What follows belongs to an exercise in optimizing a design on an open flow for small area and a short achievable clock period; a production flow would make more cautious choices.
At most, simulation tests tie the RTL to the original design; equivalence was not proved.
The series may have gaps, and a smaller design here may also do less where the tests do not look.
No functional check of the RTL was part of runs 3 and 4.

==> flow/design.v <==
module Decoder_UNIT (
	input  wire [3 : 0] ALU_FUN_DEC,
	output reg 		    Arith_Enable,
	output reg 		    Logic_Enable,
	output reg 		    CMP_Enable,
	output reg 		    Shift_Enable		
);
	always @(*) begin 
		Arith_Enable = 0; Logic_Enable = 0; CMP_Enable = 0; Shift_Enable = 0;
		case (ALU_FUN_DEC[3:2])
			2'b00 : begin
				Arith_Enable = 1;
			end
			2'b01: begin
				Logic_Enable = 1;
			end
			2'b10 : begin
				CMP_Enable = 1;
			end
			2'b11 : begin
				Shift_Enable = 1;
			end	
		endcase
	end
endmodule
module ARITHMETIC_UNIT # (
	parameter A_WIDTH = 16,
	parameter B_WIDTH = 16,
	parameter OUT_WIDTH = 16 )
(	input  wire signed [A_WIDTH-1 : 0]   A_ARITHMETIC,
	input  wire signed [B_WIDTH-1 : 0]   B_ARITHMETIC,
	input  wire 				  		 clk, rst,
	input  wire 	   [3 : 0] 		     ALU_FUN,
	input  wire 				  		 ARITHMETIC_Enable,	
	output reg 				  		 	 ALU_Carry,
	output reg         [OUT_WIDTH-1 : 0] ARITHMETIC_OUT,
	output reg 					         ARITHMETIC_Flag
);
	reg [OUT_WIDTH-1 : 0] ARITHMETIC_OUT_reg; 
	reg 				  ALU_Carry_reg;
	always @(*) begin 
		ALU_Carry_reg = 0;
		case (ALU_FUN[1:0])
			2'b00 : begin
				ARITHMETIC_OUT_reg = A_ARITHMETIC + B_ARITHMETIC;
				ALU_Carry_reg = ARITHMETIC_OUT_reg[A_WIDTH];
			end
			2'b01: begin				
				ARITHMETIC_OUT_reg = A_ARITHMETIC - B_ARITHMETIC;
				ALU_Carry_reg = ARITHMETIC_OUT_reg[A_WIDTH];
			end
			2'b10 : begin
				ARITHMETIC_OUT_reg = A_ARITHMETIC * B_ARITHMETIC;
			end
			2'b11 : begin
				if (B_ARITHMETIC == 0)
					ARITHMETIC_OUT_reg = {OUT_WIDTH{1'b1}};
				else
					ARITHMETIC_OUT_reg = A_ARITHMETIC / B_ARITHMETIC;
			end	
		endcase
	end
	always @(posedge clk or negedge rst) begin 
		if(!rst) begin
			ARITHMETIC_OUT  <= 0;
			ARITHMETIC_Flag <= 0;
			ALU_Carry       <= 0;
		end 
		else if (!ARITHMETIC_Enable) begin
			ARITHMETIC_OUT  <= 0;
			ARITHMETIC_Flag <= 0;
			ALU_Carry       <= 0;
		end
		else begin
			ARITHMETIC_OUT  <= ARITHMETIC_OUT_reg;
			ARITHMETIC_Flag <= 1;
			ALU_Carry       <= ALU_Carry_reg;
		end
	end
endmodule
module LOGIC_UNIT # (
	parameter A_WIDTH = 16,
	parameter B_WIDTH = 16,
	parameter OUT_WIDTH = 16 )
(	input  wire [A_WIDTH-1 : 0]   A_logic,
	input  wire [B_WIDTH-1 : 0]   B_logic,
	input  wire 				  clk, rst,
	input  wire [3 : 0] 		  ALU_FUN,
	input  wire 				  Logic_Enable,	
	output reg  [OUT_WIDTH-1 : 0] Logic_OUT,
	output reg 					  Logic_Flag
);
	reg [OUT_WIDTH-1 : 0] Logic_OUT_reg; 
	always @(*) begin 
		case (ALU_FUN[1:0])
			2'b00 : begin
				Logic_OUT_reg = A_logic & B_logic;
			end
			2'b01 : begin
				Logic_OUT_reg = A_logic | B_logic;
			end
			2'b10: begin
				Logic_OUT_reg = ~(A_logic & B_logic);
			end
			2'b11 : begin
				Logic_OUT_reg = ~(A_logic | B_logic);
			end
		endcase
	end
	always @(posedge clk or negedge rst) begin 
		if(!rst) begin
			Logic_OUT  <= 0;
			Logic_Flag <= 0;
		end 
		else if (!Logic_Enable) begin
			Logic_OUT  <= 0;
			Logic_Flag <= 0;
		end
		else begin
			Logic_OUT <= Logic_OUT_reg;
			Logic_Flag <= 1;
		end
	end
endmodule
module CMP_UNIT # (
	parameter A_WIDTH = 16,
	parameter B_WIDTH = 16,
	parameter OUT_WIDTH = 16 )
(	input  wire [A_WIDTH-1 : 0]   A_CMP,
	input  wire [B_WIDTH-1 : 0]   B_CMP,
	input  wire 				  clk, rst,
	input  wire [3 : 0] 		  ALU_FUN,
	input  wire 				  CMP_Enable,	
	output reg  [OUT_WIDTH-1 : 0] CMP_OUT,
	output reg 					  CMP_Flag
);
	reg [OUT_WIDTH-1 : 0] CMP_OUT_reg; 
	always @(*) begin 
		case (ALU_FUN[1:0])
			2'b01 : begin
				if(A_CMP == B_CMP)
					CMP_OUT_reg = 1;
				else
					CMP_OUT_reg = 0;
			end
			2'b10: begin
				if(A_CMP > B_CMP)
					CMP_OUT_reg = 2;
				else
					CMP_OUT_reg = 0;
			end
			2'b11 : begin
				if(A_CMP < B_CMP)
					CMP_OUT_reg = 3;
				else
					CMP_OUT_reg = 0;
			end
			default : begin
				CMP_OUT_reg = 0;
			end	
		endcase
	end
	always @(posedge clk or negedge rst) begin 
		if(!rst) begin
			CMP_OUT  <= 0;
			CMP_Flag <= 0;
		end 
		else if (!CMP_Enable) begin
			CMP_OUT  <= 0;
			CMP_Flag <= 0;
		end
		else begin
			CMP_OUT <= CMP_OUT_reg;
			CMP_Flag <= 1;
		end
	end
endmodule
module SHIFT_UNIT # (
	parameter A_WIDTH = 16,
	parameter B_WIDTH = 16,
	parameter OUT_WIDTH = 16 )
(	input  wire [A_WIDTH-1 : 0]   A_SHIFT,
	input  wire [B_WIDTH-1 : 0]   B_SHIFT,
	input  wire 				  clk, rst,
	input  wire [3 : 0] 		  ALU_FUN,
	input  wire 				  SHIFT_Enable,	
	output reg  [OUT_WIDTH-1 : 0] SHIFT_OUT,
	output reg 					  SHIFT_Flag
);
	reg [OUT_WIDTH-1 : 0] SHIFT_OUT_reg; 
	always @(*) begin 
		case (ALU_FUN[1:0])
			2'b00 : begin
				SHIFT_OUT_reg = A_SHIFT >> 1;
			end
			2'b01 : begin
				SHIFT_OUT_reg = A_SHIFT << 1;
			end
			2'b10: begin
				SHIFT_OUT_reg = B_SHIFT >> 1;
			end
			2'b11 : begin
				SHIFT_OUT_reg = B_SHIFT << 1;
			end
		endcase
	end
	always @(posedge clk or negedge rst) begin 
		if(!rst) begin
			SHIFT_OUT  <= 0;
			SHIFT_Flag <= 0;
		end 
		else if (!SHIFT_Enable) begin
			SHIFT_OUT  <= 0;
			SHIFT_Flag <= 0;
		end
		else begin
			SHIFT_OUT <= SHIFT_OUT_reg;
			SHIFT_Flag <= 1;
		end
	end
endmodule
module ALU_TOP # (
	parameter A_WIDTH_TOP = 16,
	parameter B_WIDTH_TOP = 16,
	parameter OUT_WIDTH_TOP = A_WIDTH_TOP + B_WIDTH_TOP)
(	input  wire signed [A_WIDTH_TOP-1 : 0]   A,
	input  wire signed [B_WIDTH_TOP-1 : 0]   B,
	input  wire 				  		 	 clk, rst,
	input  wire 	   [3 : 0] 		     	 ALU_FUN,
	output wire        [OUT_WIDTH_TOP-1 : 0] ARITHMETIC_OUT,
	output wire        [OUT_WIDTH_TOP-1 : 0] Logic_OUT,
	output wire        [OUT_WIDTH_TOP-1 : 0] CMP_OUT,
	output wire        [OUT_WIDTH_TOP-1 : 0] SHIFT_OUT,
	output wire 					         Carry_OUT,
	output wire 					         ARITHMETIC_Flag,
	output wire 					         Logic_Flag,
	output wire 					         CMP_Flag,
	output wire 					         SHIFT_Flag
);
wire int_Arith_Enable, int_Logic_Enable, int_CMP_Enable, int_Shift_Enable ;
Decoder_UNIT DEC_U (
	.ALU_FUN_DEC(ALU_FUN),
	.Arith_Enable(int_Arith_Enable),
	.Logic_Enable(int_Logic_Enable),
	.CMP_Enable(int_CMP_Enable),
	.Shift_Enable(int_Shift_Enable)
);
ARITHMETIC_UNIT # (
	.A_WIDTH(A_WIDTH_TOP),
	.B_WIDTH(B_WIDTH_TOP),
	.OUT_WIDTH(OUT_WIDTH_TOP)
)
ARITH_U
(	.A_ARITHMETIC(A),
	.B_ARITHMETIC(B),
	.clk(clk),
	.rst(rst),
	.ALU_FUN(ALU_FUN),
	.ARITHMETIC_Enable(int_Arith_Enable),
	.ALU_Carry(Carry_OUT),
	.ARITHMETIC_OUT(ARITHMETIC_OUT),
	.ARITHMETIC_Flag(ARITHMETIC_Flag)
);
LOGIC_UNIT # (
	.A_WIDTH(A_WIDTH_TOP),
	.B_WIDTH(B_WIDTH_TOP),
	.OUT_WIDTH(OUT_WIDTH_TOP)
)
LOG_U 
(	.A_logic(A),
	.B_logic(B),
	.clk(clk),
	.rst(rst),
	.ALU_FUN(ALU_FUN),
	.Logic_Enable(int_Logic_Enable),
	.Logic_OUT(Logic_OUT),
	.Logic_Flag(Logic_Flag)
);
CMP_UNIT # (
	.A_WIDTH(A_WIDTH_TOP),
	.B_WIDTH(B_WIDTH_TOP),
	.OUT_WIDTH(OUT_WIDTH_TOP)
)
CMP_U 
(	.A_CMP(A),
	.B_CMP(B),
	.clk(clk),
	.rst(rst),
	.ALU_FUN(ALU_FUN),
	.CMP_Enable(int_CMP_Enable),
	.CMP_OUT(CMP_OUT),
	.CMP_Flag(CMP_Flag)
);
SHIFT_UNIT # (
	.A_WIDTH(A_WIDTH_TOP),
	.B_WIDTH(B_WIDTH_TOP),
	.OUT_WIDTH(OUT_WIDTH_TOP)
)
SHIFT_U 
(	.A_SHIFT(A),
	.B_SHIFT(B),
	.clk(clk),
	.rst(rst),
	.ALU_FUN(ALU_FUN),
	.SHIFT_Enable(int_Shift_Enable),
	.SHIFT_OUT(SHIFT_OUT),
	.SHIFT_Flag(SHIFT_Flag)
);
endmodule
==> flow/run.sh <==
#!/bin/bash
# synth_recipe.tcl (not shown) runs the flow's synth.tcl, then flattens the netlist and writes it again
# the make line also repeats each setting of config.mk as NAME=value (left out here)
make -C /OpenROAD-flow-scripts/flow DESIGN_CONFIG=/design/flow/config.mk WORK_HOME=/design/flow/orfs CLKGATE_MAP_FILE= SYNTH_SCRIPT=/design/flow/synth_recipe.tcl finish
==> flow/config.mk <==
export PLATFORM = sky130hd
export DESIGN_NAME = ALU_TOP
export DESIGN_NICKNAME = ALU_TOP
export VERILOG_FILES = /design/flow/design.v
export SDC_FILE = /design/flow/constraint.sdc
export NUM_CORES = 4
export LEC_CHECK = 0
export CAP_MARGIN = 20
export CORE_MARGIN = 2
export CORE_UTILIZATION = 40
export SLEW_MARGIN = 20
==> flow/constraint.sdc <==
create_clock -name core_clock -period 84.0 [get_ports {clk}]
set_input_delay 16.8000 -clock core_clock [delete_from_list [all_inputs] [get_ports {clk}]]
set_output_delay 16.8000 -clock core_clock [all_outputs]
set_load 0.01 [all_outputs]
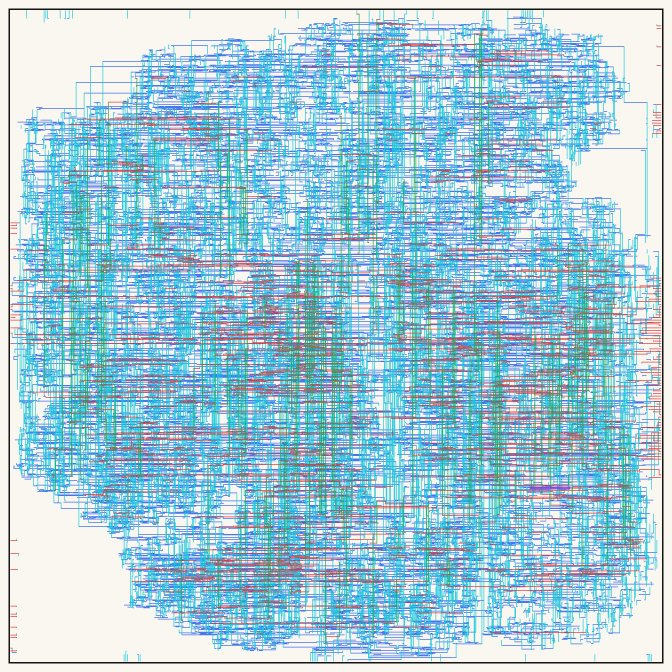
run_1/layers.png
legend:
  M2:
    colour: cyan
    wire_length: 85.9 mm
  M4:
    colour: green
    wire_length: 9210 µm
  M5:
    colour: purple
    wire_length: 19.3 µm
  M3:
    colour: red
    wire_length: 17800 µm
  M1:
    colour: blue
    wire_length: 85.0 mm

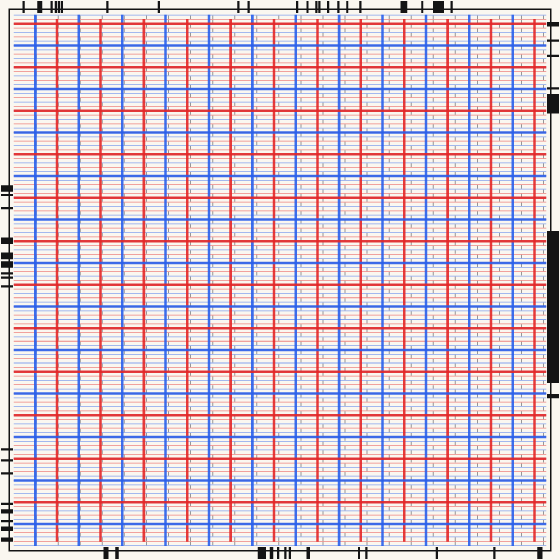
run_1/floorplan.png
Pins as bars on the die edge. Tap cells in grey.
legend:
  VDD:
    colour: red
  VSS:
    colour: blue
rows: 122
signal pins: 171
met4 straps: 24
met5 straps: 24
met1 rails: 123

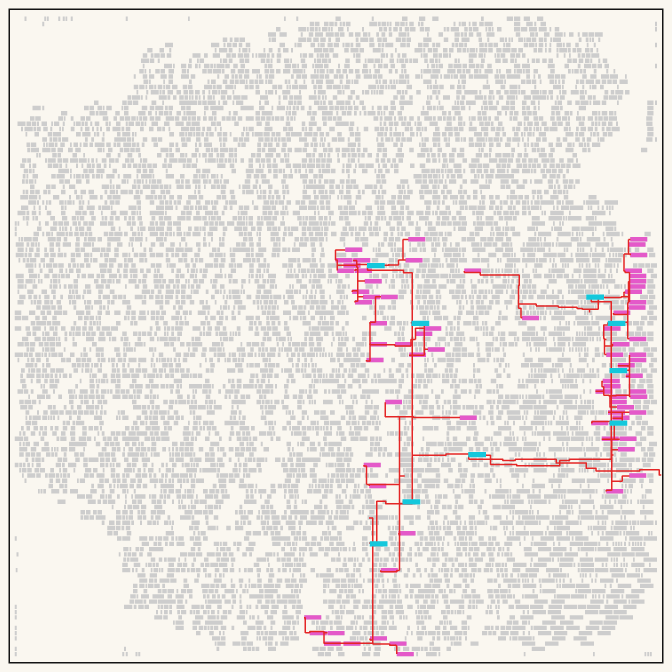
run_1/clock_wires.png
legend:
  clock wires:
    colour: red
    length: 1460 µm
  flip-flops:
    colour: magenta
    count: 73
  clock-net drivers:
    colour: cyan
    count: 9
routed clock nets: 10

==> run 1: final cells by class <==
class	instances	area, µm²
clock inverters	6	83.8
flip-flops and latches	73	1830
clock buffers	9	225
multi-input cells	5382	42000
well taps	1488	1860
diodes	1	2.50
fillers	10900	52000
inverters	503	1890
repair buffers	1350	10700
==> run 1: per-stage QoR <==
step	hold slack, ns	TNS [ns]	cells	util
after floorplan	16.50	0	6232	-
after global placement	16.68	-85.75	8739	0.509
after detailed placement	16.68	-107.70	8739	0.509
after CTS	16.27	0	8762	0.515
after global routing	16.28	-6.79	8811	0.530
final	16.28	0	8812	0.530
==> run 1: synthesized netlist by cell type, types with 73 or more instances <==
library cell / n / share of area
clkbuf_1: 166 / 0.014
a21o_1: 200 / 0.034
ha_1: 662 / 0.19
nor2_1: 582 / 0.049
nor3_1: 165 / 0.019
o21a_1: 136 / 0.023
a31oi_1: 97 / 0.014
inv_1: 490 / 0.041
fa_1: 264 / 0.12
nand3_1: 118 / 0.013
o21ai_0: 295 / 0.033
a21oi_1: 460 / 0.052
xnor2_1: 282 / 0.055
xor2_1: 131 / 0.026
dfrtp_1: 73 / 0.041
nand2_1: 605 / 0.051
==> run 1: timing repair <==
action,4_1_cts,5_1_grt
setup buffers,8,46
cloned,0,3
pin swaps,8,90
gates resized for setup,63,297
endpoints found under the setup margin,32,32
==> run 1: worst max-delay path by stage <==
stage | start | endpoint | depth (start not counted)
3_5_place_dp | B[1] | ARITH_U.ARITHMETIC_OUT[23]$_DFF_PN0_ | 308
4_1_cts | B[1] | ARITH_U.ARITHMETIC_OUT[16]$_DFF_PN0_ | 310
3_3_place_gp | B[1] | ARITH_U.ARITHMETIC_OUT[23]$_DFF_PN0_ | 306
6_report | B[0] | ARITH_U.ARITHMETIC_OUT[23]$_DFF_PN0_ | 308
5_1_grt | B[0] | ARITH_U.ARITHMETIC_OUT[28]$_DFF_PN0_ | 325
2_1_floorplan | B[0] | ARITH_U.ARITHMETIC_OUT[20]$_DFF_PN0_ | 320
==> summary.txt, run 1 <==
Critical path
  – CP max FO: 18
  – Most common cell on crit path: buf_4
  – CP required: 84.28 ns
  – Buffer and inverter count on the worst path: 45
  – Slowest stage cell, crit path: or4b_1
  – Startpoint type of the worst setup path: input pin
  – CP top delay family: compound AO/OA/AOI/OAI gates
  – CP peak stage delay: 0.57 ns
  – Worst Path Class, Setup: in -> reg
  – Critical path arrival: 81.73 ns

Timing
  – Setup-failing EPs final: 0
  – Slew HR: 0.230
  – Min cycle time layout: between 80 and 90 ns
  – PnR worst setup slack: 2.55 ns

Floorplan
  – Horiz. Die Dim: 338 µm
  – Die height: roughly 340 µm
  – I/O pin count: 171
  – Die area: around 0.11 mm²

Clock tree
  – Clk sinks: 73
  – Clk Tree Root Cell: clkbuf_16
  – CTS max path bufs: 2
  – Hold buffers post-CTS: 0
  – H-Tree Depth: 3
  – CTS tree: yes
  – Total clock buffers created by CTS: 9

Place
  – Port buffer count: 125
  – Pre-CTS setup slack: -3.83 ns
  – DP Wirelength: around 160 mm

Synthesis
  – Sequential area share after synthesis: 0.0410
  – Synth unique cells: 111
  – Synth Flop Type: dfrtp_1
  – YS warnings: 5
  – Synth Area in XOR/XNOR: 0.0816
  – Cells after Synth: 6037
  – Compound-Gate Fraction of Synth Area: 0.265
  – #FFs+latches synth: 73
  – Post-synthesis mux area share: 0.0301

Layout
  – NumNets Final: a little over 8000
  – Post-route cell area: 0.0586 mm²
  – Layout cells sized above 1: 0.232

Routing
  – Drt drc: 0
  – Vias per inst: about 5.8
  – Routed WL: 198 mm
  – M1 WL: 85.0 mm
  – WL/cell: around 22 µm
  – Via count: around 50000
  – Post-route ant nets: 0

Hold path
  – Hold Crit Class: in -> async

Global routing
  – GR Util met3: 0.0535
  – GRT Overall Usage: 0.336
  – Vias in the first global route: 49100
  – Grt ovf: 0
  – First-pass GRT wire length: 294 mm
  – Initial antenna violation count: 3

Run status
  – Status: complete, no violations

Flow run
  – Max_cap viols: 0
--- run 2 (changed files replaced; the others as in run 1) ---
==> flow/design.v <==
module Decoder_UNIT (
	input  wire [3 : 0] ALU_FUN_DEC,
	output wire         Arith_Enable,
	output wire         Logic_Enable,
	output wire         CMP_Enable,
	output wire         Shift_Enable
);
	assign Arith_Enable = (ALU_FUN_DEC[3:2] == 2'b00);
	assign Logic_Enable = (ALU_FUN_DEC[3:2] == 2'b01);
	assign CMP_Enable   = (ALU_FUN_DEC[3:2] == 2'b10);
	assign Shift_Enable = (ALU_FUN_DEC[3:2] == 2'b11);
endmodule
module ARITHMETIC_UNIT (
	input  wire signed [15:0] A_ARITHMETIC,
	input  wire signed [15:0] B_ARITHMETIC,
	input  wire               clk, rst,
	input  wire        [3:0]  ALU_FUN,
	input  wire               ARITHMETIC_Enable,
	output wire               CMP_EQ,    
	output wire               CMP_LT,    
	output reg                ALU_Carry,
	output reg         [31:0] ARITHMETIC_OUT,
	output reg                ARITHMETIC_Flag
);
	wire [15:0] A = A_ARITHMETIC;
	wire [15:0] B = B_ARITHMETIC;
	wire        sub = ALU_FUN[0] | ALU_FUN[3];
	wire [15:0] bx  = B ^ {16{sub}};
	wire [16:0] s16 = {1'b0, A} + {1'b0, bx} + {16'd0, sub};
	wire        sum16 = A[15] ^ bx[15] ^ s16[16];
	assign CMP_LT = ~s16[16];
	assign CMP_EQ = (s16[15:0] == 16'd0);
	wire [31:0] addsub = {{15{sum16}}, sum16, s16[15:0]};
	wire [31:0] prod; MUL16S MUL_U (.a(A), .b(B), .p(prod));
	wire        nA = A[15];
	wire        nB = B[15];
	wire [15:0] N  = nA ? (~A + 16'd1) : A;
	wire        bz = (B == 16'd0);
	wire [15:0] X  = B ^ {16{~nB}};
	wire        cin = ~nB;
	wire [15:0] q;
	wire [15:0] rem [0:16];
	assign rem[16] = 16'd0;
	genvar k;
	generate
		for (k = 15; k >= 0; k = k - 1) begin : row
			localparam integer W = 16 - k;
			wire [W-1:0] rin;
			if (W == 1) begin : r1
				assign rin = N[k];
			end else begin : rn
				assign rin = {rem[k+1][W-2:0], N[k]};
			end
			wire fits;
			if (W == 16) begin : f16
				assign fits = 1'b1;
			end else begin : fn
				assign fits = nB ? ((&B[15:W]) & (|B[W-1:0])) : ~(|B[15:W]);
			end
			wire [W:0] d = {1'b0, rin} + {1'b0, X[W-1:0]} + {{W{1'b0}}, cin};
			assign q[k] = fits & d[W];
			wire [W-1:0] rout = q[k] ? d[W-1:0] : rin;
			if (W < 16) begin : pad
				assign rem[k] = {{(16-W){1'b0}}, rout};
			end else begin : nopad
				assign rem[k] = rout;
			end
		end
	endgenerate
	wire        neg = (nA ^ nB) & ~bz;
	wire [15:0] qlo = neg ? (~q + 16'd1) : q;
	wire        qhi = bz | (neg & (|q));
	wire [31:0] quot = {{16{qhi}}, qlo};
	reg [31:0] res;
	always @(*) begin
		case (ALU_FUN[1:0])
			2'b00, 2'b01: res = addsub;
			2'b10:        res = prod;
			default:      res = quot;
		endcase
	end
	always @(posedge clk or negedge rst) begin
		if (!rst) begin
			ARITHMETIC_OUT  <= 0;
			ARITHMETIC_Flag <= 0;
			ALU_Carry       <= 0;
		end else begin
			ARITHMETIC_OUT  <= ARITHMETIC_Enable ? res : 32'd0;
			ARITHMETIC_Flag <= ARITHMETIC_Enable;
			ALU_Carry       <= ARITHMETIC_Enable & ~ALU_FUN[1] & sum16;
		end
	end
endmodule
module MUL16S (
	input  wire [15:0] a,
	input  wire [15:0] b,
	output wire [31:0] p
);
	wire one1;
	wire two2;
	wire neg3;
	wire pp4;
	wire pp5;
	wire pp6;
	wire pp7;
	wire pp8;
	wire pp9;
	wire pp10;
	wire pp11;
	wire pp12;
	wire pp13;
	wire pp14;
	wire pp15;
	wire pp16;
	wire pp17;
	wire pp18;
	wire pp19;
	wire pp20;
	wire ns21;
	wire one22;
	wire two23;
	wire neg24;
	wire pp25;
	wire pp26;
	wire pp27;
	wire pp28;
	wire pp29;
	wire pp30;
	wire pp31;
	wire pp32;
	wire pp33;
	wire pp34;
	wire pp35;
	wire pp36;
	wire pp37;
	wire pp38;
	wire pp39;
	wire pp40;
	wire pp41;
	wire ns42;
	wire one43;
	wire two44;
	wire neg45;
	wire pp46;
	wire pp47;
	wire pp48;
	wire pp49;
	wire pp50;
	wire pp51;
	wire pp52;
	wire pp53;
	wire pp54;
	wire pp55;
	wire pp56;
	wire pp57;
	wire pp58;
	wire pp59;
	wire pp60;
	wire pp61;
	wire pp62;
	wire ns63;
	wire one64;
	wire two65;
	wire neg66;
	wire pp67;
	wire pp68;
	wire pp69;
	wire pp70;
	wire pp71;
	wire pp72;
	wire pp73;
	wire pp74;
	wire pp75;
	wire pp76;
	wire pp77;
	wire pp78;
	wire pp79;
	wire pp80;
	wire pp81;
	wire pp82;
	wire pp83;
	wire ns84;
	wire one85;
	wire two86;
	wire neg87;
	wire pp88;
	wire pp89;
	wire pp90;
	wire pp91;
	wire pp92;
	wire pp93;
	wire pp94;
	wire pp95;
	wire pp96;
	wire pp97;
	wire pp98;
	wire pp99;
	wire pp100;
	wire pp101;
	wire pp102;
	wire pp103;
	wire pp104;
	wire ns105;
	wire one106;
	wire two107;
	wire neg108;
	wire pp109;
	wire pp110;
	wire pp111;
	wire pp112;
	wire pp113;
	wire pp114;
	wire pp115;
	wire pp116;
	wire pp117;
	wire pp118;
	wire pp119;
	wire pp120;
	wire pp121;
	wire pp122;
	wire pp123;
	wire pp124;
	wire pp125;
	wire ns126;
	wire one127;
	wire two128;
	wire neg129;
	wire pp130;
	wire pp131;
	wire pp132;
	wire pp133;
	wire pp134;
	wire pp135;
	wire pp136;
	wire pp137;
	wire pp138;
	wire pp139;
	wire pp140;
	wire pp141;
	wire pp142;
	wire pp143;
	wire pp144;
	wire pp145;
	wire pp146;
	wire ns147;
	wire one148;
	wire two149;
	wire neg150;
	wire pp151;
	wire pp152;
	wire pp153;
	wire pp154;
	wire pp155;
	wire pp156;
	wire pp157;
	wire pp158;
	wire pp159;
	wire pp160;
	wire pp161;
	wire pp162;
	wire pp163;
	wire pp164;
	wire pp165;
	wire pp166;
	wire pp167;
	wire ns168;
	wire s169;
	wire c170;
	wire s171;
	wire c172;
	wire s173;
	wire c174;
	wire s175;
	wire c176;
	wire s177;
	wire c178;
	wire s179;
	wire c180;
	wire s181;
	wire c182;
	wire s183;
	wire c184;
	wire s185;
	wire c186;
	wire s187;
	wire c188;
	wire s189;
	wire c190;
	wire s191;
	wire c192;
	wire s193;
	wire c194;
	wire s195;
	wire c196;
	wire s197;
	wire c198;
	wire s199;
	wire c200;
	wire s201;
	wire c202;
	wire s203;
	wire c204;
	wire s205;
	wire c206;
	wire s207;
	wire c208;
	wire s209;
	wire c210;
	wire s211;
	wire c212;
	wire s213;
	wire c214;
	wire s215;
	wire s216;
	wire c217;
	wire s218;
	wire c219;
	wire s220;
	wire c221;
	wire s222;
	wire c223;
	wire s224;
	wire c225;
	wire s226;
	wire c227;
	wire s228;
	wire c229;
	wire s230;
	wire c231;
	wire s232;
	wire c233;
	wire s234;
	wire c235;
	wire s236;
	wire c237;
	wire s238;
	wire c239;
	wire s240;
	wire c241;
	wire s242;
	wire c243;
	wire s244;
	wire c245;
	wire s246;
	wire c247;
	wire s248;
	wire c249;
	wire s250;
	wire c251;
	wire s252;
	wire c253;
	wire s254;
	wire c255;
	wire s256;
	wire c257;
	wire s258;
	wire c259;
	wire s260;
	wire c261;
	wire s262;
	wire c263;
	wire s264;
	wire c265;
	wire s266;
	wire c267;
	wire s268;
	wire c269;
	wire s270;
	wire c271;
	wire s272;
	wire c273;
	wire s274;
	wire c275;
	wire s276;
	wire c277;
	wire s278;
	wire c279;
	wire s280;
	wire c281;
	wire s282;
	wire c283;
	wire s284;
	wire c285;
	wire s286;
	wire s287;
	wire c288;
	wire s289;
	wire c290;
	wire s291;
	wire c292;
	wire s293;
	wire c294;
	wire s295;
	wire c296;
	wire s297;
	wire c298;
	wire s299;
	wire c300;
	wire s301;
	wire c302;
	wire s303;
	wire c304;
	wire s305;
	wire c306;
	wire s307;
	wire c308;
	wire s309;
	wire c310;
	wire s311;
	wire c312;
	wire s313;
	wire c314;
	wire s315;
	wire c316;
	wire s317;
	wire c318;
	wire s319;
	wire c320;
	wire s321;
	wire c322;
	wire s323;
	wire c324;
	wire s325;
	wire c326;
	wire s327;
	wire c328;
	wire s329;
	wire c330;
	wire s331;
	wire c332;
	wire s333;
	wire s334;
	wire c335;
	wire s336;
	wire c337;
	wire s338;
	wire c339;
	wire s340;
	wire c341;
	wire s342;
	wire c343;
	wire s344;
	wire c345;
	wire s346;
	wire c347;
	wire s348;
	wire c349;
	wire s350;
	wire c351;
	wire s352;
	wire c353;
	wire s354;
	wire c355;
	wire s356;
	wire c357;
	wire s358;
	wire c359;
	wire s360;
	wire c361;
	wire s362;
	wire c363;
	wire s364;
	wire c365;
	wire s366;
	wire c367;
	wire s368;
	wire c369;
	wire s370;
	wire c371;
	wire s372;
	wire c373;
	wire s374;
	wire c375;
	wire s376;
	wire c377;
	wire s378;
	wire c379;
	wire s380;
	wire c381;
	wire s382;
	wire c383;
	wire s384;
	wire c385;
	wire s386;
	wire c387;
	wire s388;
	wire s389;
	wire c390;
	wire s391;
	wire c392;
	wire s393;
	wire c394;
	wire s395;
	wire c396;
	wire s397;
	wire c398;
	wire s399;
	wire c400;
	wire s401;
	wire c402;
	wire s403;
	wire c404;
	wire s405;
	wire c406;
	wire s407;
	wire c408;
	wire s409;
	wire c410;
	wire s411;
	wire c412;
	wire s413;
	wire c414;
	wire s415;
	wire c416;
	wire s417;
	wire c418;
	wire s419;
	wire c420;
	wire s421;
	wire c422;
	wire s423;
	wire c424;
	wire s425;
	wire c426;
	wire s427;
	wire c428;
	wire s429;
	wire c430;
	wire s431;
	wire c432;
	wire s433;
	wire c434;
	wire s435;
	wire c436;
	wire s437;
	wire c438;
	wire s439;
	wire c440;
	wire s441;
	wire c442;
	wire s443;
	wire c444;
	wire s445;
	wire c446;
	wire s447;
	wire c448;
	wire s449;
	wire c450;
	wire s451;
	wire c452;
	assign one1 = b[0] ^ 1'b0;
	assign two2 = (b[1] & ~b[0] & ~1'b0) | (~b[1] & b[0] & 1'b0);
	assign neg3 = b[1];
	assign pp4 = ((one1 & a[0]) | (two2 & 1'b0)) ^ neg3;
	assign pp5 = ((one1 & a[1]) | (two2 & a[0])) ^ neg3;
	assign pp6 = ((one1 & a[2]) | (two2 & a[1])) ^ neg3;
	assign pp7 = ((one1 & a[3]) | (two2 & a[2])) ^ neg3;
	assign pp8 = ((one1 & a[4]) | (two2 & a[3])) ^ neg3;
	assign pp9 = ((one1 & a[5]) | (two2 & a[4])) ^ neg3;
	assign pp10 = ((one1 & a[6]) | (two2 & a[5])) ^ neg3;
	assign pp11 = ((one1 & a[7]) | (two2 & a[6])) ^ neg3;
	assign pp12 = ((one1 & a[8]) | (two2 & a[7])) ^ neg3;
	assign pp13 = ((one1 & a[9]) | (two2 & a[8])) ^ neg3;
	assign pp14 = ((one1 & a[10]) | (two2 & a[9])) ^ neg3;
	assign pp15 = ((one1 & a[11]) | (two2 & a[10])) ^ neg3;
	assign pp16 = ((one1 & a[12]) | (two2 & a[11])) ^ neg3;
	assign pp17 = ((one1 & a[13]) | (two2 & a[12])) ^ neg3;
	assign pp18 = ((one1 & a[14]) | (two2 & a[13])) ^ neg3;
	assign pp19 = ((one1 & a[15]) | (two2 & a[14])) ^ neg3;
	assign pp20 = ((one1 & a[15]) | (two2 & a[15])) ^ neg3;
	assign ns21 = ~pp20;
	assign one22 = b[2] ^ b[1];
	assign two23 = (b[3] & ~b[2] & ~b[1]) | (~b[3] & b[2] & b[1]);
	assign neg24 = b[3];
	assign pp25 = ((one22 & a[0]) | (two23 & 1'b0)) ^ neg24;
	assign pp26 = ((one22 & a[1]) | (two23 & a[0])) ^ neg24;
	assign pp27 = ((one22 & a[2]) | (two23 & a[1])) ^ neg24;
	assign pp28 = ((one22 & a[3]) | (two23 & a[2])) ^ neg24;
	assign pp29 = ((one22 & a[4]) | (two23 & a[3])) ^ neg24;
	assign pp30 = ((one22 & a[5]) | (two23 & a[4])) ^ neg24;
	assign pp31 = ((one22 & a[6]) | (two23 & a[5])) ^ neg24;
	assign pp32 = ((one22 & a[7]) | (two23 & a[6])) ^ neg24;
	assign pp33 = ((one22 & a[8]) | (two23 & a[7])) ^ neg24;
	assign pp34 = ((one22 & a[9]) | (two23 & a[8])) ^ neg24;
	assign pp35 = ((one22 & a[10]) | (two23 & a[9])) ^ neg24;
	assign pp36 = ((one22 & a[11]) | (two23 & a[10])) ^ neg24;
	assign pp37 = ((one22 & a[12]) | (two23 & a[11])) ^ neg24;
	assign pp38 = ((one22 & a[13]) | (two23 & a[12])) ^ neg24;
	assign pp39 = ((one22 & a[14]) | (two23 & a[13])) ^ neg24;
	assign pp40 = ((one22 & a[15]) | (two23 & a[14])) ^ neg24;
	assign pp41 = ((one22 & a[15]) | (two23 & a[15])) ^ neg24;
	assign ns42 = ~pp41;
	assign one43 = b[4] ^ b[3];
	assign two44 = (b[5] & ~b[4] & ~b[3]) | (~b[5] & b[4] & b[3]);
	assign neg45 = b[5];
	assign pp46 = ((one43 & a[0]) | (two44 & 1'b0)) ^ neg45;
	assign pp47 = ((one43 & a[1]) | (two44 & a[0])) ^ neg45;
	assign pp48 = ((one43 & a[2]) | (two44 & a[1])) ^ neg45;
	assign pp49 = ((one43 & a[3]) | (two44 & a[2])) ^ neg45;
	assign pp50 = ((one43 & a[4]) | (two44 & a[3])) ^ neg45;
	assign pp51 = ((one43 & a[5]) | (two44 & a[4])) ^ neg45;
	assign pp52 = ((one43 & a[6]) | (two44 & a[5])) ^ neg45;
	assign pp53 = ((one43 & a[7]) | (two44 & a[6])) ^ neg45;
	assign pp54 = ((one43 & a[8]) | (two44 & a[7])) ^ neg45;
	assign pp55 = ((one43 & a[9]) | (two44 & a[8])) ^ neg45;
	assign pp56 = ((one43 & a[10]) | (two44 & a[9])) ^ neg45;
	assign pp57 = ((one43 & a[11]) | (two44 & a[10])) ^ neg45;
	assign pp58 = ((one43 & a[12]) | (two44 & a[11])) ^ neg45;
	assign pp59 = ((one43 & a[13]) | (two44 & a[12])) ^ neg45;
	assign pp60 = ((one43 & a[14]) | (two44 & a[13])) ^ neg45;
	assign pp61 = ((one43 & a[15]) | (two44 & a[14])) ^ neg45;
	assign pp62 = ((one43 & a[15]) | (two44 & a[15])) ^ neg45;
	assign ns63 = ~pp62;
	assign one64 = b[6] ^ b[5];
	assign two65 = (b[7] & ~b[6] & ~b[5]) | (~b[7] & b[6] & b[5]);
	assign neg66 = b[7];
	assign pp67 = ((one64 & a[0]) | (two65 & 1'b0)) ^ neg66;
	assign pp68 = ((one64 & a[1]) | (two65 & a[0])) ^ neg66;
	assign pp69 = ((one64 & a[2]) | (two65 & a[1])) ^ neg66;
	assign pp70 = ((one64 & a[3]) | (two65 & a[2])) ^ neg66;
	assign pp71 = ((one64 & a[4]) | (two65 & a[3])) ^ neg66;
	assign pp72 = ((one64 & a[5]) | (two65 & a[4])) ^ neg66;
	assign pp73 = ((one64 & a[6]) | (two65 & a[5])) ^ neg66;
	assign pp74 = ((one64 & a[7]) | (two65 & a[6])) ^ neg66;
	assign pp75 = ((one64 & a[8]) | (two65 & a[7])) ^ neg66;
	assign pp76 = ((one64 & a[9]) | (two65 & a[8])) ^ neg66;
	assign pp77 = ((one64 & a[10]) | (two65 & a[9])) ^ neg66;
	assign pp78 = ((one64 & a[11]) | (two65 & a[10])) ^ neg66;
	assign pp79 = ((one64 & a[12]) | (two65 & a[11])) ^ neg66;
	assign pp80 = ((one64 & a[13]) | (two65 & a[12])) ^ neg66;
	assign pp81 = ((one64 & a[14]) | (two65 & a[13])) ^ neg66;
	assign pp82 = ((one64 & a[15]) | (two65 & a[14])) ^ neg66;
	assign pp83 = ((one64 & a[15]) | (two65 & a[15])) ^ neg66;
	assign ns84 = ~pp83;
	assign one85 = b[8] ^ b[7];
	assign two86 = (b[9] & ~b[8] & ~b[7]) | (~b[9] & b[8] & b[7]);
	assign neg87 = b[9];
	assign pp88 = ((one85 & a[0]) | (two86 & 1'b0)) ^ neg87;
	assign pp89 = ((one85 & a[1]) | (two86 & a[0])) ^ neg87;
	assign pp90 = ((one85 & a[2]) | (two86 & a[1])) ^ neg87;
	assign pp91 = ((one85 & a[3]) | (two86 & a[2])) ^ neg87;
	assign pp92 = ((one85 & a[4]) | (two86 & a[3])) ^ neg87;
	assign pp93 = ((one85 & a[5]) | (two86 & a[4])) ^ neg87;
	assign pp94 = ((one85 & a[6]) | (two86 & a[5])) ^ neg87;
	assign pp95 = ((one85 & a[7]) | (two86 & a[6])) ^ neg87;
	assign pp96 = ((one85 & a[8]) | (two86 & a[7])) ^ neg87;
	assign pp97 = ((one85 & a[9]) | (two86 & a[8])) ^ neg87;
	assign pp98 = ((one85 & a[10]) | (two86 & a[9])) ^ neg87;
	assign pp99 = ((one85 & a[11]) | (two86 & a[10])) ^ neg87;
	assign pp100 = ((one85 & a[12]) | (two86 & a[11])) ^ neg87;
	assign pp101 = ((one85 & a[13]) | (two86 & a[12])) ^ neg87;
	assign pp102 = ((one85 & a[14]) | (two86 & a[13])) ^ neg87;
	assign pp103 = ((one85 & a[15]) | (two86 & a[14])) ^ neg87;
	assign pp104 = ((one85 & a[15]) | (two86 & a[15])) ^ neg87;
	assign ns105 = ~pp104;
	assign one106 = b[10] ^ b[9];
	assign two107 = (b[11] & ~b[10] & ~b[9]) | (~b[11] & b[10] & b[9]);
	assign neg108 = b[11];
	assign pp109 = ((one106 & a[0]) | (two107 & 1'b0)) ^ neg108;
	assign pp110 = ((one106 & a[1]) | (two107 & a[0])) ^ neg108;
	assign pp111 = ((one106 & a[2]) | (two107 & a[1])) ^ neg108;
	assign pp112 = ((one106 & a[3]) | (two107 & a[2])) ^ neg108;
	assign pp113 = ((one106 & a[4]) | (two107 & a[3])) ^ neg108;
	assign pp114 = ((one106 & a[5]) | (two107 & a[4])) ^ neg108;
	assign pp115 = ((one106 & a[6]) | (two107 & a[5])) ^ neg108;
	assign pp116 = ((one106 & a[7]) | (two107 & a[6])) ^ neg108;
	assign pp117 = ((one106 & a[8]) | (two107 & a[7])) ^ neg108;
	assign pp118 = ((one106 & a[9]) | (two107 & a[8])) ^ neg108;
	assign pp119 = ((one106 & a[10]) | (two107 & a[9])) ^ neg108;
	assign pp120 = ((one106 & a[11]) | (two107 & a[10])) ^ neg108;
	assign pp121 = ((one106 & a[12]) | (two107 & a[11])) ^ neg108;
	assign pp122 = ((one106 & a[13]) | (two107 & a[12])) ^ neg108;
	assign pp123 = ((one106 & a[14]) | (two107 & a[13])) ^ neg108;
	assign pp124 = ((one106 & a[15]) | (two107 & a[14])) ^ neg108;
	assign pp125 = ((one106 & a[15]) | (two107 & a[15])) ^ neg108;
	assign ns126 = ~pp125;
	assign one127 = b[12] ^ b[11];
	assign two128 = (b[13] & ~b[12] & ~b[11]) | (~b[13] & b[12] & b[11]);
	assign neg129 = b[13];
	assign pp130 = ((one127 & a[0]) | (two128 & 1'b0)) ^ neg129;
	assign pp131 = ((one127 & a[1]) | (two128 & a[0])) ^ neg129;
	assign pp132 = ((one127 & a[2]) | (two128 & a[1])) ^ neg129;
	assign pp133 = ((one127 & a[3]) | (two128 & a[2])) ^ neg129;
	assign pp134 = ((one127 & a[4]) | (two128 & a[3])) ^ neg129;
	assign pp135 = ((one127 & a[5]) | (two128 & a[4])) ^ neg129;
	assign pp136 = ((one127 & a[6]) | (two128 & a[5])) ^ neg129;
	assign pp137 = ((one127 & a[7]) | (two128 & a[6])) ^ neg129;
	assign pp138 = ((one127 & a[8]) | (two128 & a[7])) ^ neg129;
	assign pp139 = ((one127 & a[9]) | (two128 & a[8])) ^ neg129;
	assign pp140 = ((one127 & a[10]) | (two128 & a[9])) ^ neg129;
	assign pp141 = ((one127 & a[11]) | (two128 & a[10])) ^ neg129;
	assign pp142 = ((one127 & a[12]) | (two128 & a[11])) ^ neg129;
	assign pp143 = ((one127 & a[13]) | (two128 & a[12])) ^ neg129;
	assign pp144 = ((one127 & a[14]) | (two128 & a[13])) ^ neg129;
	assign pp145 = ((one127 & a[15]) | (two128 & a[14])) ^ neg129;
	assign pp146 = ((one127 & a[15]) | (two128 & a[15])) ^ neg129;
	assign ns147 = ~pp146;
	assign one148 = b[14] ^ b[13];
	assign two149 = (b[15] & ~b[14] & ~b[13]) | (~b[15] & b[14] & b[13]);
	assign neg150 = b[15];
	assign pp151 = ((one148 & a[0]) | (two149 & 1'b0)) ^ neg150;
	assign pp152 = ((one148 & a[1]) | (two149 & a[0])) ^ neg150;
	assign pp153 = ((one148 & a[2]) | (two149 & a[1])) ^ neg150;
	assign pp154 = ((one148 & a[3]) | (two149 & a[2])) ^ neg150;
	assign pp155 = ((one148 & a[4]) | (two149 & a[3])) ^ neg150;
	assign pp156 = ((one148 & a[5]) | (two149 & a[4])) ^ neg150;
	assign pp157 = ((one148 & a[6]) | (two149 & a[5])) ^ neg150;
	assign pp158 = ((one148 & a[7]) | (two149 & a[6])) ^ neg150;
	assign pp159 = ((one148 & a[8]) | (two149 & a[7])) ^ neg150;
	assign pp160 = ((one148 & a[9]) | (two149 & a[8])) ^ neg150;
	assign pp161 = ((one148 & a[10]) | (two149 & a[9])) ^ neg150;
	assign pp162 = ((one148 & a[11]) | (two149 & a[10])) ^ neg150;
	assign pp163 = ((one148 & a[12]) | (two149 & a[11])) ^ neg150;
	assign pp164 = ((one148 & a[13]) | (two149 & a[12])) ^ neg150;
	assign pp165 = ((one148 & a[14]) | (two149 & a[13])) ^ neg150;
	assign pp166 = ((one148 & a[15]) | (two149 & a[14])) ^ neg150;
	assign pp167 = ((one148 & a[15]) | (two149 & a[15])) ^ neg150;
	assign ns168 = ~pp167;
	assign s169 = neg108 ^ pp109;
	assign c170 = neg108 & pp109;
	assign s171 = pp110 ^ pp91;
	assign c172 = pp110 & pp91;
	assign s173 = neg129 ^ pp130 ^ pp111;
	assign c174 = (neg129 & pp130) | (neg129 & pp111) | (pp130 & pp111);
	assign s175 = pp92 ^ pp73;
	assign c176 = pp92 & pp73;
	assign s177 = pp131 ^ pp112 ^ pp93;
	assign c178 = (pp131 & pp112) | (pp131 & pp93) | (pp112 & pp93);
	assign s179 = pp74 ^ pp55;
	assign c180 = pp74 & pp55;
	assign s181 = neg150 ^ pp151 ^ pp132;
	assign c182 = (neg150 & pp151) | (neg150 & pp132) | (pp151 & pp132);
	assign s183 = pp113 ^ pp94 ^ pp75;
	assign c184 = (pp113 & pp94) | (pp113 & pp75) | (pp94 & pp75);
	assign s185 = pp56 ^ pp37;
	assign c186 = pp56 & pp37;
	assign s187 = pp152 ^ pp133 ^ pp114;
	assign c188 = (pp152 & pp133) | (pp152 & pp114) | (pp133 & pp114);
	assign s189 = pp95 ^ pp76 ^ pp57;
	assign c190 = (pp95 & pp76) | (pp95 & pp57) | (pp76 & pp57);
	assign s191 = pp38 ^ pp19;
	assign c192 = pp38 & pp19;
	assign s193 = ~(pp153 ^ pp134);
	assign c194 = pp153 | pp134;
	assign s195 = pp115 ^ pp96 ^ pp77;
	assign c196 = (pp115 & pp96) | (pp115 & pp77) | (pp96 & pp77);
	assign s197 = pp58 ^ pp39 ^ ns21;
	assign c198 = (pp58 & pp39) | (pp58 & ns21) | (pp39 & ns21);
	assign s199 = ~(pp154 ^ pp135);
	assign c200 = pp154 | pp135;
	assign s201 = pp116 ^ pp97 ^ pp78;
	assign c202 = (pp116 & pp97) | (pp116 & pp78) | (pp97 & pp78);
	assign s203 = pp59 ^ pp40;
	assign c204 = pp59 & pp40;
	assign s205 = pp155 ^ pp136 ^ pp117;
	assign c206 = (pp155 & pp136) | (pp155 & pp117) | (pp136 & pp117);
	assign s207 = pp98 ^ pp79 ^ pp60;
	assign c208 = (pp98 & pp79) | (pp98 & pp60) | (pp79 & pp60);
	assign s209 = ~(pp156 ^ pp137);
	assign c210 = pp156 | pp137;
	assign s211 = pp118 ^ pp99;
	assign c212 = pp118 & pp99;
	assign s213 = pp157 ^ pp138 ^ pp119;
	assign c214 = (pp157 & pp138) | (pp157 & pp119) | (pp138 & pp119);
	assign s215 = ~pp158;
	assign s216 = neg66 ^ pp67;
	assign c217 = neg66 & pp67;
	assign s218 = pp68 ^ pp49;
	assign c219 = pp68 & pp49;
	assign s220 = neg87 ^ pp88 ^ pp69;
	assign c221 = (neg87 & pp88) | (neg87 & pp69) | (pp88 & pp69);
	assign s222 = pp50 ^ pp31;
	assign c223 = pp50 & pp31;
	assign s224 = pp89 ^ pp70 ^ pp51;
	assign c225 = (pp89 & pp70) | (pp89 & pp51) | (pp70 & pp51);
	assign s226 = pp32 ^ pp13;
	assign c227 = pp32 & pp13;
	assign s228 = pp90 ^ pp71 ^ pp52;
	assign c229 = (pp90 & pp71) | (pp90 & pp52) | (pp71 & pp52);
	assign s230 = pp33 ^ pp14 ^ s169;
	assign c231 = (pp33 & pp14) | (pp33 & s169) | (pp14 & s169);
	assign s232 = pp72 ^ pp53 ^ pp34;
	assign c233 = (pp72 & pp53) | (pp72 & pp34) | (pp53 & pp34);
	assign s234 = pp15 ^ s171 ^ c170;
	assign c235 = (pp15 & s171) | (pp15 & c170) | (s171 & c170);
	assign s236 = pp54 ^ pp35 ^ pp16;
	assign c237 = (pp54 & pp35) | (pp54 & pp16) | (pp35 & pp16);
	assign s238 = s175 ^ s173 ^ c172;
	assign c239 = (s175 & s173) | (s175 & c172) | (s173 & c172);
	assign s240 = pp36 ^ pp17 ^ s179;
	assign c241 = (pp36 & pp17) | (pp36 & s179) | (pp17 & s179);
	assign s242 = s177 ^ c176 ^ c174;
	assign c243 = (s177 & c176) | (s177 & c174) | (c176 & c174);
	assign s244 = pp18 ^ s185 ^ s183;
	assign c245 = (pp18 & s185) | (pp18 & s183) | (s185 & s183);
	assign s246 = s181 ^ c180 ^ c178;
	assign c247 = (s181 & c180) | (s181 & c178) | (c180 & c178);
	assign s248 = s191 ^ s189 ^ s187;
	assign c249 = (s191 & s189) | (s191 & s187) | (s189 & s187);
	assign s250 = c186 ^ c184 ^ c182;
	assign c251 = (c186 & c184) | (c186 & c182) | (c184 & c182);
	assign s252 = s197 ^ s195 ^ s193;
	assign c253 = (s197 & s195) | (s197 & s193) | (s195 & s193);
	assign s254 = c192 ^ c190 ^ c188;
	assign c255 = (c192 & c190) | (c192 & c188) | (c190 & c188);
	assign s256 = s203 ^ s201 ^ s199;
	assign c257 = (s203 & s201) | (s203 & s199) | (s201 & s199);
	assign s258 = c198 ^ c196 ^ c194;
	assign c259 = (c198 & c196) | (c198 & c194) | (c196 & c194);
	assign s260 = ns42 ^ s207 ^ s205;
	assign c261 = (ns42 & s207) | (ns42 & s205) | (s207 & s205);
	assign s262 = c204 ^ c202 ^ c200;
	assign c263 = (c204 & c202) | (c204 & c200) | (c202 & c200);
	assign s264 = pp80 ^ pp61 ^ s211;
	assign c265 = (pp80 & pp61) | (pp80 & s211) | (pp61 & s211);
	assign s266 = s209 ^ c208 ^ c206;
	assign c267 = (s209 & c208) | (s209 & c206) | (c208 & c206);
	assign s268 = pp100 ^ pp81 ^ ns63;
	assign c269 = (pp100 & pp81) | (pp100 & ns63) | (pp81 & ns63);
	assign s270 = s213 ^ c212 ^ c210;
	assign c271 = (s213 & c212) | (s213 & c210) | (c212 & c210);
	assign s272 = pp139 ^ pp120 ^ pp101;
	assign c273 = (pp139 & pp120) | (pp139 & pp101) | (pp120 & pp101);
	assign s274 = pp82 ^ s215 ^ c214;
	assign c275 = (pp82 & s215) | (pp82 & c214) | (s215 & c214);
	assign s276 = pp159 ^ pp140 ^ pp121;
	assign c277 = (pp159 & pp140) | (pp159 & pp121) | (pp140 & pp121);
	assign s278 = pp102 ^ ns84 ^ pp158;
	assign c279 = (pp102 & ns84) | (pp102 & pp158) | (ns84 & pp158);
	assign s280 = ~(pp160 ^ pp141);
	assign c281 = pp160 | pp141;
	assign s282 = pp122 ^ pp103;
	assign c283 = pp122 & pp103;
	assign s284 = pp161 ^ pp142 ^ pp123;
	assign c285 = (pp161 & pp142) | (pp161 & pp123) | (pp142 & pp123);
	assign s286 = ~pp162;
	assign s287 = neg45 ^ pp46;
	assign c288 = neg45 & pp46;
	assign s289 = pp47 ^ pp28;
	assign c290 = pp47 & pp28;
	assign s291 = pp48 ^ pp29 ^ pp10;
	assign c292 = (pp48 & pp29) | (pp48 & pp10) | (pp29 & pp10);
	assign s293 = pp30 ^ pp11 ^ s218;
	assign c294 = (pp30 & pp11) | (pp30 & s218) | (pp11 & s218);
	assign s295 = pp12 ^ s222 ^ s220;
	assign c296 = (pp12 & s222) | (pp12 & s220) | (s222 & s220);
	assign s297 = s226 ^ s224 ^ c223;
	assign c298 = (s226 & s224) | (s226 & c223) | (s224 & c223);
	assign s299 = s230 ^ s228 ^ c227;
	assign c300 = (s230 & s228) | (s230 & c227) | (s228 & c227);
	assign s301 = s234 ^ s232 ^ c231;
	assign c302 = (s234 & s232) | (s234 & c231) | (s232 & c231);
	assign s303 = s238 ^ s236 ^ c235;
	assign c304 = (s238 & s236) | (s238 & c235) | (s236 & c235);
	assign s305 = s242 ^ s240 ^ c239;
	assign c306 = (s242 & s240) | (s242 & c239) | (s240 & c239);
	assign s307 = s246 ^ s244 ^ c243;
	assign c308 = (s246 & s244) | (s246 & c243) | (s244 & c243);
	assign s309 = s250 ^ s248 ^ c247;
	assign c310 = (s250 & s248) | (s250 & c247) | (s248 & c247);
	assign s311 = s254 ^ s252 ^ c251;
	assign c312 = (s254 & s252) | (s254 & c251) | (s252 & c251);
	assign s313 = s258 ^ s256 ^ c255;
	assign c314 = (s258 & s256) | (s258 & c255) | (s256 & c255);
	assign s315 = s262 ^ s260 ^ c259;
	assign c316 = (s262 & s260) | (s262 & c259) | (s260 & c259);
	assign s317 = s266 ^ s264 ^ c263;
	assign c318 = (s266 & s264) | (s266 & c263) | (s264 & c263);
	assign s319 = s270 ^ s268 ^ c267;
	assign c320 = (s270 & s268) | (s270 & c267) | (s268 & c267);
	assign s321 = s274 ^ s272 ^ c271;
	assign c322 = (s274 & s272) | (s274 & c271) | (s272 & c271);
	assign s323 = s278 ^ s276 ^ c275;
	assign c324 = (s278 & s276) | (s278 & c275) | (s276 & c275);
	assign s325 = s282 ^ s280 ^ c279;
	assign c326 = (s282 & s280) | (s282 & c279) | (s280 & c279);
	assign s327 = ns105 ^ s284 ^ c283;
	assign c328 = (ns105 & s284) | (ns105 & c283) | (s284 & c283);
	assign s329 = pp143 ^ pp124 ^ s286;
	assign c330 = (pp143 & pp124) | (pp143 & s286) | (pp124 & s286);
	assign s331 = pp163 ^ pp144 ^ ns126;
	assign c332 = (pp163 & pp144) | (pp163 & ns126) | (pp144 & ns126);
	assign s333 = ~pp164;
	assign s334 = neg24 ^ pp25;
	assign c335 = neg24 & pp25;
	assign s336 = pp26 ^ pp7;
	assign c337 = pp26 & pp7;
	assign s338 = pp27 ^ pp8 ^ s287;
	assign c339 = (pp27 & pp8) | (pp27 & s287) | (pp8 & s287);
	assign s340 = pp9 ^ s289 ^ c288;
	assign c341 = (pp9 & s289) | (pp9 & c288) | (s289 & c288);
	assign s342 = s216 ^ s291 ^ c290;
	assign c343 = (s216 & s291) | (s216 & c290) | (s291 & c290);
	assign s344 = c217 ^ s293 ^ c292;
	assign c345 = (c217 & s293) | (c217 & c292) | (s293 & c292);
	assign s346 = c219 ^ s295 ^ c294;
	assign c347 = (c219 & s295) | (c219 & c294) | (s295 & c294);
	assign s348 = c221 ^ s297 ^ c296;
	assign c349 = (c221 & s297) | (c221 & c296) | (s297 & c296);
	assign s350 = c225 ^ s299 ^ c298;
	assign c351 = (c225 & s299) | (c225 & c298) | (s299 & c298);
	assign s352 = c229 ^ s301 ^ c300;
	assign c353 = (c229 & s301) | (c229 & c300) | (s301 & c300);
	assign s354 = c233 ^ s303 ^ c302;
	assign c355 = (c233 & s303) | (c233 & c302) | (s303 & c302);
	assign s356 = c237 ^ s305 ^ c304;
	assign c357 = (c237 & s305) | (c237 & c304) | (s305 & c304);
	assign s358 = c241 ^ s307 ^ c306;
	assign c359 = (c241 & s307) | (c241 & c306) | (s307 & c306);
	assign s360 = c245 ^ s309 ^ c308;
	assign c361 = (c245 & s309) | (c245 & c308) | (s309 & c308);
	assign s362 = c249 ^ s311 ^ c310;
	assign c363 = (c249 & s311) | (c249 & c310) | (s311 & c310);
	assign s364 = c253 ^ s313 ^ c312;
	assign c365 = (c253 & s313) | (c253 & c312) | (s313 & c312);
	assign s366 = c257 ^ s315 ^ c314;
	assign c367 = (c257 & s315) | (c257 & c314) | (s315 & c314);
	assign s368 = c261 ^ s317 ^ c316;
	assign c369 = (c261 & s317) | (c261 & c316) | (s317 & c316);
	assign s370 = c265 ^ s319 ^ c318;
	assign c371 = (c265 & s319) | (c265 & c318) | (s319 & c318);
	assign s372 = c269 ^ s321 ^ c320;
	assign c373 = (c269 & s321) | (c269 & c320) | (s321 & c320);
	assign s374 = c273 ^ s323 ^ c322;
	assign c375 = (c273 & s323) | (c273 & c322) | (s323 & c322);
	assign s376 = c277 ^ s325 ^ c324;
	assign c377 = (c277 & s325) | (c277 & c324) | (s325 & c324);
	assign s378 = c281 ^ s327 ^ c326;
	assign c379 = (c281 & s327) | (c281 & c326) | (s327 & c326);
	assign s380 = c285 ^ s329 ^ c328;
	assign c381 = (c285 & s329) | (c285 & c328) | (s329 & c328);
	assign s382 = pp162 ^ s331 ^ c330;
	assign c383 = (pp162 & s331) | (pp162 & c330) | (s331 & c330);
	assign s384 = pp145 ^ s333 ^ c332;
	assign c385 = (pp145 & s333) | (pp145 & c332) | (s333 & c332);
	assign s386 = pp165 ^ ns147 ^ pp164;
	assign c387 = (pp165 & ns147) | (pp165 & pp164) | (ns147 & pp164);
	assign s388 = ~pp166;
	assign s389 = pp4 ^ neg3;
	assign c390 = pp4 & neg3;
	assign p[0] = s389;
	assign s391 = pp5 ^ c390;
	assign c392 = pp5 & c390;
	assign p[1] = s391;
	assign s393 = s334 ^ pp6 ^ c392;
	assign c394 = (s334 & pp6) | (s334 & c392) | (pp6 & c392);
	assign p[2] = s393;
	assign s395 = c335 ^ s336 ^ c394;
	assign c396 = (c335 & s336) | (c335 & c394) | (s336 & c394);
	assign p[3] = s395;
	assign s397 = c337 ^ s338 ^ c396;
	assign c398 = (c337 & s338) | (c337 & c396) | (s338 & c396);
	assign p[4] = s397;
	assign s399 = c339 ^ s340 ^ c398;
	assign c400 = (c339 & s340) | (c339 & c398) | (s340 & c398);
	assign p[5] = s399;
	assign s401 = c341 ^ s342 ^ c400;
	assign c402 = (c341 & s342) | (c341 & c400) | (s342 & c400);
	assign p[6] = s401;
	assign s403 = c343 ^ s344 ^ c402;
	assign c404 = (c343 & s344) | (c343 & c402) | (s344 & c402);
	assign p[7] = s403;
	assign s405 = c345 ^ s346 ^ c404;
	assign c406 = (c345 & s346) | (c345 & c404) | (s346 & c404);
	assign p[8] = s405;
	assign s407 = c347 ^ s348 ^ c406;
	assign c408 = (c347 & s348) | (c347 & c406) | (s348 & c406);
	assign p[9] = s407;
	assign s409 = c349 ^ s350 ^ c408;
	assign c410 = (c349 & s350) | (c349 & c408) | (s350 & c408);
	assign p[10] = s409;
	assign s411 = c351 ^ s352 ^ c410;
	assign c412 = (c351 & s352) | (c351 & c410) | (s352 & c410);
	assign p[11] = s411;
	assign s413 = c353 ^ s354 ^ c412;
	assign c414 = (c353 & s354) | (c353 & c412) | (s354 & c412);
	assign p[12] = s413;
	assign s415 = c355 ^ s356 ^ c414;
	assign c416 = (c355 & s356) | (c355 & c414) | (s356 & c414);
	assign p[13] = s415;
	assign s417 = c357 ^ s358 ^ c416;
	assign c418 = (c357 & s358) | (c357 & c416) | (s358 & c416);
	assign p[14] = s417;
	assign s419 = c359 ^ s360 ^ c418;
	assign c420 = (c359 & s360) | (c359 & c418) | (s360 & c418);
	assign p[15] = s419;
	assign s421 = c361 ^ s362 ^ c420;
	assign c422 = (c361 & s362) | (c361 & c420) | (s362 & c420);
	assign p[16] = s421;
	assign s423 = c363 ^ s364 ^ c422;
	assign c424 = (c363 & s364) | (c363 & c422) | (s364 & c422);
	assign p[17] = s423;
	assign s425 = c365 ^ s366 ^ c424;
	assign c426 = (c365 & s366) | (c365 & c424) | (s366 & c424);
	assign p[18] = s425;
	assign s427 = c367 ^ s368 ^ c426;
	assign c428 = (c367 & s368) | (c367 & c426) | (s368 & c426);
	assign p[19] = s427;
	assign s429 = c369 ^ s370 ^ c428;
	assign c430 = (c369 & s370) | (c369 & c428) | (s370 & c428);
	assign p[20] = s429;
	assign s431 = c371 ^ s372 ^ c430;
	assign c432 = (c371 & s372) | (c371 & c430) | (s372 & c430);
	assign p[21] = s431;
	assign s433 = c373 ^ s374 ^ c432;
	assign c434 = (c373 & s374) | (c373 & c432) | (s374 & c432);
	assign p[22] = s433;
	assign s435 = c375 ^ s376 ^ c434;
	assign c436 = (c375 & s376) | (c375 & c434) | (s376 & c434);
	assign p[23] = s435;
	assign s437 = c377 ^ s378 ^ c436;
	assign c438 = (c377 & s378) | (c377 & c436) | (s378 & c436);
	assign p[24] = s437;
	assign s439 = c379 ^ s380 ^ c438;
	assign c440 = (c379 & s380) | (c379 & c438) | (s380 & c438);
	assign p[25] = s439;
	assign s441 = c381 ^ s382 ^ c440;
	assign c442 = (c381 & s382) | (c381 & c440) | (s382 & c440);
	assign p[26] = s441;
	assign s443 = c383 ^ s384 ^ c442;
	assign c444 = (c383 & s384) | (c383 & c442) | (s384 & c442);
	assign p[27] = s443;
	assign s445 = c385 ^ s386 ^ c444;
	assign c446 = (c385 & s386) | (c385 & c444) | (s386 & c444);
	assign p[28] = s445;
	assign s447 = c387 ^ s388 ^ c446;
	assign c448 = (c387 & s388) | (c387 & c446) | (s388 & c446);
	assign p[29] = s447;
	assign s449 = pp166 ^ ns168 ^ c448;
	assign c450 = (pp166 & ns168) | (pp166 & c448) | (ns168 & c448);
	assign p[30] = s449;
	assign s451 = 1'b1 ^ c450;
	assign c452 = 1'b1 & c450;
	assign p[31] = s451;
endmodule
module LOGIC_UNIT (
	input  wire [15:0] A_logic,
	input  wire [15:0] B_logic,
	input  wire        clk, rst,
	input  wire [1:0]  FUN,
	input  wire        Logic_Enable,
	output wire [31:0] Logic_OUT,
	output reg         Logic_Flag
);
	reg  [15:0] lo;
	reg         hi;
	wire [15:0] val = (FUN[0] ? (A_logic | B_logic) : (A_logic & B_logic)) ^ {16{FUN[1]}};
	always @(posedge clk or negedge rst) begin
		if (!rst) begin
			lo <= 0; hi <= 0; Logic_Flag <= 0;
		end else begin
			lo <= Logic_Enable ? val : 16'd0;
			hi <= Logic_Enable & FUN[1];
			Logic_Flag <= Logic_Enable;
		end
	end
	assign Logic_OUT = {{16{hi}}, lo};
endmodule
module CMP_UNIT (
	input  wire        eq,     
	input  wire        lt,     
	input  wire        clk, rst,
	input  wire [1:0]  FUN,
	input  wire        CMP_Enable,
	output wire [31:0] CMP_OUT,
	output reg         CMP_Flag
);
	reg  [1:0] r;
	wire gt = ~eq & ~lt;
	wire b0 = (FUN == 2'b01) ? eq : (FUN == 2'b11) ? lt : 1'b0;
	wire b1 = (FUN == 2'b10) ? gt : (FUN == 2'b11) ? lt : 1'b0;
	always @(posedge clk or negedge rst) begin
		if (!rst) begin
			r <= 0; CMP_Flag <= 0;
		end else begin
			r <= CMP_Enable ? {b1, b0} : 2'b00;
			CMP_Flag <= CMP_Enable;
		end
	end
	assign CMP_OUT = {30'd0, r};
endmodule
module SHIFT_UNIT (
	input  wire [15:0] A_SHIFT,
	input  wire [15:0] B_SHIFT,
	input  wire        clk, rst,
	input  wire [1:0]  FUN,
	input  wire        SHIFT_Enable,
	output wire [31:0] SHIFT_OUT,
	output reg         SHIFT_Flag
);
	reg  [16:0] r;
	wire [15:0] x   = FUN[1] ? B_SHIFT : A_SHIFT;
	wire [16:0] val = FUN[0] ? {x, 1'b0} : {2'b00, x[15:1]};
	always @(posedge clk or negedge rst) begin
		if (!rst) begin
			r <= 0; SHIFT_Flag <= 0;
		end else begin
			r <= SHIFT_Enable ? val : 17'd0;
			SHIFT_Flag <= SHIFT_Enable;
		end
	end
	assign SHIFT_OUT = {15'd0, r};
endmodule
module ALU_TOP # (
	parameter A_WIDTH_TOP = 16,
	parameter B_WIDTH_TOP = 16,
	parameter OUT_WIDTH_TOP = A_WIDTH_TOP + B_WIDTH_TOP)
(	input  wire signed [A_WIDTH_TOP-1 : 0]   A,
	input  wire signed [B_WIDTH_TOP-1 : 0]   B,
	input  wire                              clk, rst,
	input  wire        [3 : 0]               ALU_FUN,
	output wire        [OUT_WIDTH_TOP-1 : 0] ARITHMETIC_OUT,
	output wire        [OUT_WIDTH_TOP-1 : 0] Logic_OUT,
	output wire        [OUT_WIDTH_TOP-1 : 0] CMP_OUT,
	output wire        [OUT_WIDTH_TOP-1 : 0] SHIFT_OUT,
	output wire                              Carry_OUT,
	output wire                              ARITHMETIC_Flag,
	output wire                              Logic_Flag,
	output wire                              CMP_Flag,
	output wire                              SHIFT_Flag
);
wire int_Arith_Enable, int_Logic_Enable, int_CMP_Enable, int_Shift_Enable;
wire cmp_eq, cmp_lt;
Decoder_UNIT DEC_U (
	.ALU_FUN_DEC(ALU_FUN),
	.Arith_Enable(int_Arith_Enable),
	.Logic_Enable(int_Logic_Enable),
	.CMP_Enable(int_CMP_Enable),
	.Shift_Enable(int_Shift_Enable)
);
ARITHMETIC_UNIT ARITH_U (
	.A_ARITHMETIC(A),
	.B_ARITHMETIC(B),
	.clk(clk),
	.rst(rst),
	.ALU_FUN(ALU_FUN),
	.ARITHMETIC_Enable(int_Arith_Enable),
	.CMP_EQ(cmp_eq),
	.CMP_LT(cmp_lt),
	.ALU_Carry(Carry_OUT),
	.ARITHMETIC_OUT(ARITHMETIC_OUT),
	.ARITHMETIC_Flag(ARITHMETIC_Flag)
);
LOGIC_UNIT LOG_U (
	.A_logic(A),
	.B_logic(B),
	.clk(clk),
	.rst(rst),
	.FUN(ALU_FUN[1:0]),
	.Logic_Enable(int_Logic_Enable),
	.Logic_OUT(Logic_OUT),
	.Logic_Flag(Logic_Flag)
);
CMP_UNIT CMP_U (
	.eq(cmp_eq),
	.lt(cmp_lt),
	.clk(clk),
	.rst(rst),
	.FUN(ALU_FUN[1:0]),
	.CMP_Enable(int_CMP_Enable),
	.CMP_OUT(CMP_OUT),
	.CMP_Flag(CMP_Flag)
);
SHIFT_UNIT SHIFT_U (
	.A_SHIFT(A),
	.B_SHIFT(B),
	.clk(clk),
	.rst(rst),
	.FUN(ALU_FUN[1:0]),
	.SHIFT_Enable(int_Shift_Enable),
	.SHIFT_OUT(SHIFT_OUT),
	.SHIFT_Flag(SHIFT_Flag)
);
endmodule
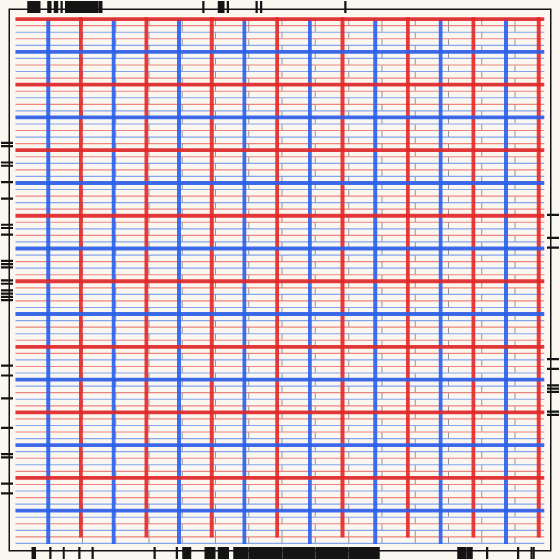
run_2/floorplan.png
Pins as bars on the die edge. Tap cells in grey.
legend:
  VSS:
    colour: blue
  VDD:
    colour: red
rows: 80
tap cells: 615
met4 straps: 16
signal pins: 171
met1 rails: 81
core area: 0.0477 mm²

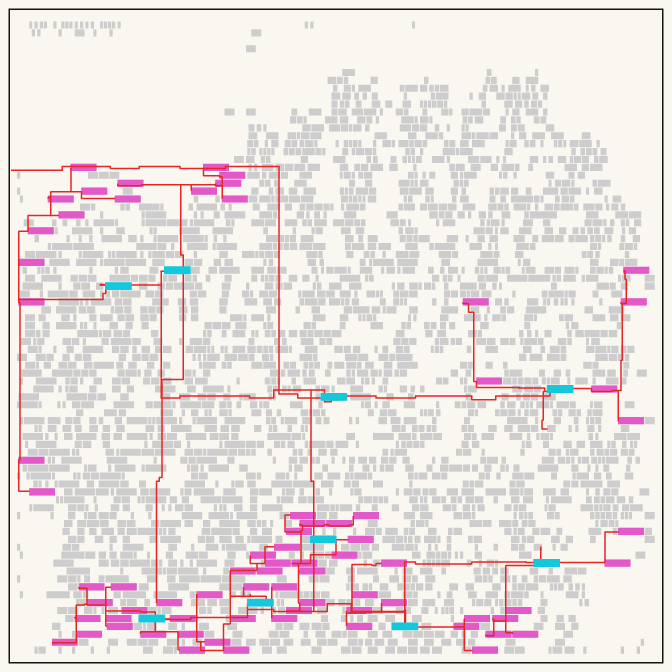
run_2/clock_wires.png

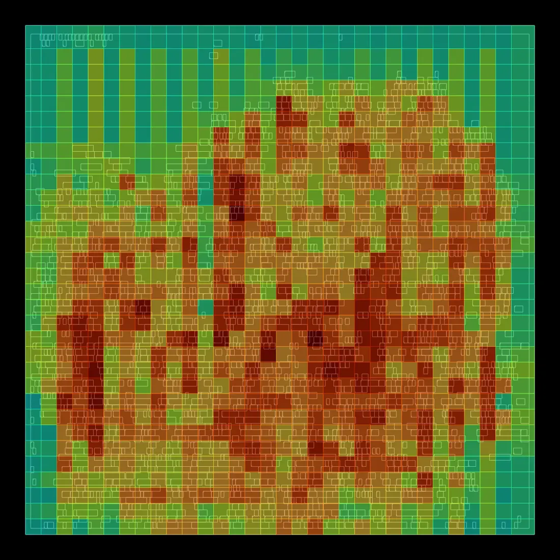
run_2/congestion_map.png
GR Util met3: 0.0488
busiest layer in global routing: met2

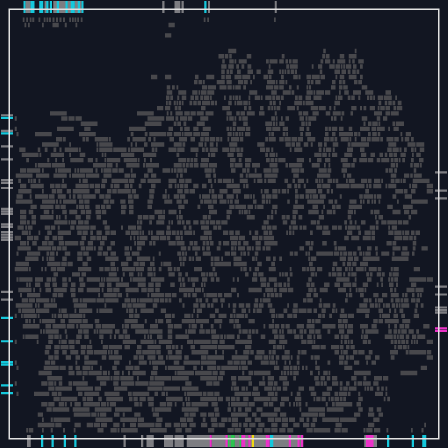
run_2/pinout.png
Pins as bars across the die edge, other pins in grey.
legend:
  `CMP_Flag`:
    colour: yellow
    pins: 1
    direction: output
    edge: bottom
  `A`:
    colour: magenta
    pins: 16
    direction: input
    edge: 14 bottom, 2 right
  `ALU_FUN`:
    colour: green
    pins: 4
    direction: input
    edge: bottom
  `CMP_OUT`:
    colour: cyan
    pins: 32
    direction: output
    edge: 14 top, 10 bottom, 8 left
Horiz. Die Dim: 224 µm
port buffer count: 125

==> run 2 against run 1 <==
Net effect: die area fell by 56%; still clean; utilization fell by 8.5 points; final area fell by 64%; fmax rose by 56%; via count fell by 63%; worst hold slack got worse by 0.00090 ns; largest cell class unchanged; global-route usage fell by 4.4 points; critical path depth fell by 185; non-clock buffer count fell by 1168; count of clock-buffer cells in the layout rose by 2.
==> summary.txt, run 2 <==
Critical path
  – CP required: 84.30 ns (+0.02 ns)
  – Most common cell on crit path: ha_1
  – CP peak stage delay: 1.06 ns (+0.49 ns)
  – Slowest stage cell, crit path: clkdlybuf4s50_1
  – Buffer and inverter count on the worst path: 6 (-87%)
  – Startpoint type of the worst setup path: input pin
  – Worst Path Class, Setup: in -> reg
  – CP top delay family: compound AO/OA/AOI/OAI gates
  – CP max FO: 25 (+7)

Timing
  – Min cycle time layout: 52.12 ns (-29.33 ns)
  – Setup-failing EPs final: 0 (unchanged)
  – PnR worst setup slack: 31.88 ns (+29.33 ns)
  – Setup TNS: 0 ns (unchanged)
  – Slew HR: 0.175 (-0.0553)

Flow run
  – Max_cap viols: 0 (unchanged)

Routing
  – Via count: 18800 (-63%)
  – Routed WL: 72.9 mm (-63%)
  – Post-route ant nets: 0 (unchanged)
  – Drt drc: 0 (unchanged)
  – M1 WL: 30.6 mm (-64%)
  – WL/cell: 24.0 µm (+6.9%)

Global routing
  – Grt ovf: 0 (unchanged)
  – Initial antenna violation count: 1 (-2)
  – GRT Overall Usage: 0.291 (-0.0445)

Synthesis
  – YS warnings: 4 (-1)
  – Cells after Synth: 2395 (-60%)
  – Cell taking the most area after synthesis: fa_1
  – Synth area leaders: fa_1 13%, ha_1 12%, xnor2_1 10%
  – Top-area cell type share of the netlist area: 0.132 (-0.0537)
  – Most frequent cell after synthesis: xnor2_1
  – Top post-synthesis cells by count: 231 x xnor2_1, 180 x ha_1, 174 x inv_1
  – #FFs+latches synth: 73 (unchanged)

Floorplan
  – I/O pin count: 171 (unchanged)

Clock tree
  – Cts repair resizes: 0 (-100%)
  – Post-CTS Setup Inserts: 0 (-8)
  – Hold buffers post-CTS: 0 (unchanged)
  – Total clock buffers created by CTS: 9 (unchanged)
  – CTS tree: yes
  – H-Tree Depth: 3 (unchanged)

Run status
  – Status: complete, no violations

Layout
  – ANT cells: 0 (-1)
  – Final core occ: 0.445 (-0.0853)
  – Layout cells sized above 1: 0.0743 (-0.158)

Hold path
  – Hold Crit Class: in -> async
run 2: path summary, 6_finish.rpt:
kind,from,end,slack [ns],cells past startpoint
max,B[13],ARITH_U.ARITHMETIC_OUT[4]$_DFF_PN0_,31.88,123
min,rst,ARITH_U.ARITHMETIC_OUT[17]$_DFF_PN0_,16.28,1
max in group asynchronous,rst,ARITH_U.ARITHMETIC_OUT[12]$_DFF_PN0_,66.63,2
min in group core_clock,ALU_FUN[0],CMP_U.r[0]$_DFF_PN0_,17.09,4
run 2: final cells by class:
type | count | area [µm²]
Tap cell | 615 | 769
Multi-Input combinational cell | 1970 | 16000
Clock inverter | 5 | 38.8
Fill cell | 4786 | 26500
Clock buffer | 11 | 243
Inverter | 182 | 683
Timing Repair Buffer | 182 | 1650
Sequential cell | 73 | 1830
run 2: kinds of logic after synthesis:
family / Yosys count / synth area share
AOI/OAI and AO/OA: 661 / 0.235
buffers and inverters: 396 / 0.0899
adders and majority gates: 318 / 0.254
muxes: 71 / 0.0456
other: 1 / 0.000194
DFF: 73 / 0.0943
xor gates and xnor gates: 272 / 0.123
and+or+nand+nor: 603 / 0.158
run 2: per-stage QoR:
stage / cell area (µm²) / hold WS (ns) / std cells
final: 21200 / 16.28 / 3038
after global placement: 20900 / 16.70 / 3022
after global routing: 21200 / 16.29 / 3038
after CTS: 21200 / 16.28 / 3038
after floorplan: 19500 / 16.50 / 2439
after detailed placement: 20900 / 16.71 / 3022
run 2: per-layer routing:
layer,GRT usage,vias up
li1,-,8449
met1,0.387,9282
met2,0.472,842
met3,0.0488,188
met4,0.113,0
met5,0,-
==> run 3, diff against run 2 <==
--- a/flow/design.v
+++ b/flow/design.v
@@ -32,45 +32,8 @@
 	assign CMP_EQ = (s16[15:0] == 16'd0);
 	wire [31:0] addsub = {{15{sum16}}, sum16, s16[15:0]};
 	wire [31:0] prod; MUL16S MUL_U (.a(A), .b(B), .p(prod));
-	wire        nA = A[15];
-	wire        nB = B[15];
-	wire [15:0] N  = nA ? (~A + 16'd1) : A;
-	wire        bz = (B == 16'd0);
-	wire [15:0] X  = B ^ {16{~nB}};
-	wire        cin = ~nB;
-	wire [15:0] q;
-	wire [15:0] rem [0:16];
-	assign rem[16] = 16'd0;
-	genvar k;
-	generate
-		for (k = 15; k >= 0; k = k - 1) begin : row
-			localparam integer W = 16 - k;
-			wire [W-1:0] rin;
-			if (W == 1) begin : r1
-				assign rin = N[k];
-			end else begin : rn
-				assign rin = {rem[k+1][W-2:0], N[k]};
-			end
-			wire fits;
-			if (W == 16) begin : f16
-				assign fits = 1'b1;
-			end else begin : fn
-				assign fits = nB ? ((&B[15:W]) & (|B[W-1:0])) : ~(|B[15:W]);
-			end
-			wire [W:0] d = {1'b0, rin} + {1'b0, X[W-1:0]} + {{W{1'b0}}, cin};
-			assign q[k] = fits & d[W];
-			wire [W-1:0] rout = q[k] ? d[W-1:0] : rin;
-			if (W < 16) begin : pad
-				assign rem[k] = {{(16-W){1'b0}}, rout};
-			end else begin : nopad
-				assign rem[k] = rout;
-			end
-		end
-	endgenerate
-	wire        neg = (nA ^ nB) & ~bz;
-	wire [15:0] qlo = neg ? (~q + 16'd1) : q;
-	wire        qhi = bz | (neg & (|q));
-	wire [31:0] quot = {{16{qhi}}, qlo};
+	wire [31:0] quot;
+	DIV16S DIV_U (.a(A), .b(B), .y(quot));
 	reg [31:0] res;
 	always @(*) begin
 		case (ALU_FUN[1:0])
@@ -1033,6 +996,56 @@
 	assign c452 = 1'b1 & c450;
 	assign p[31] = s451;
 endmodule
+module DIV16S (
+	input  wire [15:0] a,
+	input  wire [15:0] b,
+	output wire [31:0] y
+);
+	wire        nA = a[15];
+	wire        nB = b[15];
+	wire [15:0] N  = nA ? (~a + 16'd1) : a;
+	wire [16:0] D1 = {1'b0, nB ? (~b + 16'd1) : b};
+	wire [17:0] D2 = {D1, 1'b0};
+	wire [17:0] D3 = {1'b0, D1} + D2;
+	wire        bz = (b == 16'd0);
+	wire [15:0] q;
+	wire [15:0] rem [0:8];
+	assign rem[8] = 16'd0;
+	genvar j;
+	generate
+		for (j = 7; j >= 0; j = j - 1) begin : st
+			localparam integer W = 16 - 2*j;
+			wire [W-1:0] rin;
+			if (W == 2) begin : r2
+				assign rin = N[2*j+1:2*j];
+			end else begin : rn
+				assign rin = {rem[j+1][W-3:0], N[2*j+1:2*j]};
+			end
+			wire f1, f2, f3;
+			if (W >= 17) begin : fa1 assign f1 = 1'b1; end else begin : fb1 assign f1 = ~(|D1[16:W]); end
+			if (W >= 18) begin : fa2 assign f2 = 1'b1; end else begin : fb2 assign f2 = ~(|D2[17:W]); end
+			if (W >= 18) begin : fa3 assign f3 = 1'b1; end else begin : fb3 assign f3 = ~(|D3[17:W]); end
+			wire [W:0] s1 = {1'b0, rin} + {1'b0, ~D1[W-1:0]} + 1'b1;
+			wire [W:0] s2 = {1'b0, rin} + {1'b0, ~D2[W-1:0]} + 1'b1;
+			wire [W:0] s3 = {1'b0, rin} + {1'b0, ~D3[W-1:0]} + 1'b1;
+			wire g1 = f1 & s1[W];
+			wire g2 = f2 & s2[W];
+			wire g3 = f3 & s3[W];
+			assign q[2*j+1] = g2;
+			assign q[2*j]   = g3 | (g1 & ~g2);
+			wire [W-1:0] rout = g3 ? s3[W-1:0] : g2 ? s2[W-1:0] : g1 ? s1[W-1:0] : rin;
+			if (W < 16) begin : pad
+				assign rem[j] = {{(16-W){1'b0}}, rout};
+			end else begin : nopad
+				assign rem[j] = rout;
+			end
+		end
+	endgenerate
+	wire        neg = (nA ^ nB) & ~bz;
+	wire [15:0] qlo = neg ? (~q + 16'd1) : q;
+	wire        qhi = bz | (neg & (|q));
+	assign y = {{16{qhi}}, qlo};
+endmodule
 module LOGIC_UNIT (
 	input  wire [15:0] A_logic,
 	input  wire [15:0] B_logic,
==> flow/config.mk (replaced) <==
export PLATFORM = sky130hd
export DESIGN_NAME = ALU_TOP
export DESIGN_NICKNAME = ALU_TOP
export VERILOG_FILES = /design/flow/design.v
export SDC_FILE = /design/flow/constraint.sdc
export NUM_CORES = 4
export LEC_CHECK = 0
export CAP_MARGIN = 50
export CORE_MARGIN = 2
export CORE_UTILIZATION = 60
export SLEW_MARGIN = 70
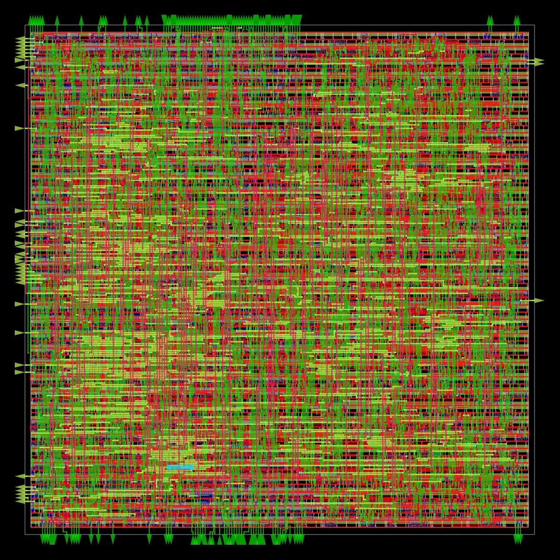
run_3/routed.png
DR WL met2: 36.0 mm
M1 WL: 28.5 mm
GRT Overall Usage: 0.417

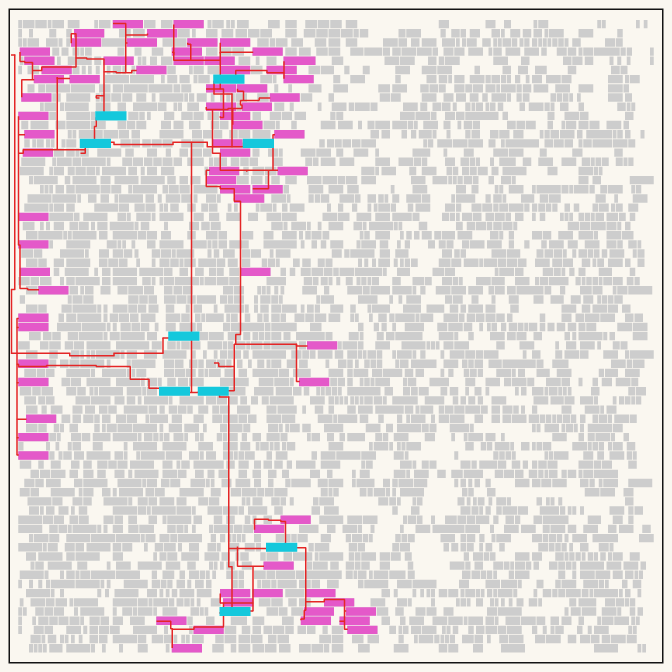
run_3/clock_wires.png
legend:
  clock-net drivers:
    colour: cyan
    count: 9
  flip-flops:
    colour: magenta
    count: 73
  clock wires:
    colour: red
    length: 1200 µm
routed clock nets: 10

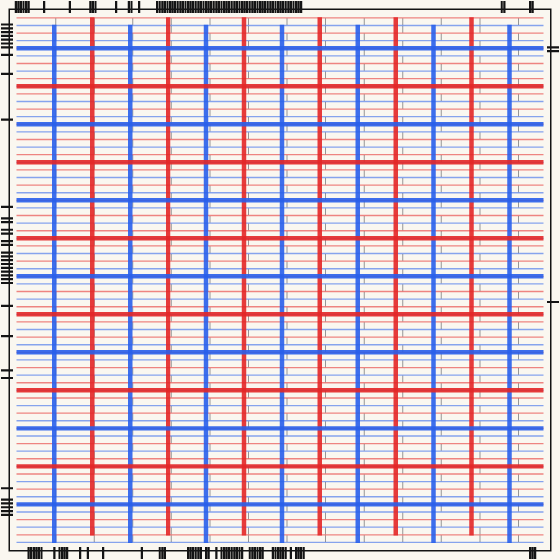
run_3/floorplan.png
Pins as bars on the die edge. Tap cells in grey.
die height: 193 µm

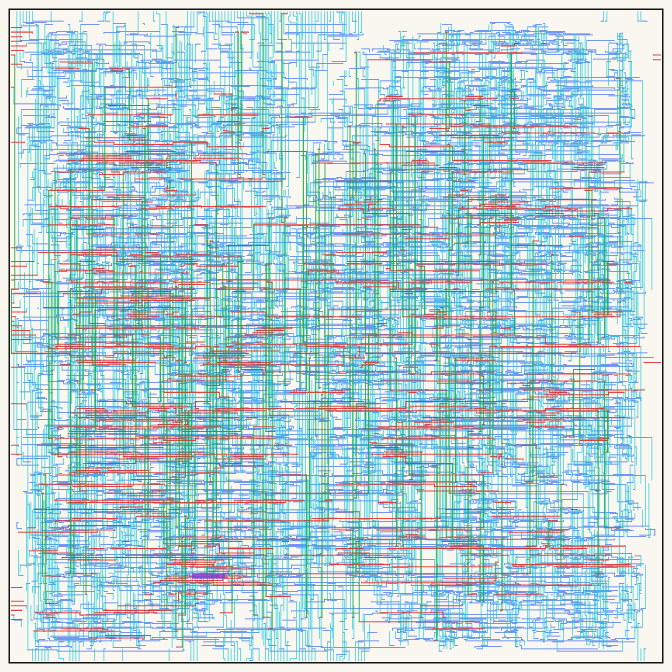
run_3/layers.png
Routed WL: 79.8 mm
via count: 21400
WL/cell: 24.8 µm

==> run 3 against run 2 <==
Net effect: die area shrank 26%; first-iteration DRC count grew 8.1%; fmax grew 27%; still clean; critical path depth shrank 19; critical endpoint is now ARITH_U.ARITHMETIC_OUT[14]$_DFF_PN0_.
==> summary.txt, run 3 <==
Clock tree
  – Post-CTS Setup Inserts: 0 (unchanged)
  – Total clock buffers created by CTS: 9 (unchanged)
  – Hold buffers post-CTS: 0 (unchanged)

Layout
  – Register area: 0.00183 mm² (about the same)
  – Area of the multi-input gates: 0.0189 mm² (+18%)
  – ANT cells: 0 (unchanged)
  – Leading cell kind: multi-input gates
  – Non-clock buffers: 212 (+16%)

Critical path
  – Worst Path Class, Setup: in -> reg
  – Slowest stage cell, crit path: and4_1
  – CP peak stage delay: 0.51 ns (-0.55 ns)

Routing
  – Post-route ant nets: 0 (unchanged)

Synthesis
  – Most frequent cell after synthesis: xnor2_1
  – YS warnings: 5 (+1)

Floorplan
  – Core area: 0.0354 mm² (-26%)
  – I/O pin count: 171 (unchanged)

Timing
  – Min cycle time layout: 41.09 ns (-11.03 ns)
  – Setup-failing EPs final: 0 (unchanged)

Global routing
  – Initial antenna violation count: 1 (unchanged)
  – Grt ovf: 0 (unchanged)

Run status
  – Status: complete, no violations
-- run 3: cell types whose count changed after synthesis, sizes merged, moves of 13 or more --
| cell | previous run | this run |
|---|---|---|
| a211oi | 23 | 51 |
| nand2b | 18 | 41 |
| a21boi | 5 | 19 |
| clkbuf | 115 | 101 |
| xnor2 | 232 | 265 |
| o21ai | 117 | 148 |
| o21bai | 3 | 20 |
| inv | 178 | 235 |
| a31oi | 33 | 20 |
| nor2 | 150 | 170 |
| a21o | 37 | 79 |
| mux2 | 28 | 14 |
| ha | 180 | 264 |
| nor4 | 20 | 36 |
-- run 3: per-stage QoR --
| stage | utilization | cells | hold WS (ns) |
|---|---|---|---|
| floorplan | - | 2720 | 16.50 |
| global placement | 0.648 | 3168 | 16.76 |
| detailed placement | 0.668 | 3189 | 16.77 |
| CTS | 0.676 | 3205 | 16.39 |
| global route | 0.689 | 3211 | 16.34 |
| finish | 0.689 | 3211 | 16.32 |
-- run 3: critical path, delay by kind of cell --
family                   cells  cell delay [ns]
AO/OA/AOI/OAI               45            10.12
AND/OR/NAND/NOR             30             5.62
adder cells (fa/ha/maj)     12             3.70
multiplexers                 8             3.06
buffers and inverters        8             1.78
XOR/XNOR                     1             0.20
-- run 3: path summary, 6_finish.rpt --
check	slack, ns	end	from	cells past startpoint
setup / recovery	42.91	ARITH_U.ARITHMETIC_OUT[14]$_DFF_PN0_	B[3]	104
hold / removal	16.32	CMP_U.r[1]$_DFF_PN0_	rst	1
max in group asynchronous	67.00	LOG_U.hi$_DFF_PN0_	rst	3
min in group core_clock	16.83	CMP_U.r[1]$_DFF_PN0_	ALU_FUN[0]	3
-- run 3: layer usage --
| layer | vias up | GRT usage | share of wire |
|---|---|---|---|
| met5 | - | 0 | 0.00010 |
| met4 | 2 | 0.302 | 0.087 |
| met3 | 427 | 0.0797 | 0.10 |
| met2 | 1330 | 0.676 | 0.45 |
| met1 | 10200 | 0.494 | 0.36 |
| li1 | 9491 | - | - |
-- run 3: kinds of logic (layout without fill, tap and decap cells) --
group / after synthesis / count (layout) / share of synthesized area
multiplexers: 46 / 46 / 0.0222
XOR/XNOR: 311 / 311 / 0.127
adder cells (fa/ha/maj): 416 / 416 / 0.288
flip-flops: 73 / 73 / 0.0850
other: 1 / 45 / 0.000175
AO/OA/AOI/OAI: 779 / 779 / 0.246
buffers and inverters: 439 / 469 / 0.0889
AND/OR/NAND/NOR: 611 / 611 / 0.143
==> run 4, diff against run 3 <==
==> flow/config.mk (replaced) <==
export PLATFORM = sky130hd
export DESIGN_NAME = ALU_TOP
export DESIGN_NICKNAME = ALU_TOP
export VERILOG_FILES = /design/flow/design.v
export SDC_FILE = /design/flow/constraint.sdc
export NUM_CORES = 4
export LEC_CHECK = 0
export CAP_MARGIN = 20
export CORE_MARGIN = 2
export CORE_UTILIZATION = 40
export SLEW_MARGIN = 20
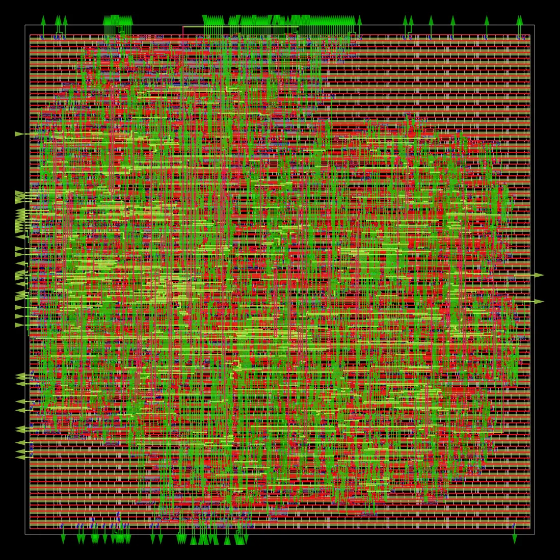
run_4/routed.png
GRT Overall Usage: 0.291
DR WL met2: 38.4 mm
via count: 20700
M1 WL: 34.6 mm

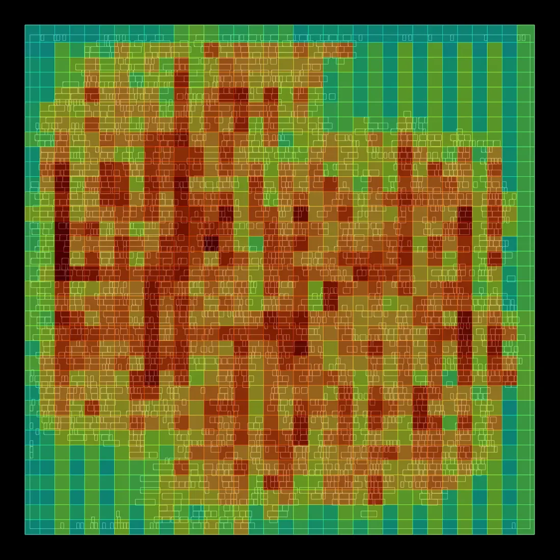
run_4/congestion_map.png
final core occ: 0.446
met2 global-route usage: 0.488
GR Util met3: 0.0342

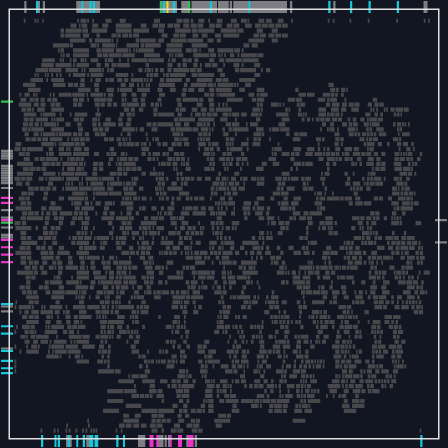
run_4/pinout.png
Pins as bars across the die edge, other pins in grey.
legend:
  `CMP_OUT`:
    colour: cyan
    pins: 32
    direction: output
    edge: 13 bottom, 12 top, 7 left
  `A`:
    colour: magenta
    pins: 16
    direction: input
    edge: 9 bottom, 7 left
  `ALU_FUN`:
    colour: green
    pins: 4
    direction: input
    edge: 2 left, 2 top
  `CMP_Flag`:
    colour: yellow
    pins: 1
    direction: output
    edge: top
all pins by edge: 95 top, 37 left, 37 bottom, 2 right

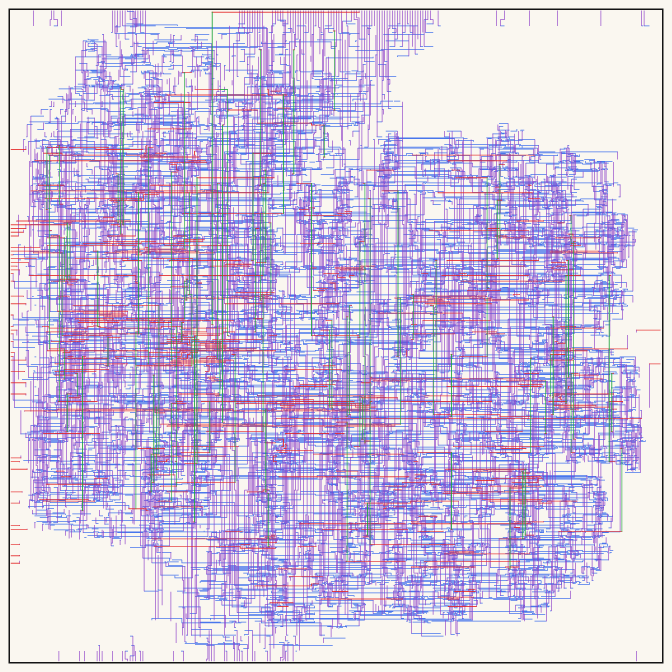
run_4/layers.png
legend:
  M4:
    colour: green
    wire_length: 3650 µm
  M1:
    colour: blue
    wire_length: 34.6 mm
  M2:
    colour: purple
    wire_length: 38.4 mm
  M3:
    colour: red
    wire_length: 5630 µm

==> run 4 against run 3 <==
Net effect: still clean; first-iteration DRC count down 15%; worst hold slack better by 0.14 ns; setup slack got worse by 3.4 ns; count of clock-buffer cells in the layout fell by 1; fmax shrank 7.7%; highest routed layer is now met4.
==> summary.txt, run 4 <==
Clock tree
  – Post-CTS Setup Inserts: 0 (unchanged)
  – Reg clk slew, reported paths: 0.07 ns
  – Cts repair resizes: 0
  – Total clock buffers created by CTS: 9 (unchanged)
  – Hold buffers post-CTS: 0 (unchanged)

Timing
  – Slew Viols, Final: 0
  – Slew at the pin with the worst max-slew slack: 1.11 ns
  – Setup-failing EPs final: 0 (unchanged)
  – Min cycle time layout: 44.51 ns (+3.42 ns)
  – Final Hold Slack: 16.46 ns (+0.139 ns)
  – Slew HR: 0.251
  – Fmax: 0.0225 GHz

Floorplan
  – Core area: 0.0529 mm² (+49%)
  – Floorplan row count: 84
  – Die height: 236 µm (+22%)
  – Starting density of the core: 0.406
  – I/O pin count: 171 (unchanged)

Synthesis
  – Top-area cell type share of the netlist area: 0.154
  – Synth area leaders: ha_1 15%, fa_1 13%, xnor2_1 11%
  – Most frequent cell after synthesis: xnor2_1
  – YS warnings: 5 (unchanged)
  – Ys async rst share: 1.00
  – Cell taking the most area after synthesis: ha_1
  – Cells after Synth: around 2700

Critical path
  – CP max FO: 18
  – Worst Path Class, Setup: in -> reg
  – CP top delay family: compound AO/OA/AOI/OAI gates
  – Startpoint type of the worst setup path: input pin
  – Slowest stage cell, crit path: clkdlybuf4s50_1
  – CP peak stage delay: 1.02 ns (+0.51 ns)
  – Buffer and inverter count on the worst path: 7 (-1)
  – Most common cell on crit path: ha_1
  – CP required: roughly 84 ns

Global routing
  – Initial antenna violation count: 1 (unchanged)
  – Grt ovf: 0 (unchanged)
  – Vias in the first global route: around 21000

Place
  – Routability cong.: between 0.9 and 1
  – Port buffer count: 125

Routing
  – WL/cell: 24.1 µm (-3.1%)
  – Post-route ant nets: 0 (unchanged)
  – Routed WL: 82.3 mm (+3.2%)

Layout
  – Layout area overhead: 9.86%
  – Area of the multi-input gates: 0.0180 mm² (-5.0%)
  – NumNets Final: about 3200
  – Most frequent cells in the layout: 264 x ha_1, 261 x xnor2_1, 232 x inv_1, 170 x nor2_1, 149 x nand2_1
  – Leading cell type in the layout, fill and taps excluded: ha_1
  – Register area: 0.00183 mm² (about the same)
  – ANT cells: 0 (unchanged)

Run status
  – Status: complete, no violations

Hold path
  – Hold Crit Class: in -> async
==> run 4: cell counts after synthesis <==
No cell type changed its count.
==> run 4: final timing paths <==
path	end	depth (start not counted)	startpoint
max	ARITH_U.ARITHMETIC_OUT[30]$_DFF_PN0_	98	B[1]
max in group asynchronous	ARITH_U.ARITHMETIC_OUT[2]$_DFF_PN0_	1	rst
min in group core_clock	LOG_U.lo[11]$_DFF_PN0_	3	ALU_FUN[1]
min	LOG_U.lo[13]$_DFF_PN0_	1	rst
==> run 4: routing by layer <==
metal | up-vias | GRT usage | wire length, µm
met5 | - | 0 | 0
met4 | 0 | 0.123 | 3650
met3 | 211 | 0.0342 | 5630
met2 | 893 | 0.488 | 38400
met1 | 10100 | 0.378 | 34600
li1 | 9463 | - | -
==> run 4: layout make-up <==
cell class | count | share of cell area
Sequential cell | 73 | 0.0774
Inverter | 241 | 0.0384
Tap cell | 688 | 0.0365
Clock buffer | 9 | 0.00954
Timing Repair Buffer | 194 | 0.0744
Clock inverter | 7 | 0.00260
Multi-Input combinational cell | 2208 | 0.761
==> run 4: logic make-up (layout without fill, tap and decap cells) <==
family / Yosys count / count (layout) / synth area share
buffers and inverters: 439 / 451 / 0.0889
muxes: 46 / 46 / 0.0222
adders and majority gates: 416 / 416 / 0.288
DFF: 73 / 73 / 0.0850
xor gates and xnor gates: 311 / 311 / 0.127
other: 1 / 45 / 0.000175
AOI/OAI and AO/OA: 779 / 779 / 0.246
and+or+nand+nor: 611 / 611 / 0.143
==> run 4: per-stage QoR <==
stage | cells
6_report | 3420
3_5_place_dp | 3404
3_3_place_gp | 3404
2_1_floorplan | 2720
5_1_grt | 3420
4_1_cts | 3420
==> run 5, diff against run 4 <==
--- a/flow/design.v
+++ b/flow/design.v
@@ -1024,7 +1024,7 @@
 			wire f1, f2, f3;
 			if (W >= 17) begin : fa1 assign f1 = 1'b1; end else begin : fb1 assign f1 = ~(|D1[16:W]); end
 			if (W >= 18) begin : fa2 assign f2 = 1'b1; end else begin : fb2 assign f2 = ~(|D2[17:W]); end
-			if (W >= 18) begin : fa3 assign f3 = 1'b1; end else begin : fb3 assign f3 = ~(|D3[17:W]); end
+			assign f3 = (D1 <= (((1 << W) - 1) / 3));
 			wire [W:0] s1 = {1'b0, rin} + {1'b0, ~D1[W-1:0]} + 1'b1;
 			wire [W:0] s2 = {1'b0, rin} + {1'b0, ~D2[W-1:0]} + 1'b1;
 			wire [W:0] s3 = {1'b0, rin} + {1'b0, ~D3[W-1:0]} + 1'b1;
==> flow/config.mk (replaced) <==
export PLATFORM = sky130hd
export DESIGN_NAME = ALU_TOP
export DESIGN_NICKNAME = ALU_TOP
export VERILOG_FILES = /design/flow/design.v
export SDC_FILE = /design/flow/constraint.sdc
export NUM_CORES = 4
export LEC_CHECK = 0
export ABC_AREA = 1
export CAP_MARGIN = 50
export CORE_MARGIN = 2
export CORE_UTILIZATION = 50
export SLEW_MARGIN = 70
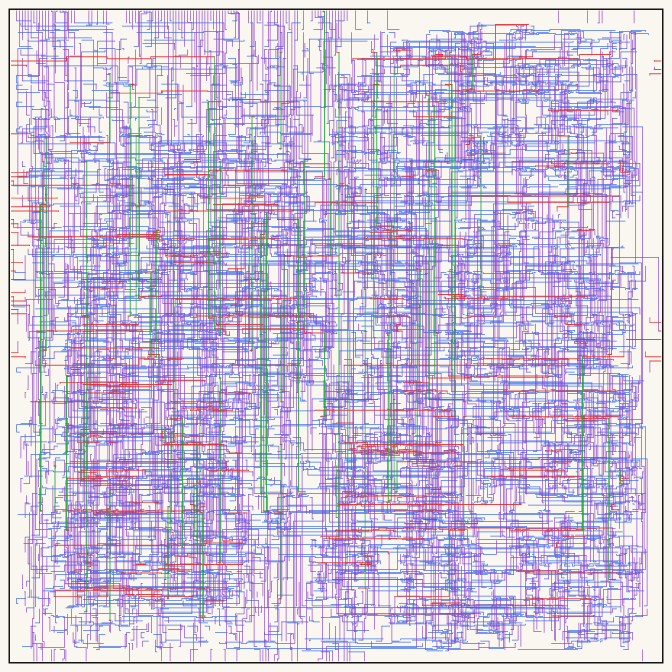
run_5/layers.png
legend:
  M4:
    colour: green
    wire_length: 4280 µm
  M2:
    colour: purple
    wire_length: 36.5 mm
  M1:
    colour: blue
    wire_length: 29.9 mm
  M3:
    colour: red
    wire_length: 4370 µm
Routed WL: 75.0 mm
WL/cell: 22.0 µm
via count: 19800
GRT Overall Usage: 0.352

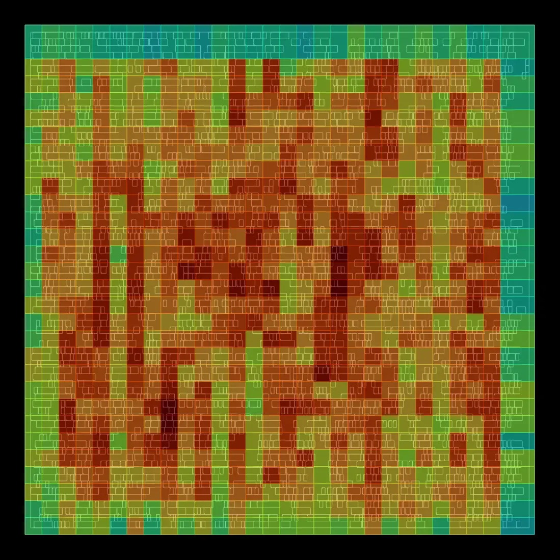
run_5/congestion_map.png
final core occ: 0.567
GRT met1 Usage: 0.432

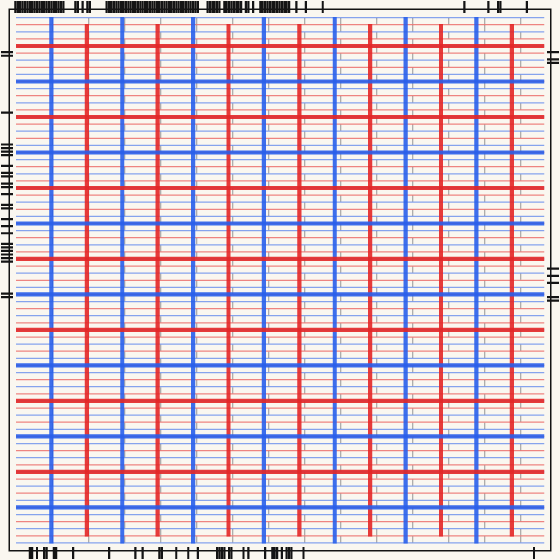
run_5/floorplan.png
Pins as bars on the die edge. Tap cells in grey.
legend:
  VDD:
    colour: red
  VSS:
    colour: blue
rows: 74
met4 straps: 14
met1 rails: 75
signal pins: 171
core area: 0.0407 mm²
Horiz. Die Dim: 207 µm
die height: 207 µm

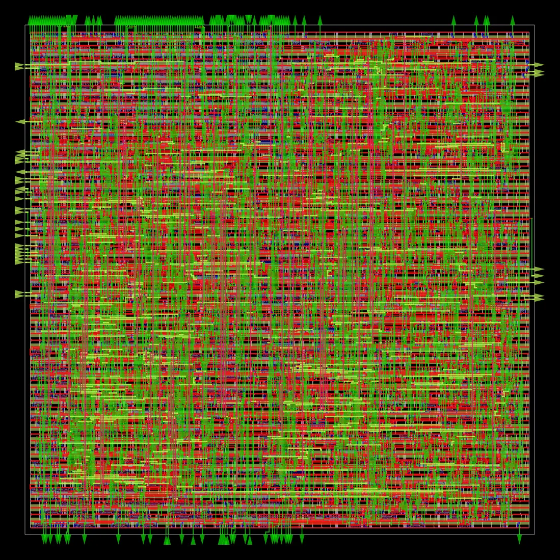
run_5/routed.png
DR WL met3: 4.37 mm
DR WL met2: 36.5 mm

==> run 5 against run 4 <==
Net effect: wire length decreased by 8.9%; critical path depth up 38; via count down 4.3%; critical path type unchanged; die area fell by 23%; global-route usage up 6.1 points; synthesized cell count grew 5.0%; first-iteration DRC count shrank 11%; final area is 2.2% lower; non-clock buffer count shrank 28.
==> summary.txt, run 5 <==
Global routing
  – Vias in the first global route: 19700 (-5.1%)

Critical path
  – CP max FO: 20 (+2)
  – Worst Path Class, Setup: in -> reg
  – CP required: 84.30 ns (+0.11 ns)
  – Startpoint type of the worst setup path: input pin
  – Slowest stage cell, crit path: clkdlybuf4s50_1

Layout
  – NumNets Final: 3331 (+5.3%)
  – ANT cells: 0 (unchanged)
  – Layout area overhead: 12.2%
  – Fin cells: 3416 (-0.12%)
  – Register area: 0.00183 mm² (about the same)

Timing
  – Setup-failing EPs final: 0 (unchanged)
  – Min cycle time layout: 39.39 ns (-5.12 ns)
  – Final Hold Slack: 16.23 ns (-0.226 ns)
  – Fmax: 0.0254 GHz (+13%)
  – Slew at the pin with the worst max-slew slack: 0.492 ns (-0.618 ns)
  – Slew HR: 0.669 (+0.418)

Run status
  – Status: complete, no violations

Synthesis
  – Post-synthesis mux area share: 0.00158 (-0.0207)
  – Largest family of logic cells by synthesized area: adder cells
  – Synth Area in XOR/XNOR: 0.125 (-0.00172)
  – YS warnings: 5 (unchanged)
  – Top-area cell type share of the netlist area: 0.170 (+0.0158)
  – Fraction of the mapped netlist area in simple logic gates: 0.156 (+0.0125)
  – Adder-Cell Fraction of Synth Area: 0.301 (+0.0132)
  – Compound-Gate Fraction of Synth Area: 0.205 (-0.0407)

Clock tree
  – Total clock buffers created by CTS: 9 (unchanged)
  – Reg clk slew, reported paths: 0.07 ns (about the same)
  – Post-CTS Setup Inserts: 0 (unchanged)
  – Cts repair resizes: 0 (unchanged)
  – Hold buffers post-CTS: 0 (unchanged)

Floorplan
  – I/O pin count: 171 (unchanged)
  – Starting density of the core: 0.505 (+0.0990)

Place
  – Dpl cells: 3398 (-0.18%)
  – Port buffer count: 125 (unchanged)
  – Routability cong.: 0.974 (+3.7%)

Routing
  – Post-route ant nets: 0 (unchanged)

Hold path
  – Hold Crit Class: in -> async
run 5: cell count changes after synthesis, sizes merged, moves of 108 or more:
cell   before  now
a22oi     127    1
xnor2     265   40
o22ai      14  142
a21oi     146  254
nand2     149  380
xor2       46  254
inv       235  437
run 5: worst max path at each step:
stage,start,endpoint,slack (ns),cells after the start
5_1_grt,A[1],ARITH_U.ARITHMETIC_OUT[14]$_DFF_PN0_,42.52,136
4_1_cts,A[1],ARITH_U.ARITHMETIC_OUT[14]$_DFF_PN0_,44.67,142
6_report,A[1],ARITH_U.ARITHMETIC_OUT[14]$_DFF_PN0_,44.61,136
2_1_floorplan,B[15],ARITH_U.ARITHMETIC_OUT[10]$_DFF_PN0_,48.89,131
3_3_place_gp,B[1],ARITH_U.ARITHMETIC_OUT[14]$_DFF_PN0_,44.27,137
3_5_place_dp,A[1],ARITH_U.ARITHMETIC_OUT[14]$_DFF_PN0_,44.34,139
run 5: logic make-up (layout without fill, tap and decap cells):
logic type,Yosys count,count (layout)
buf+inv,603,632
other cells,1,45
simple gates,688,688
flops,73,73
mux,3,3
compound gates,735,735
xor+xnor,294,294
fa+ha+maj,414,414
run 5: cell type report:
cell class	instances	share of cell area
multi-input cells	2179	0.735
clock inverters	7	0.00358
inverters	450	0.0753
flip-flops and latches	73	0.0792
clock buffers	9	0.00975
well taps	532	0.0288
repair buffers	166	0.0683
run 5: layer usage:
layer	wire, µm	GRT usage
met1	29900	0.432
met2	36500	0.608
met3	4370	0.0358
met4	4280	0.191
met5	0	0
run 5: critical path: cells and delay by family:
| kind | cells | cell delay [ns] |
|---|---|---|
| compound gates | 47 | 7.78 |
| xor+xnor | 1 | 0.28 |
| simple gates | 53 | 7.19 |
| buf+inv | 23 | 3.98 |
| fa+ha+maj | 11 | 3.36 |
| mux | 1 | 0.25 |
==> run 6, diff against run 5 <==
--- a/flow/config.mk
+++ b/flow/config.mk
@@ -5,7 +5,6 @@
 export SDC_FILE = /design/flow/constraint.sdc
 export NUM_CORES = 4
 export LEC_CHECK = 0
-export ABC_AREA = 1
 export CAP_MARGIN = 50
 export CORE_MARGIN = 2
 export CORE_UTILIZATION = 50
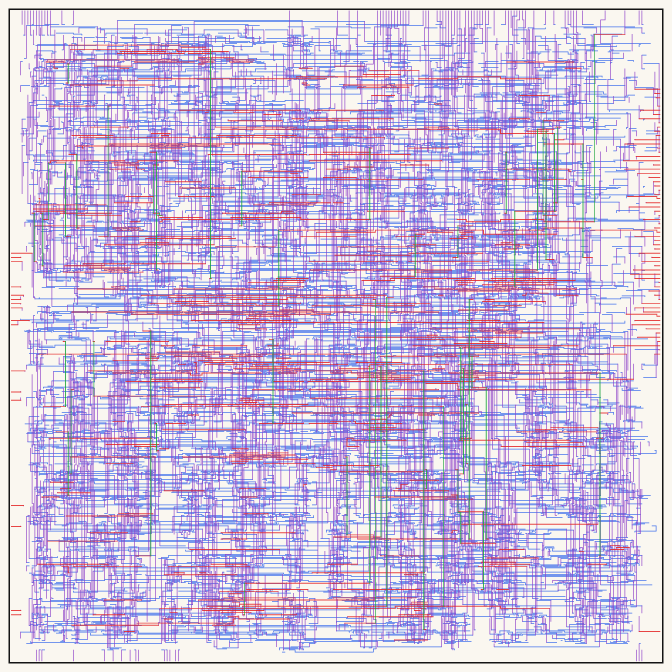
run_6/layers.png
legend:
  M1:
    colour: blue
    wire_length: 35.6 mm
  M2:
    colour: purple
    wire_length: 34.5 mm
  M3:
    colour: red
    wire_length: 7690 µm
  M4:
    colour: green
    wire_length: 1720 µm
WL/cell: 24.2 µm
via count: 20900
Routed WL: 79.4 mm

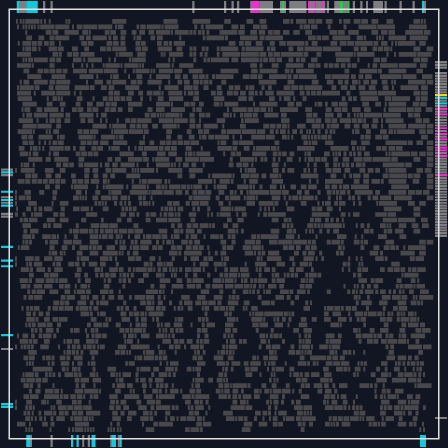
run_6/pinout.png
Pins as bars across the die edge, other pins in grey.
legend:
  `A`:
    colour: magenta
    pins: 16
    direction: input
    edge: 9 right, 7 top
  `CMP_OUT`:
    colour: cyan
    pins: 32
    direction: output
    edge: 12 bottom, 10 left, 8 top, 2 right
  `ALU_FUN`:
    colour: green
    pins: 4
    direction: input
    edge: top
  `CMP_Flag`:
    colour: yellow
    pins: 1
    direction: output
    edge: right
all pins by edge: 72 top, 64 right, 18 bottom, 17 left
die height: 211 µm
Horiz. Die Dim: 211 µm

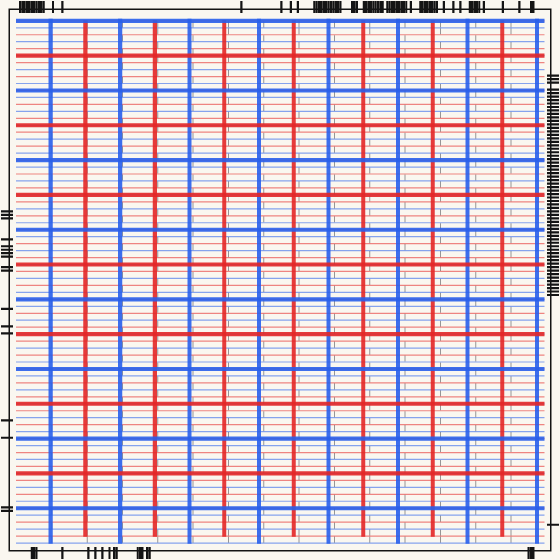
run_6/floorplan.png
Pins as bars on the die edge. Tap cells in grey.
legend:
  VDD:
    colour: red
  VSS:
    colour: blue
signal pins: 171
met1 rails: 76
tap cells: 539
rows: 75

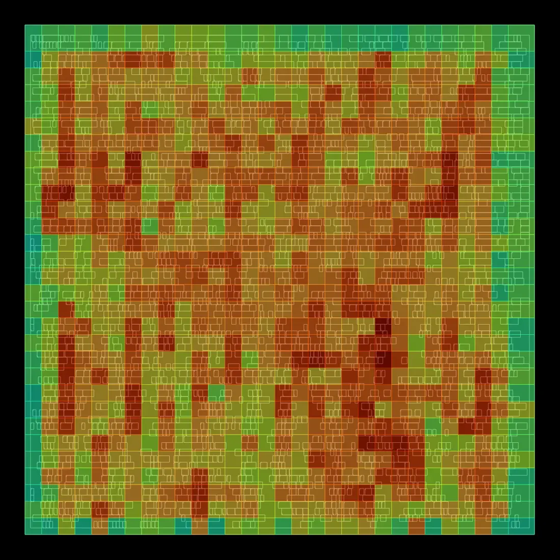
run_6/congestion_map.png
GRT Overall Usage: 0.355
met2 global-route usage: 0.543
GR Util met3: 0.0647
final core occ: 0.575
GRT met1 Usage: 0.518

==> run 6 against run 5 <==
Net effect: final area increased by 4.9%; cell count decreased by 3.7%; sequential share of layout area decreased by 0.37 points; critical path type unchanged; via count increased by 5.5%; non-clock buffer count increased by 47; worst hold slack improved by 0.019 ns.
==> summary.txt, run 6 <==
Synthesis
  – Netlist Area Pre-Place: 0.0214 mm²
  – Top-area cell type share of the netlist area: 0.163 (-0.00655)
  – Top post-synthesis cells by count: 279 x ha_1, 255 x xnor2_1, 220 x inv_1
  – #FFs+latches synth: 73
  – YS warnings: 5 (unchanged)

Place
  – Routability cong.: 0.992 (+1.8%)
  – Port buffer count: 125 (unchanged)
  – DP Wirelength: 60.8 mm

Timing
  – Setup TNS: 0 ns
  – Setup-failing EPs final: 0 (unchanged)
  – Slew Viols, Final: 0
  – Min cycle time layout: 39.11 ns (-0.286 ns)
  – Fin crit share: 0.466
  – Fmax: 0.0256 GHz (+0.73%)
  – Final Hold Slack: 16.25 ns (+0.0188 ns)

Routing
  – Post-route ant nets: 0 (unchanged)

Layout
  – Layout area overhead: 13.1%
  – Post-route cell area: around 0.024 mm²
  – NumNets Final: 3195 (-4.1%)

Clock tree
  – Reg clk slew, reported paths: 0.06 ns (about the same)
  – Clk Tree Root Cell: clkbuf_16
  – Total clock buffers created by CTS: 9 (unchanged)
  – Clk sinks: 73
  – Post-CTS Setup Inserts: 0 (unchanged)
  – CTS tree: yes
  – Cts repair resizes: 0 (unchanged)
  – Hold buffers post-CTS: 0 (unchanged)

Critical path
  – Startpoint type of the worst setup path: input pin
  – Worst Path Class, Setup: in -> reg
  – CP max FO: 24 (+20%)
  – Slowest stage cell, crit path: or4b_2
  – CP top delay family: compound AO/OA/AOI/OAI gates
  – CP required: 84.22 ns (-0.08 ns)
  – Buffer and inverter count on the worst path: 10 (-57%)

Global routing
  – Vias in the first global route: 20100 (+2.0%)
  – Grt ovf: 0

Floorplan
  – Die area: about 0.044 mm²
  – Starting density of the core: 0.508 (+0.00290)
  – I/O pin count: 171 (unchanged)
  – Core area: 0.0421 mm² (+3.4%)

Hold path
  – Hold Crit Class: in -> async

Run status
  – Status: complete, no violations
run 6: worst paths after layout:
kind / from / end / slack [ns] / cells after the start
worst min-delay path: rst / LOG_U.lo[4]$_DFF_PN0_ / 16.25 / 1
min in group core_clock: B[14] / SHIFT_U.r[15]$_DFF_PN0_ / 16.95 / 3
worst max-delay path: B[3] / ARITH_U.ARITHMETIC_OUT[17]$_DFF_PN0_ / 44.89 / 93
max in group asynchronous: rst / LOG_U.hi$_DFF_PN0_ / 67.35 / 2
run 6: cells by family (layout without fill, tap and decap cells):
logic type               count (synthesis)  after routing  share of synthesized area
AO/OA/AOI/OAI                          813            813                      0.252
AND/OR/NAND/NOR                        588            588                      0.136
buffers and inverters                  432            458                     0.0879
adder cells (fa/ha/maj)                428            428                      0.296
XOR/XNOR                               312            312                      0.128
flip-flops                              73             73                     0.0853
multiplexers                            31             31                     0.0150
other                                    1             46                   0.000175
run 6: per-layer routing:
layer	share of wire	global-route usage	up-vias
met5	0	0	-
met4	0.022	0.0823	0
met3	0.097	0.0647	107
met2	0.43	0.543	1013
met1	0.45	0.518	10300
li1	-	-	9523
run 6: through the flow:
stage | std cells | worst slack (ns) | utilization
finish | 3288 | 44.89 | 0.575
floorplan | 2722 | 47.71 | -
global placement | 3245 | 42.29 | 0.546
detailed placement | 3268 | 44.03 | 0.562
CTS | 3284 | 44.28 | 0.571
global route | 3287 | 43.74 | 0.575
run 6: final cells by class:
class,instances,area (µm²),share of cell area
Multi-Input combinational cell,2217,18600,0.768
Inverter,229,863,0.0356
Clock inverter,6,138,0.00568
Antenna cell,1,2.50,0.000103
Timing Repair Buffer,213,1890,0.0781
Sequential cell,73,1830,0.0755
Tap cell,539,674,0.0278
Clock buffer,10,229,0.00945
==> run 7, diff against run 6 <==
--- a/flow/config.mk
+++ b/flow/config.mk
@@ -5,7 +5,7 @@
 export SDC_FILE = /design/flow/constraint.sdc
 export NUM_CORES = 4
 export LEC_CHECK = 0
-export CAP_MARGIN = 50
+export CAP_MARGIN = 70
 export CORE_MARGIN = 2
 export CORE_UTILIZATION = 50
-export SLEW_MARGIN = 70
+export SLEW_MARGIN = 85
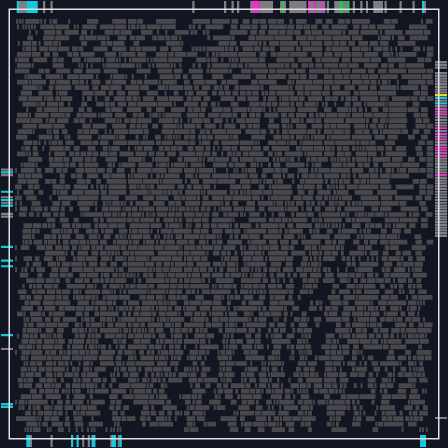
run_7/pinout.png
Pins as bars across the die edge, other pins in grey.

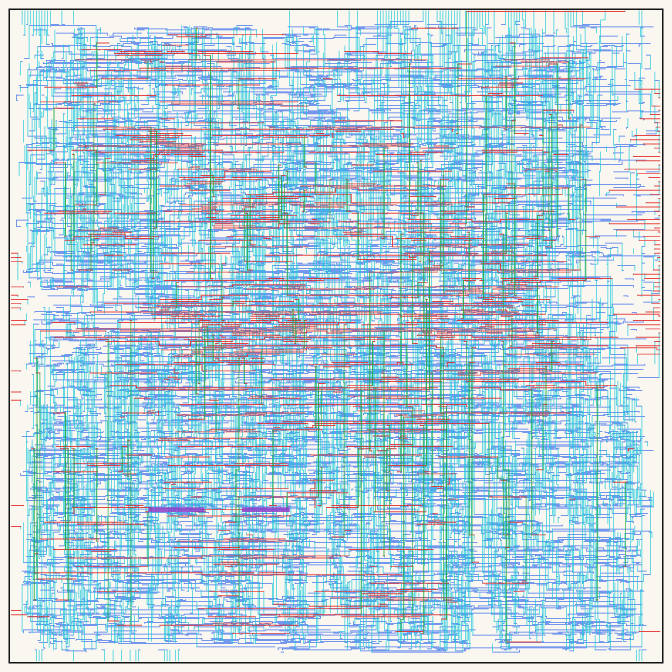
run_7/layers.png
Routed WL: 90.6 mm
GRT Overall Usage: 0.383
via count: 23400

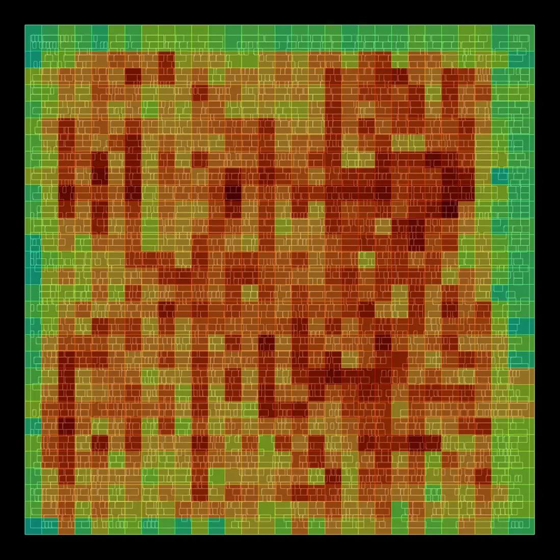
run_7/congestion_map.png
final core occ: 0.775
GR Util met3: 0.104
WL/cell: 24.7 µm
met2 global-route usage: 0.586
GRT met1 Usage: 0.518

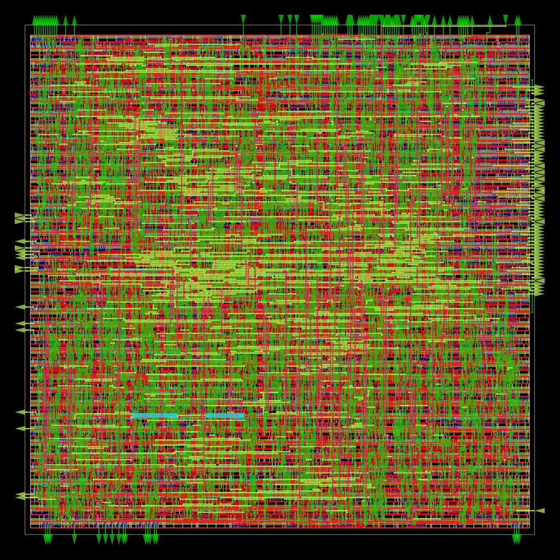
run_7/routed.png
DR WL met3: 9.65 mm
M1 WL: 36.8 mm

==> run 7 against run 6 <==
Net effect: non-clock buffer count rose by 382; fmax fell by 33%; global-route usage rose by 2.8 points; wire length rose by 14%; still clean on timing, DRC and antenna; first-iteration DRC count rose by 6.1%; area after synthesis did not move; critical path depth rose by 60.
==> summary.txt, run 7 <==
Place
  – Port buffer count: 125 (unchanged)
  – Dpl cells: 3591 (+9.9%)
  – Routability cong.: 0.992 (unchanged)

Layout
  – Fin cells: 3670 (+12%)
  – Register area: 0.00183 mm² (+0.21%)
  – Area of the multi-input gates: 0.0236 mm² (+27%)
  – Layout area overhead: 52.5%

Critical path
  – CP max FO: 16 (-33%)
  – Startpoint type of the worst setup path: input pin
  – CP required: 84.25 ns (+0.03 ns)
  – Slowest stage cell, crit path: or4b_2
  – Worst Path Class, Setup: in -> reg

Synthesis
  – Top-area cell type share of the netlist area: 0.163 (unchanged)
  – Top post-synthesis cells by count: 279 x ha_1, 255 x xnor2_1, 220 x inv_1
  – Netlist Area Pre-Place: 0.0214 mm² (unchanged)

Clock tree
  – Clk Tree Root Cell: clkbuf_16
  – CTS tree: yes
  – Reg clk slew, reported paths: 0.08 ns (+0.02 ns)
  – Clk sinks: 73 (unchanged)
  – Cts repair resizes: 0 (unchanged)
  – Hold buffers post-CTS: 0 (unchanged)

Floorplan
  – Die area: 0.0445 mm² (unchanged)
  – Horiz. Die Dim: 211 µm (unchanged)

Timing
  – Fmax: 0.0172 GHz (-33%)
  – Min cycle time layout: 58.02 ns (+18.91 ns)
  – Setup-failing EPs final: 0 (unchanged)
  – Fin crit share: 0.691 (+0.225)
  – Slew Viols, Final: 0 (unchanged)

Global routing
  – Vias in the first global route: 22700 (+13%)

Hold path
  – Hold Crit Class: in -> async

Run status
  – Status: complete, no violations
==> run 7: area by class of cell <==
class                           instances  area share
Sequential cell                        73      0.0561
Antenna cell                            1   0.0000766
Clock inverter                          7     0.00184
Tap cell                              539      0.0207
Clock buffer                            9     0.00690
Timing Repair Buffer                  595       0.165
Inverter                              229      0.0286
Multi-Input combinational cell       2217       0.721
==> run 7: how the worst max path moves through the flow <==
| stage | from | end | slack, ns | cells after the start |
|---|---|---|---|---|
| after floorplan | B[15] | ARITH_U.ARITHMETIC_OUT[21]$_DFF_PN0_ | 47.71 | 88 |
| after global placement | B[1] | ARITH_U.ARITHMETIC_OUT[27]$_DFF_PN0_ | 42.29 | 83 |
| after detailed placement | B[3] | ARITH_U.ARITHMETIC_OUT[5]$_DFF_PN0_ | 32.14 | 139 |
| after CTS | B[3] | ARITH_U.ARITHMETIC_OUT[5]$_DFF_PN0_ | 32.34 | 139 |
| after global routing | B[3] | ARITH_U.ARITHMETIC_OUT[5]$_DFF_PN0_ | 24.69 | 153 |
| final | B[3] | ARITH_U.ARITHMETIC_OUT[5]$_DFF_PN0_ | 25.98 | 153 |
==> run 7: worst max-delay path: cells and delay by family <==
| family | cells | cell delay, ns |
|---|---|---|
| buf+inv | 77 | 27.36 |
| compound gates | 38 | 6.35 |
| simple gates | 26 | 4.42 |
| fa+ha+maj | 8 | 2.47 |
| mux | 3 | 0.72 |
| xor+xnor | 1 | 0.12 |
==> run 7: routing by layer <==
layer  wire length [µm]  track usage
met5                 30            0
met4               4000        0.139
met3               9650        0.104
met2              40200        0.586
met1              36800        0.518
==> run 7: logic make-up after synthesis <==
| kind of cell | share of synthesized area |
|---|---|
| AOI/OAI and AO/OA | 0.252 |
| xor gates and xnor gates | 0.128 |
| adders and majority gates | 0.296 |
| buffers and inverters | 0.0879 |
| DFF | 0.0853 |
| muxes | 0.0150 |
| other | 0.000175 |
| and+or+nand+nor | 0.136 |
==> run 7: stage by stage <==
step | hold WS (ns) | setup WS (ns)
floorplan | 16.50 | 47.71
global placement | 17.00 | 42.29
detailed placement | 16.62 | 32.14
CTS | 16.25 | 32.34
global route | 16.26 | 24.69
finish | 16.25 | 25.98
==> run 8, diff against run 7 <==
--- a/flow/config.mk
+++ b/flow/config.mk
@@ -5,7 +5,8 @@
 export SDC_FILE = /design/flow/constraint.sdc
 export NUM_CORES = 4
 export LEC_CHECK = 0
-export CAP_MARGIN = 70
+export ABC_AREA = 1
+export CAP_MARGIN = 30
 export CORE_MARGIN = 2
 export CORE_UTILIZATION = 50
-export SLEW_MARGIN = 85
+export SLEW_MARGIN = 50
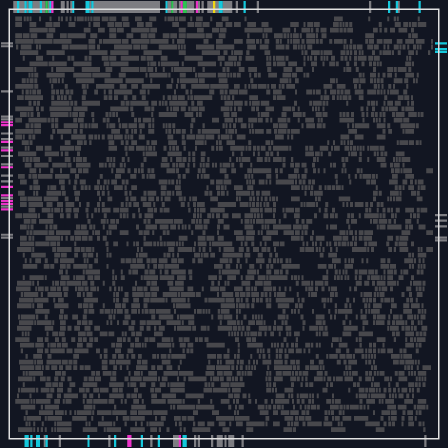
run_8/pinout.png
Pins as bars across the die edge, other pins in grey.
Horiz. Die Dim: 207 µm
die height: 207 µm

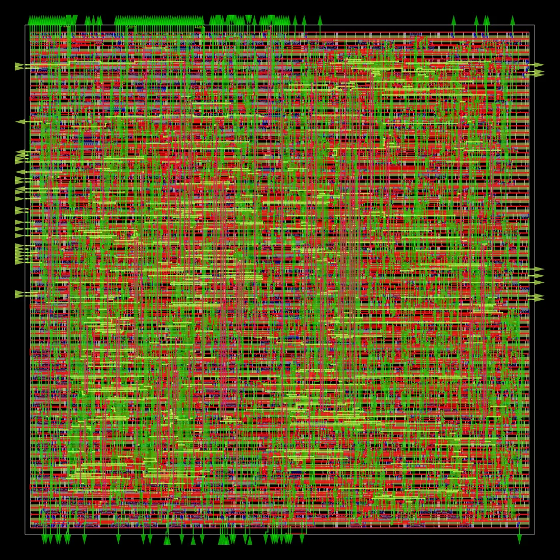
run_8/routed.png
DR WL met2: 35.8 mm
M1 WL: 29.3 mm
DR WL met3: 4.61 mm
via count: 19800
Routed WL: 74.1 mm

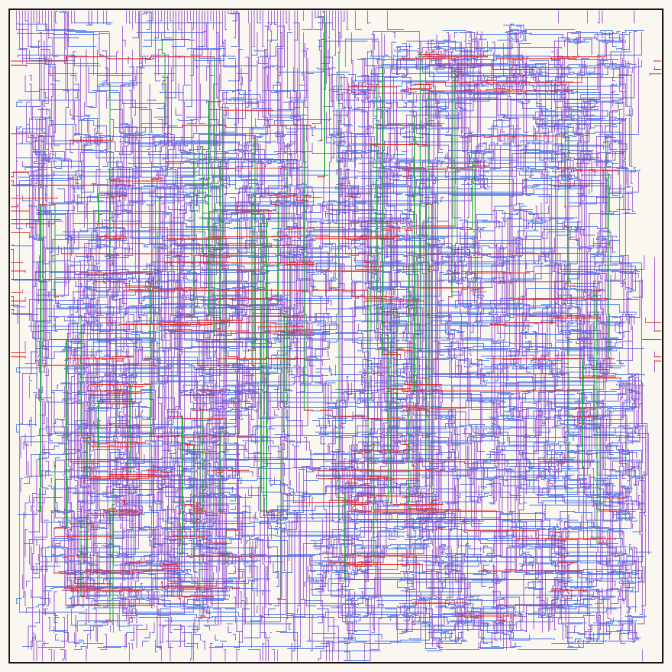
run_8/layers.png
legend:
  M3:
    colour: red
    wire_length: 4610 µm
  M2:
    colour: purple
    wire_length: 35.8 mm
  M1:
    colour: blue
    wire_length: 29.3 mm
  M4:
    colour: green
    wire_length: 4360 µm
GRT Overall Usage: 0.346
WL/cell: 21.7 µm

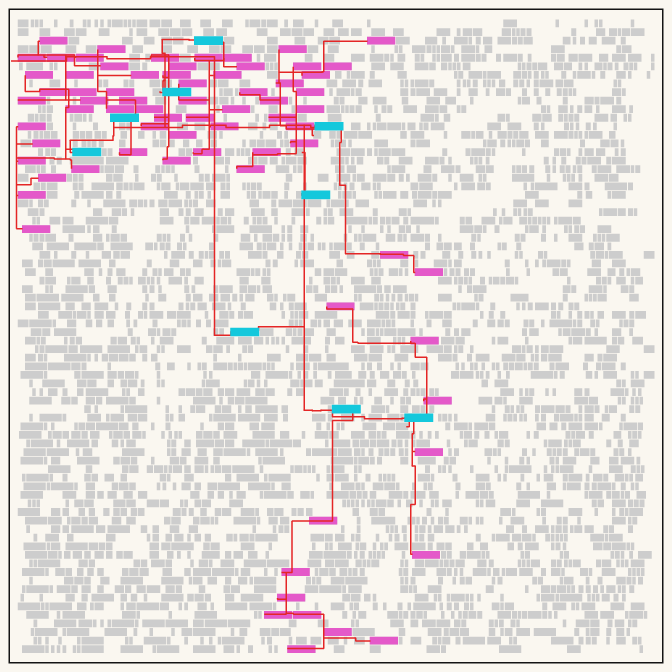
run_8/clock_wires.png

==> run 8 against run 7 <==
Net effect: still clean; area after synthesis decreased by 3.9%; global-route usage decreased by 3.6 points; non-clock buffer count fell by 437; final area down 31%; cell count is 7.1% lower; utilization shrank 22 points; wire length is 18% lower; via count fell by 15%; first-iteration DRC count shrank 35%; largest cell class unchanged; highest routed layer is now met4.
==> summary.txt, run 8 <==
Critical path
  – Crit path from: A[0]
  – Startpoint type of the worst setup path: input pin
  – CP max FO: 19 (+3)
  – Worst setup path end: ARITH_U.ARITHMETIC_OUT[14]$_DFF_PN0_

Layout
  – Layout area overhead: 9.42%

Clock tree
  – Cts repair resizes: 0 (unchanged)
  – Reg clk slew, reported paths: 0.07 ns (about the same)
  – CTS tree: yes
  – Clk Tree Root Cell: clkbuf_16

Routing
  – Top Metal Used: met4

Synthesis
  – Adder-Cell Fraction of Synth Area: 0.301 (+0.00507)
  – Netlist Area Pre-Place: 0.0206 mm² (-3.9%)
  – Post-synthesis mux area share: 0.00158 (-0.0134)

Global routing
  – Met2 global-route usage: 0.600 (+0.0142)
  – GRT met1 Usage: 0.423 (-0.0950)

Run status
  – Status: complete, no violations

Timing
  – PnR worst setup slack: 43.84 ns (+17.86 ns)
  – Setup-failing EPs final: 0 (unchanged)
  – Slew Viols, Final: 0 (unchanged)

Place
  – Pre-CTS setup slack: 43.71 ns (+11.56 ns)
==> run 8: cell families after synthesis <==
family	Yosys count
DFF	73
xor gates and xnor gates	294
muxes	3
and+or+nand+nor	688
AOI/OAI and AO/OA	735
buffers and inverters	603
adders and majority gates	414
other	1
==> run 8: worst min path at each step <==
stage | startpoint | to | slack, ns | depth (start not counted)
after floorplan | rst | ARITH_U.ALU_Carry$_DFF_PN0_ | 16.50 | 0
after global placement | rst | ARITH_U.ARITHMETIC_OUT[21]$_DFF_PN0_ | 17.02 | 1
after detailed placement | rst | ARITH_U.ARITHMETIC_OUT[26]$_DFF_PN0_ | 16.82 | 1
after CTS | rst | ARITH_U.ARITHMETIC_OUT[26]$_DFF_PN0_ | 16.44 | 1
after global routing | rst | ARITH_U.ARITHMETIC_OUT[18]$_DFF_PN0_ | 16.45 | 1
final | rst | ARITH_U.ARITHMETIC_OUT[26]$_DFF_PN0_ | 16.41 | 1
==> run 8: critical path: cells and delay by family <==
| kind | cells | cell delay (ns) |
|---|---|---|
| simple gates | 53 | 7.10 |
| compound gates | 47 | 7.94 |
| xor+xnor | 1 | 0.25 |
| mux | 1 | 0.25 |
| fa+ha+maj | 11 | 3.64 |
| buf+inv | 23 | 4.50 |
==> run 8: final cells by class <==
class,count,area [µm²]
Sequential cell,73,1830
Tap cell,532,666
Inverter,450,1700
Fill cell,4021,18200
Clock inverter,7,82.6
Multi-Input combinational cell,2179,16500
Timing Repair Buffer,158,1510
Clock buffer,9,225
==> run 8: stage by stage <==
step | utilization | std cells | hold slack [ns] | area (µm²)
finish | 0.553 | 3408 | 16.41 | 22500
CTS | 0.553 | 3408 | 16.44 | 22500
global route | 0.553 | 3408 | 16.45 | 22500
global placement | 0.543 | 3390 | 17.02 | 22100
detailed placement | 0.546 | 3392 | 16.82 | 22200
floorplan | - | 2855 | 16.50 | 20800

==> re-timing with driven ports <==
In the flow no input, the clock included, has a driving cell. The finished layouts below were timed again as built, in two steps.
Step 1 (the two cells are an assumption about what drives the block):
set clk [get_ports {clk}]
set_driving_cell -lib_cell sky130_fd_sc_hd__clkbuf_16 $clk
set_driving_cell -lib_cell sky130_fd_sc_hd__buf_2 [delete_from_list [all_inputs] $clk]
Step 2, shift: input delay + t, output delay - t, t = (earliest + latest rising clock arrival at the registers) / 2. This alone moves slack from input paths to output paths.
a / b / c = ideal ports / drivers / drivers and shift; a / b = the first two.
run | t (ns) | setup slack, ns | hold WS [ns] | slew at the worst register clock pin (ns)
run 1 | 0.419 | 2.547 / 2.573 / 2.154 | 16.276 / 16.258 / 16.677 | 0.07 / 0.07
run 2 | 0.445 | 31.880 / 31.911 / 31.467 | 16.275 / 16.244 / 16.689 | 0.07 / 0.07
run 3 | 0.397 | 42.907 / 42.928 / 42.531 | 16.320 / 16.314 / 16.711 | 0.06 / 0.06
run 4 | 0.428 | 39.489 / 39.514 / 39.086 | 16.460 / 16.449 / 16.877 | 0.10 / 0.10
run 5 | 0.405 | 44.606 / 44.637 / 44.232 | 16.234 / 16.233 / 16.638 | 0.07 / 0.07
run 6 | 0.382 | 44.891 / 44.896 / 44.514 | 16.253 / 16.261 / 16.643 | 0.07 / 0.07
run 7 | 0.398 | 25.983 / 25.993 / 25.595 | 16.253 / 16.259 / 16.657 | 0.08 / 0.08
run 8 | 0.409 | 43.840 / 43.836 / 43.427 | 16.407 / 16.405 / 16.814 | 0.07 / 0.07
After both steps setup and hold are still met in every run listed.
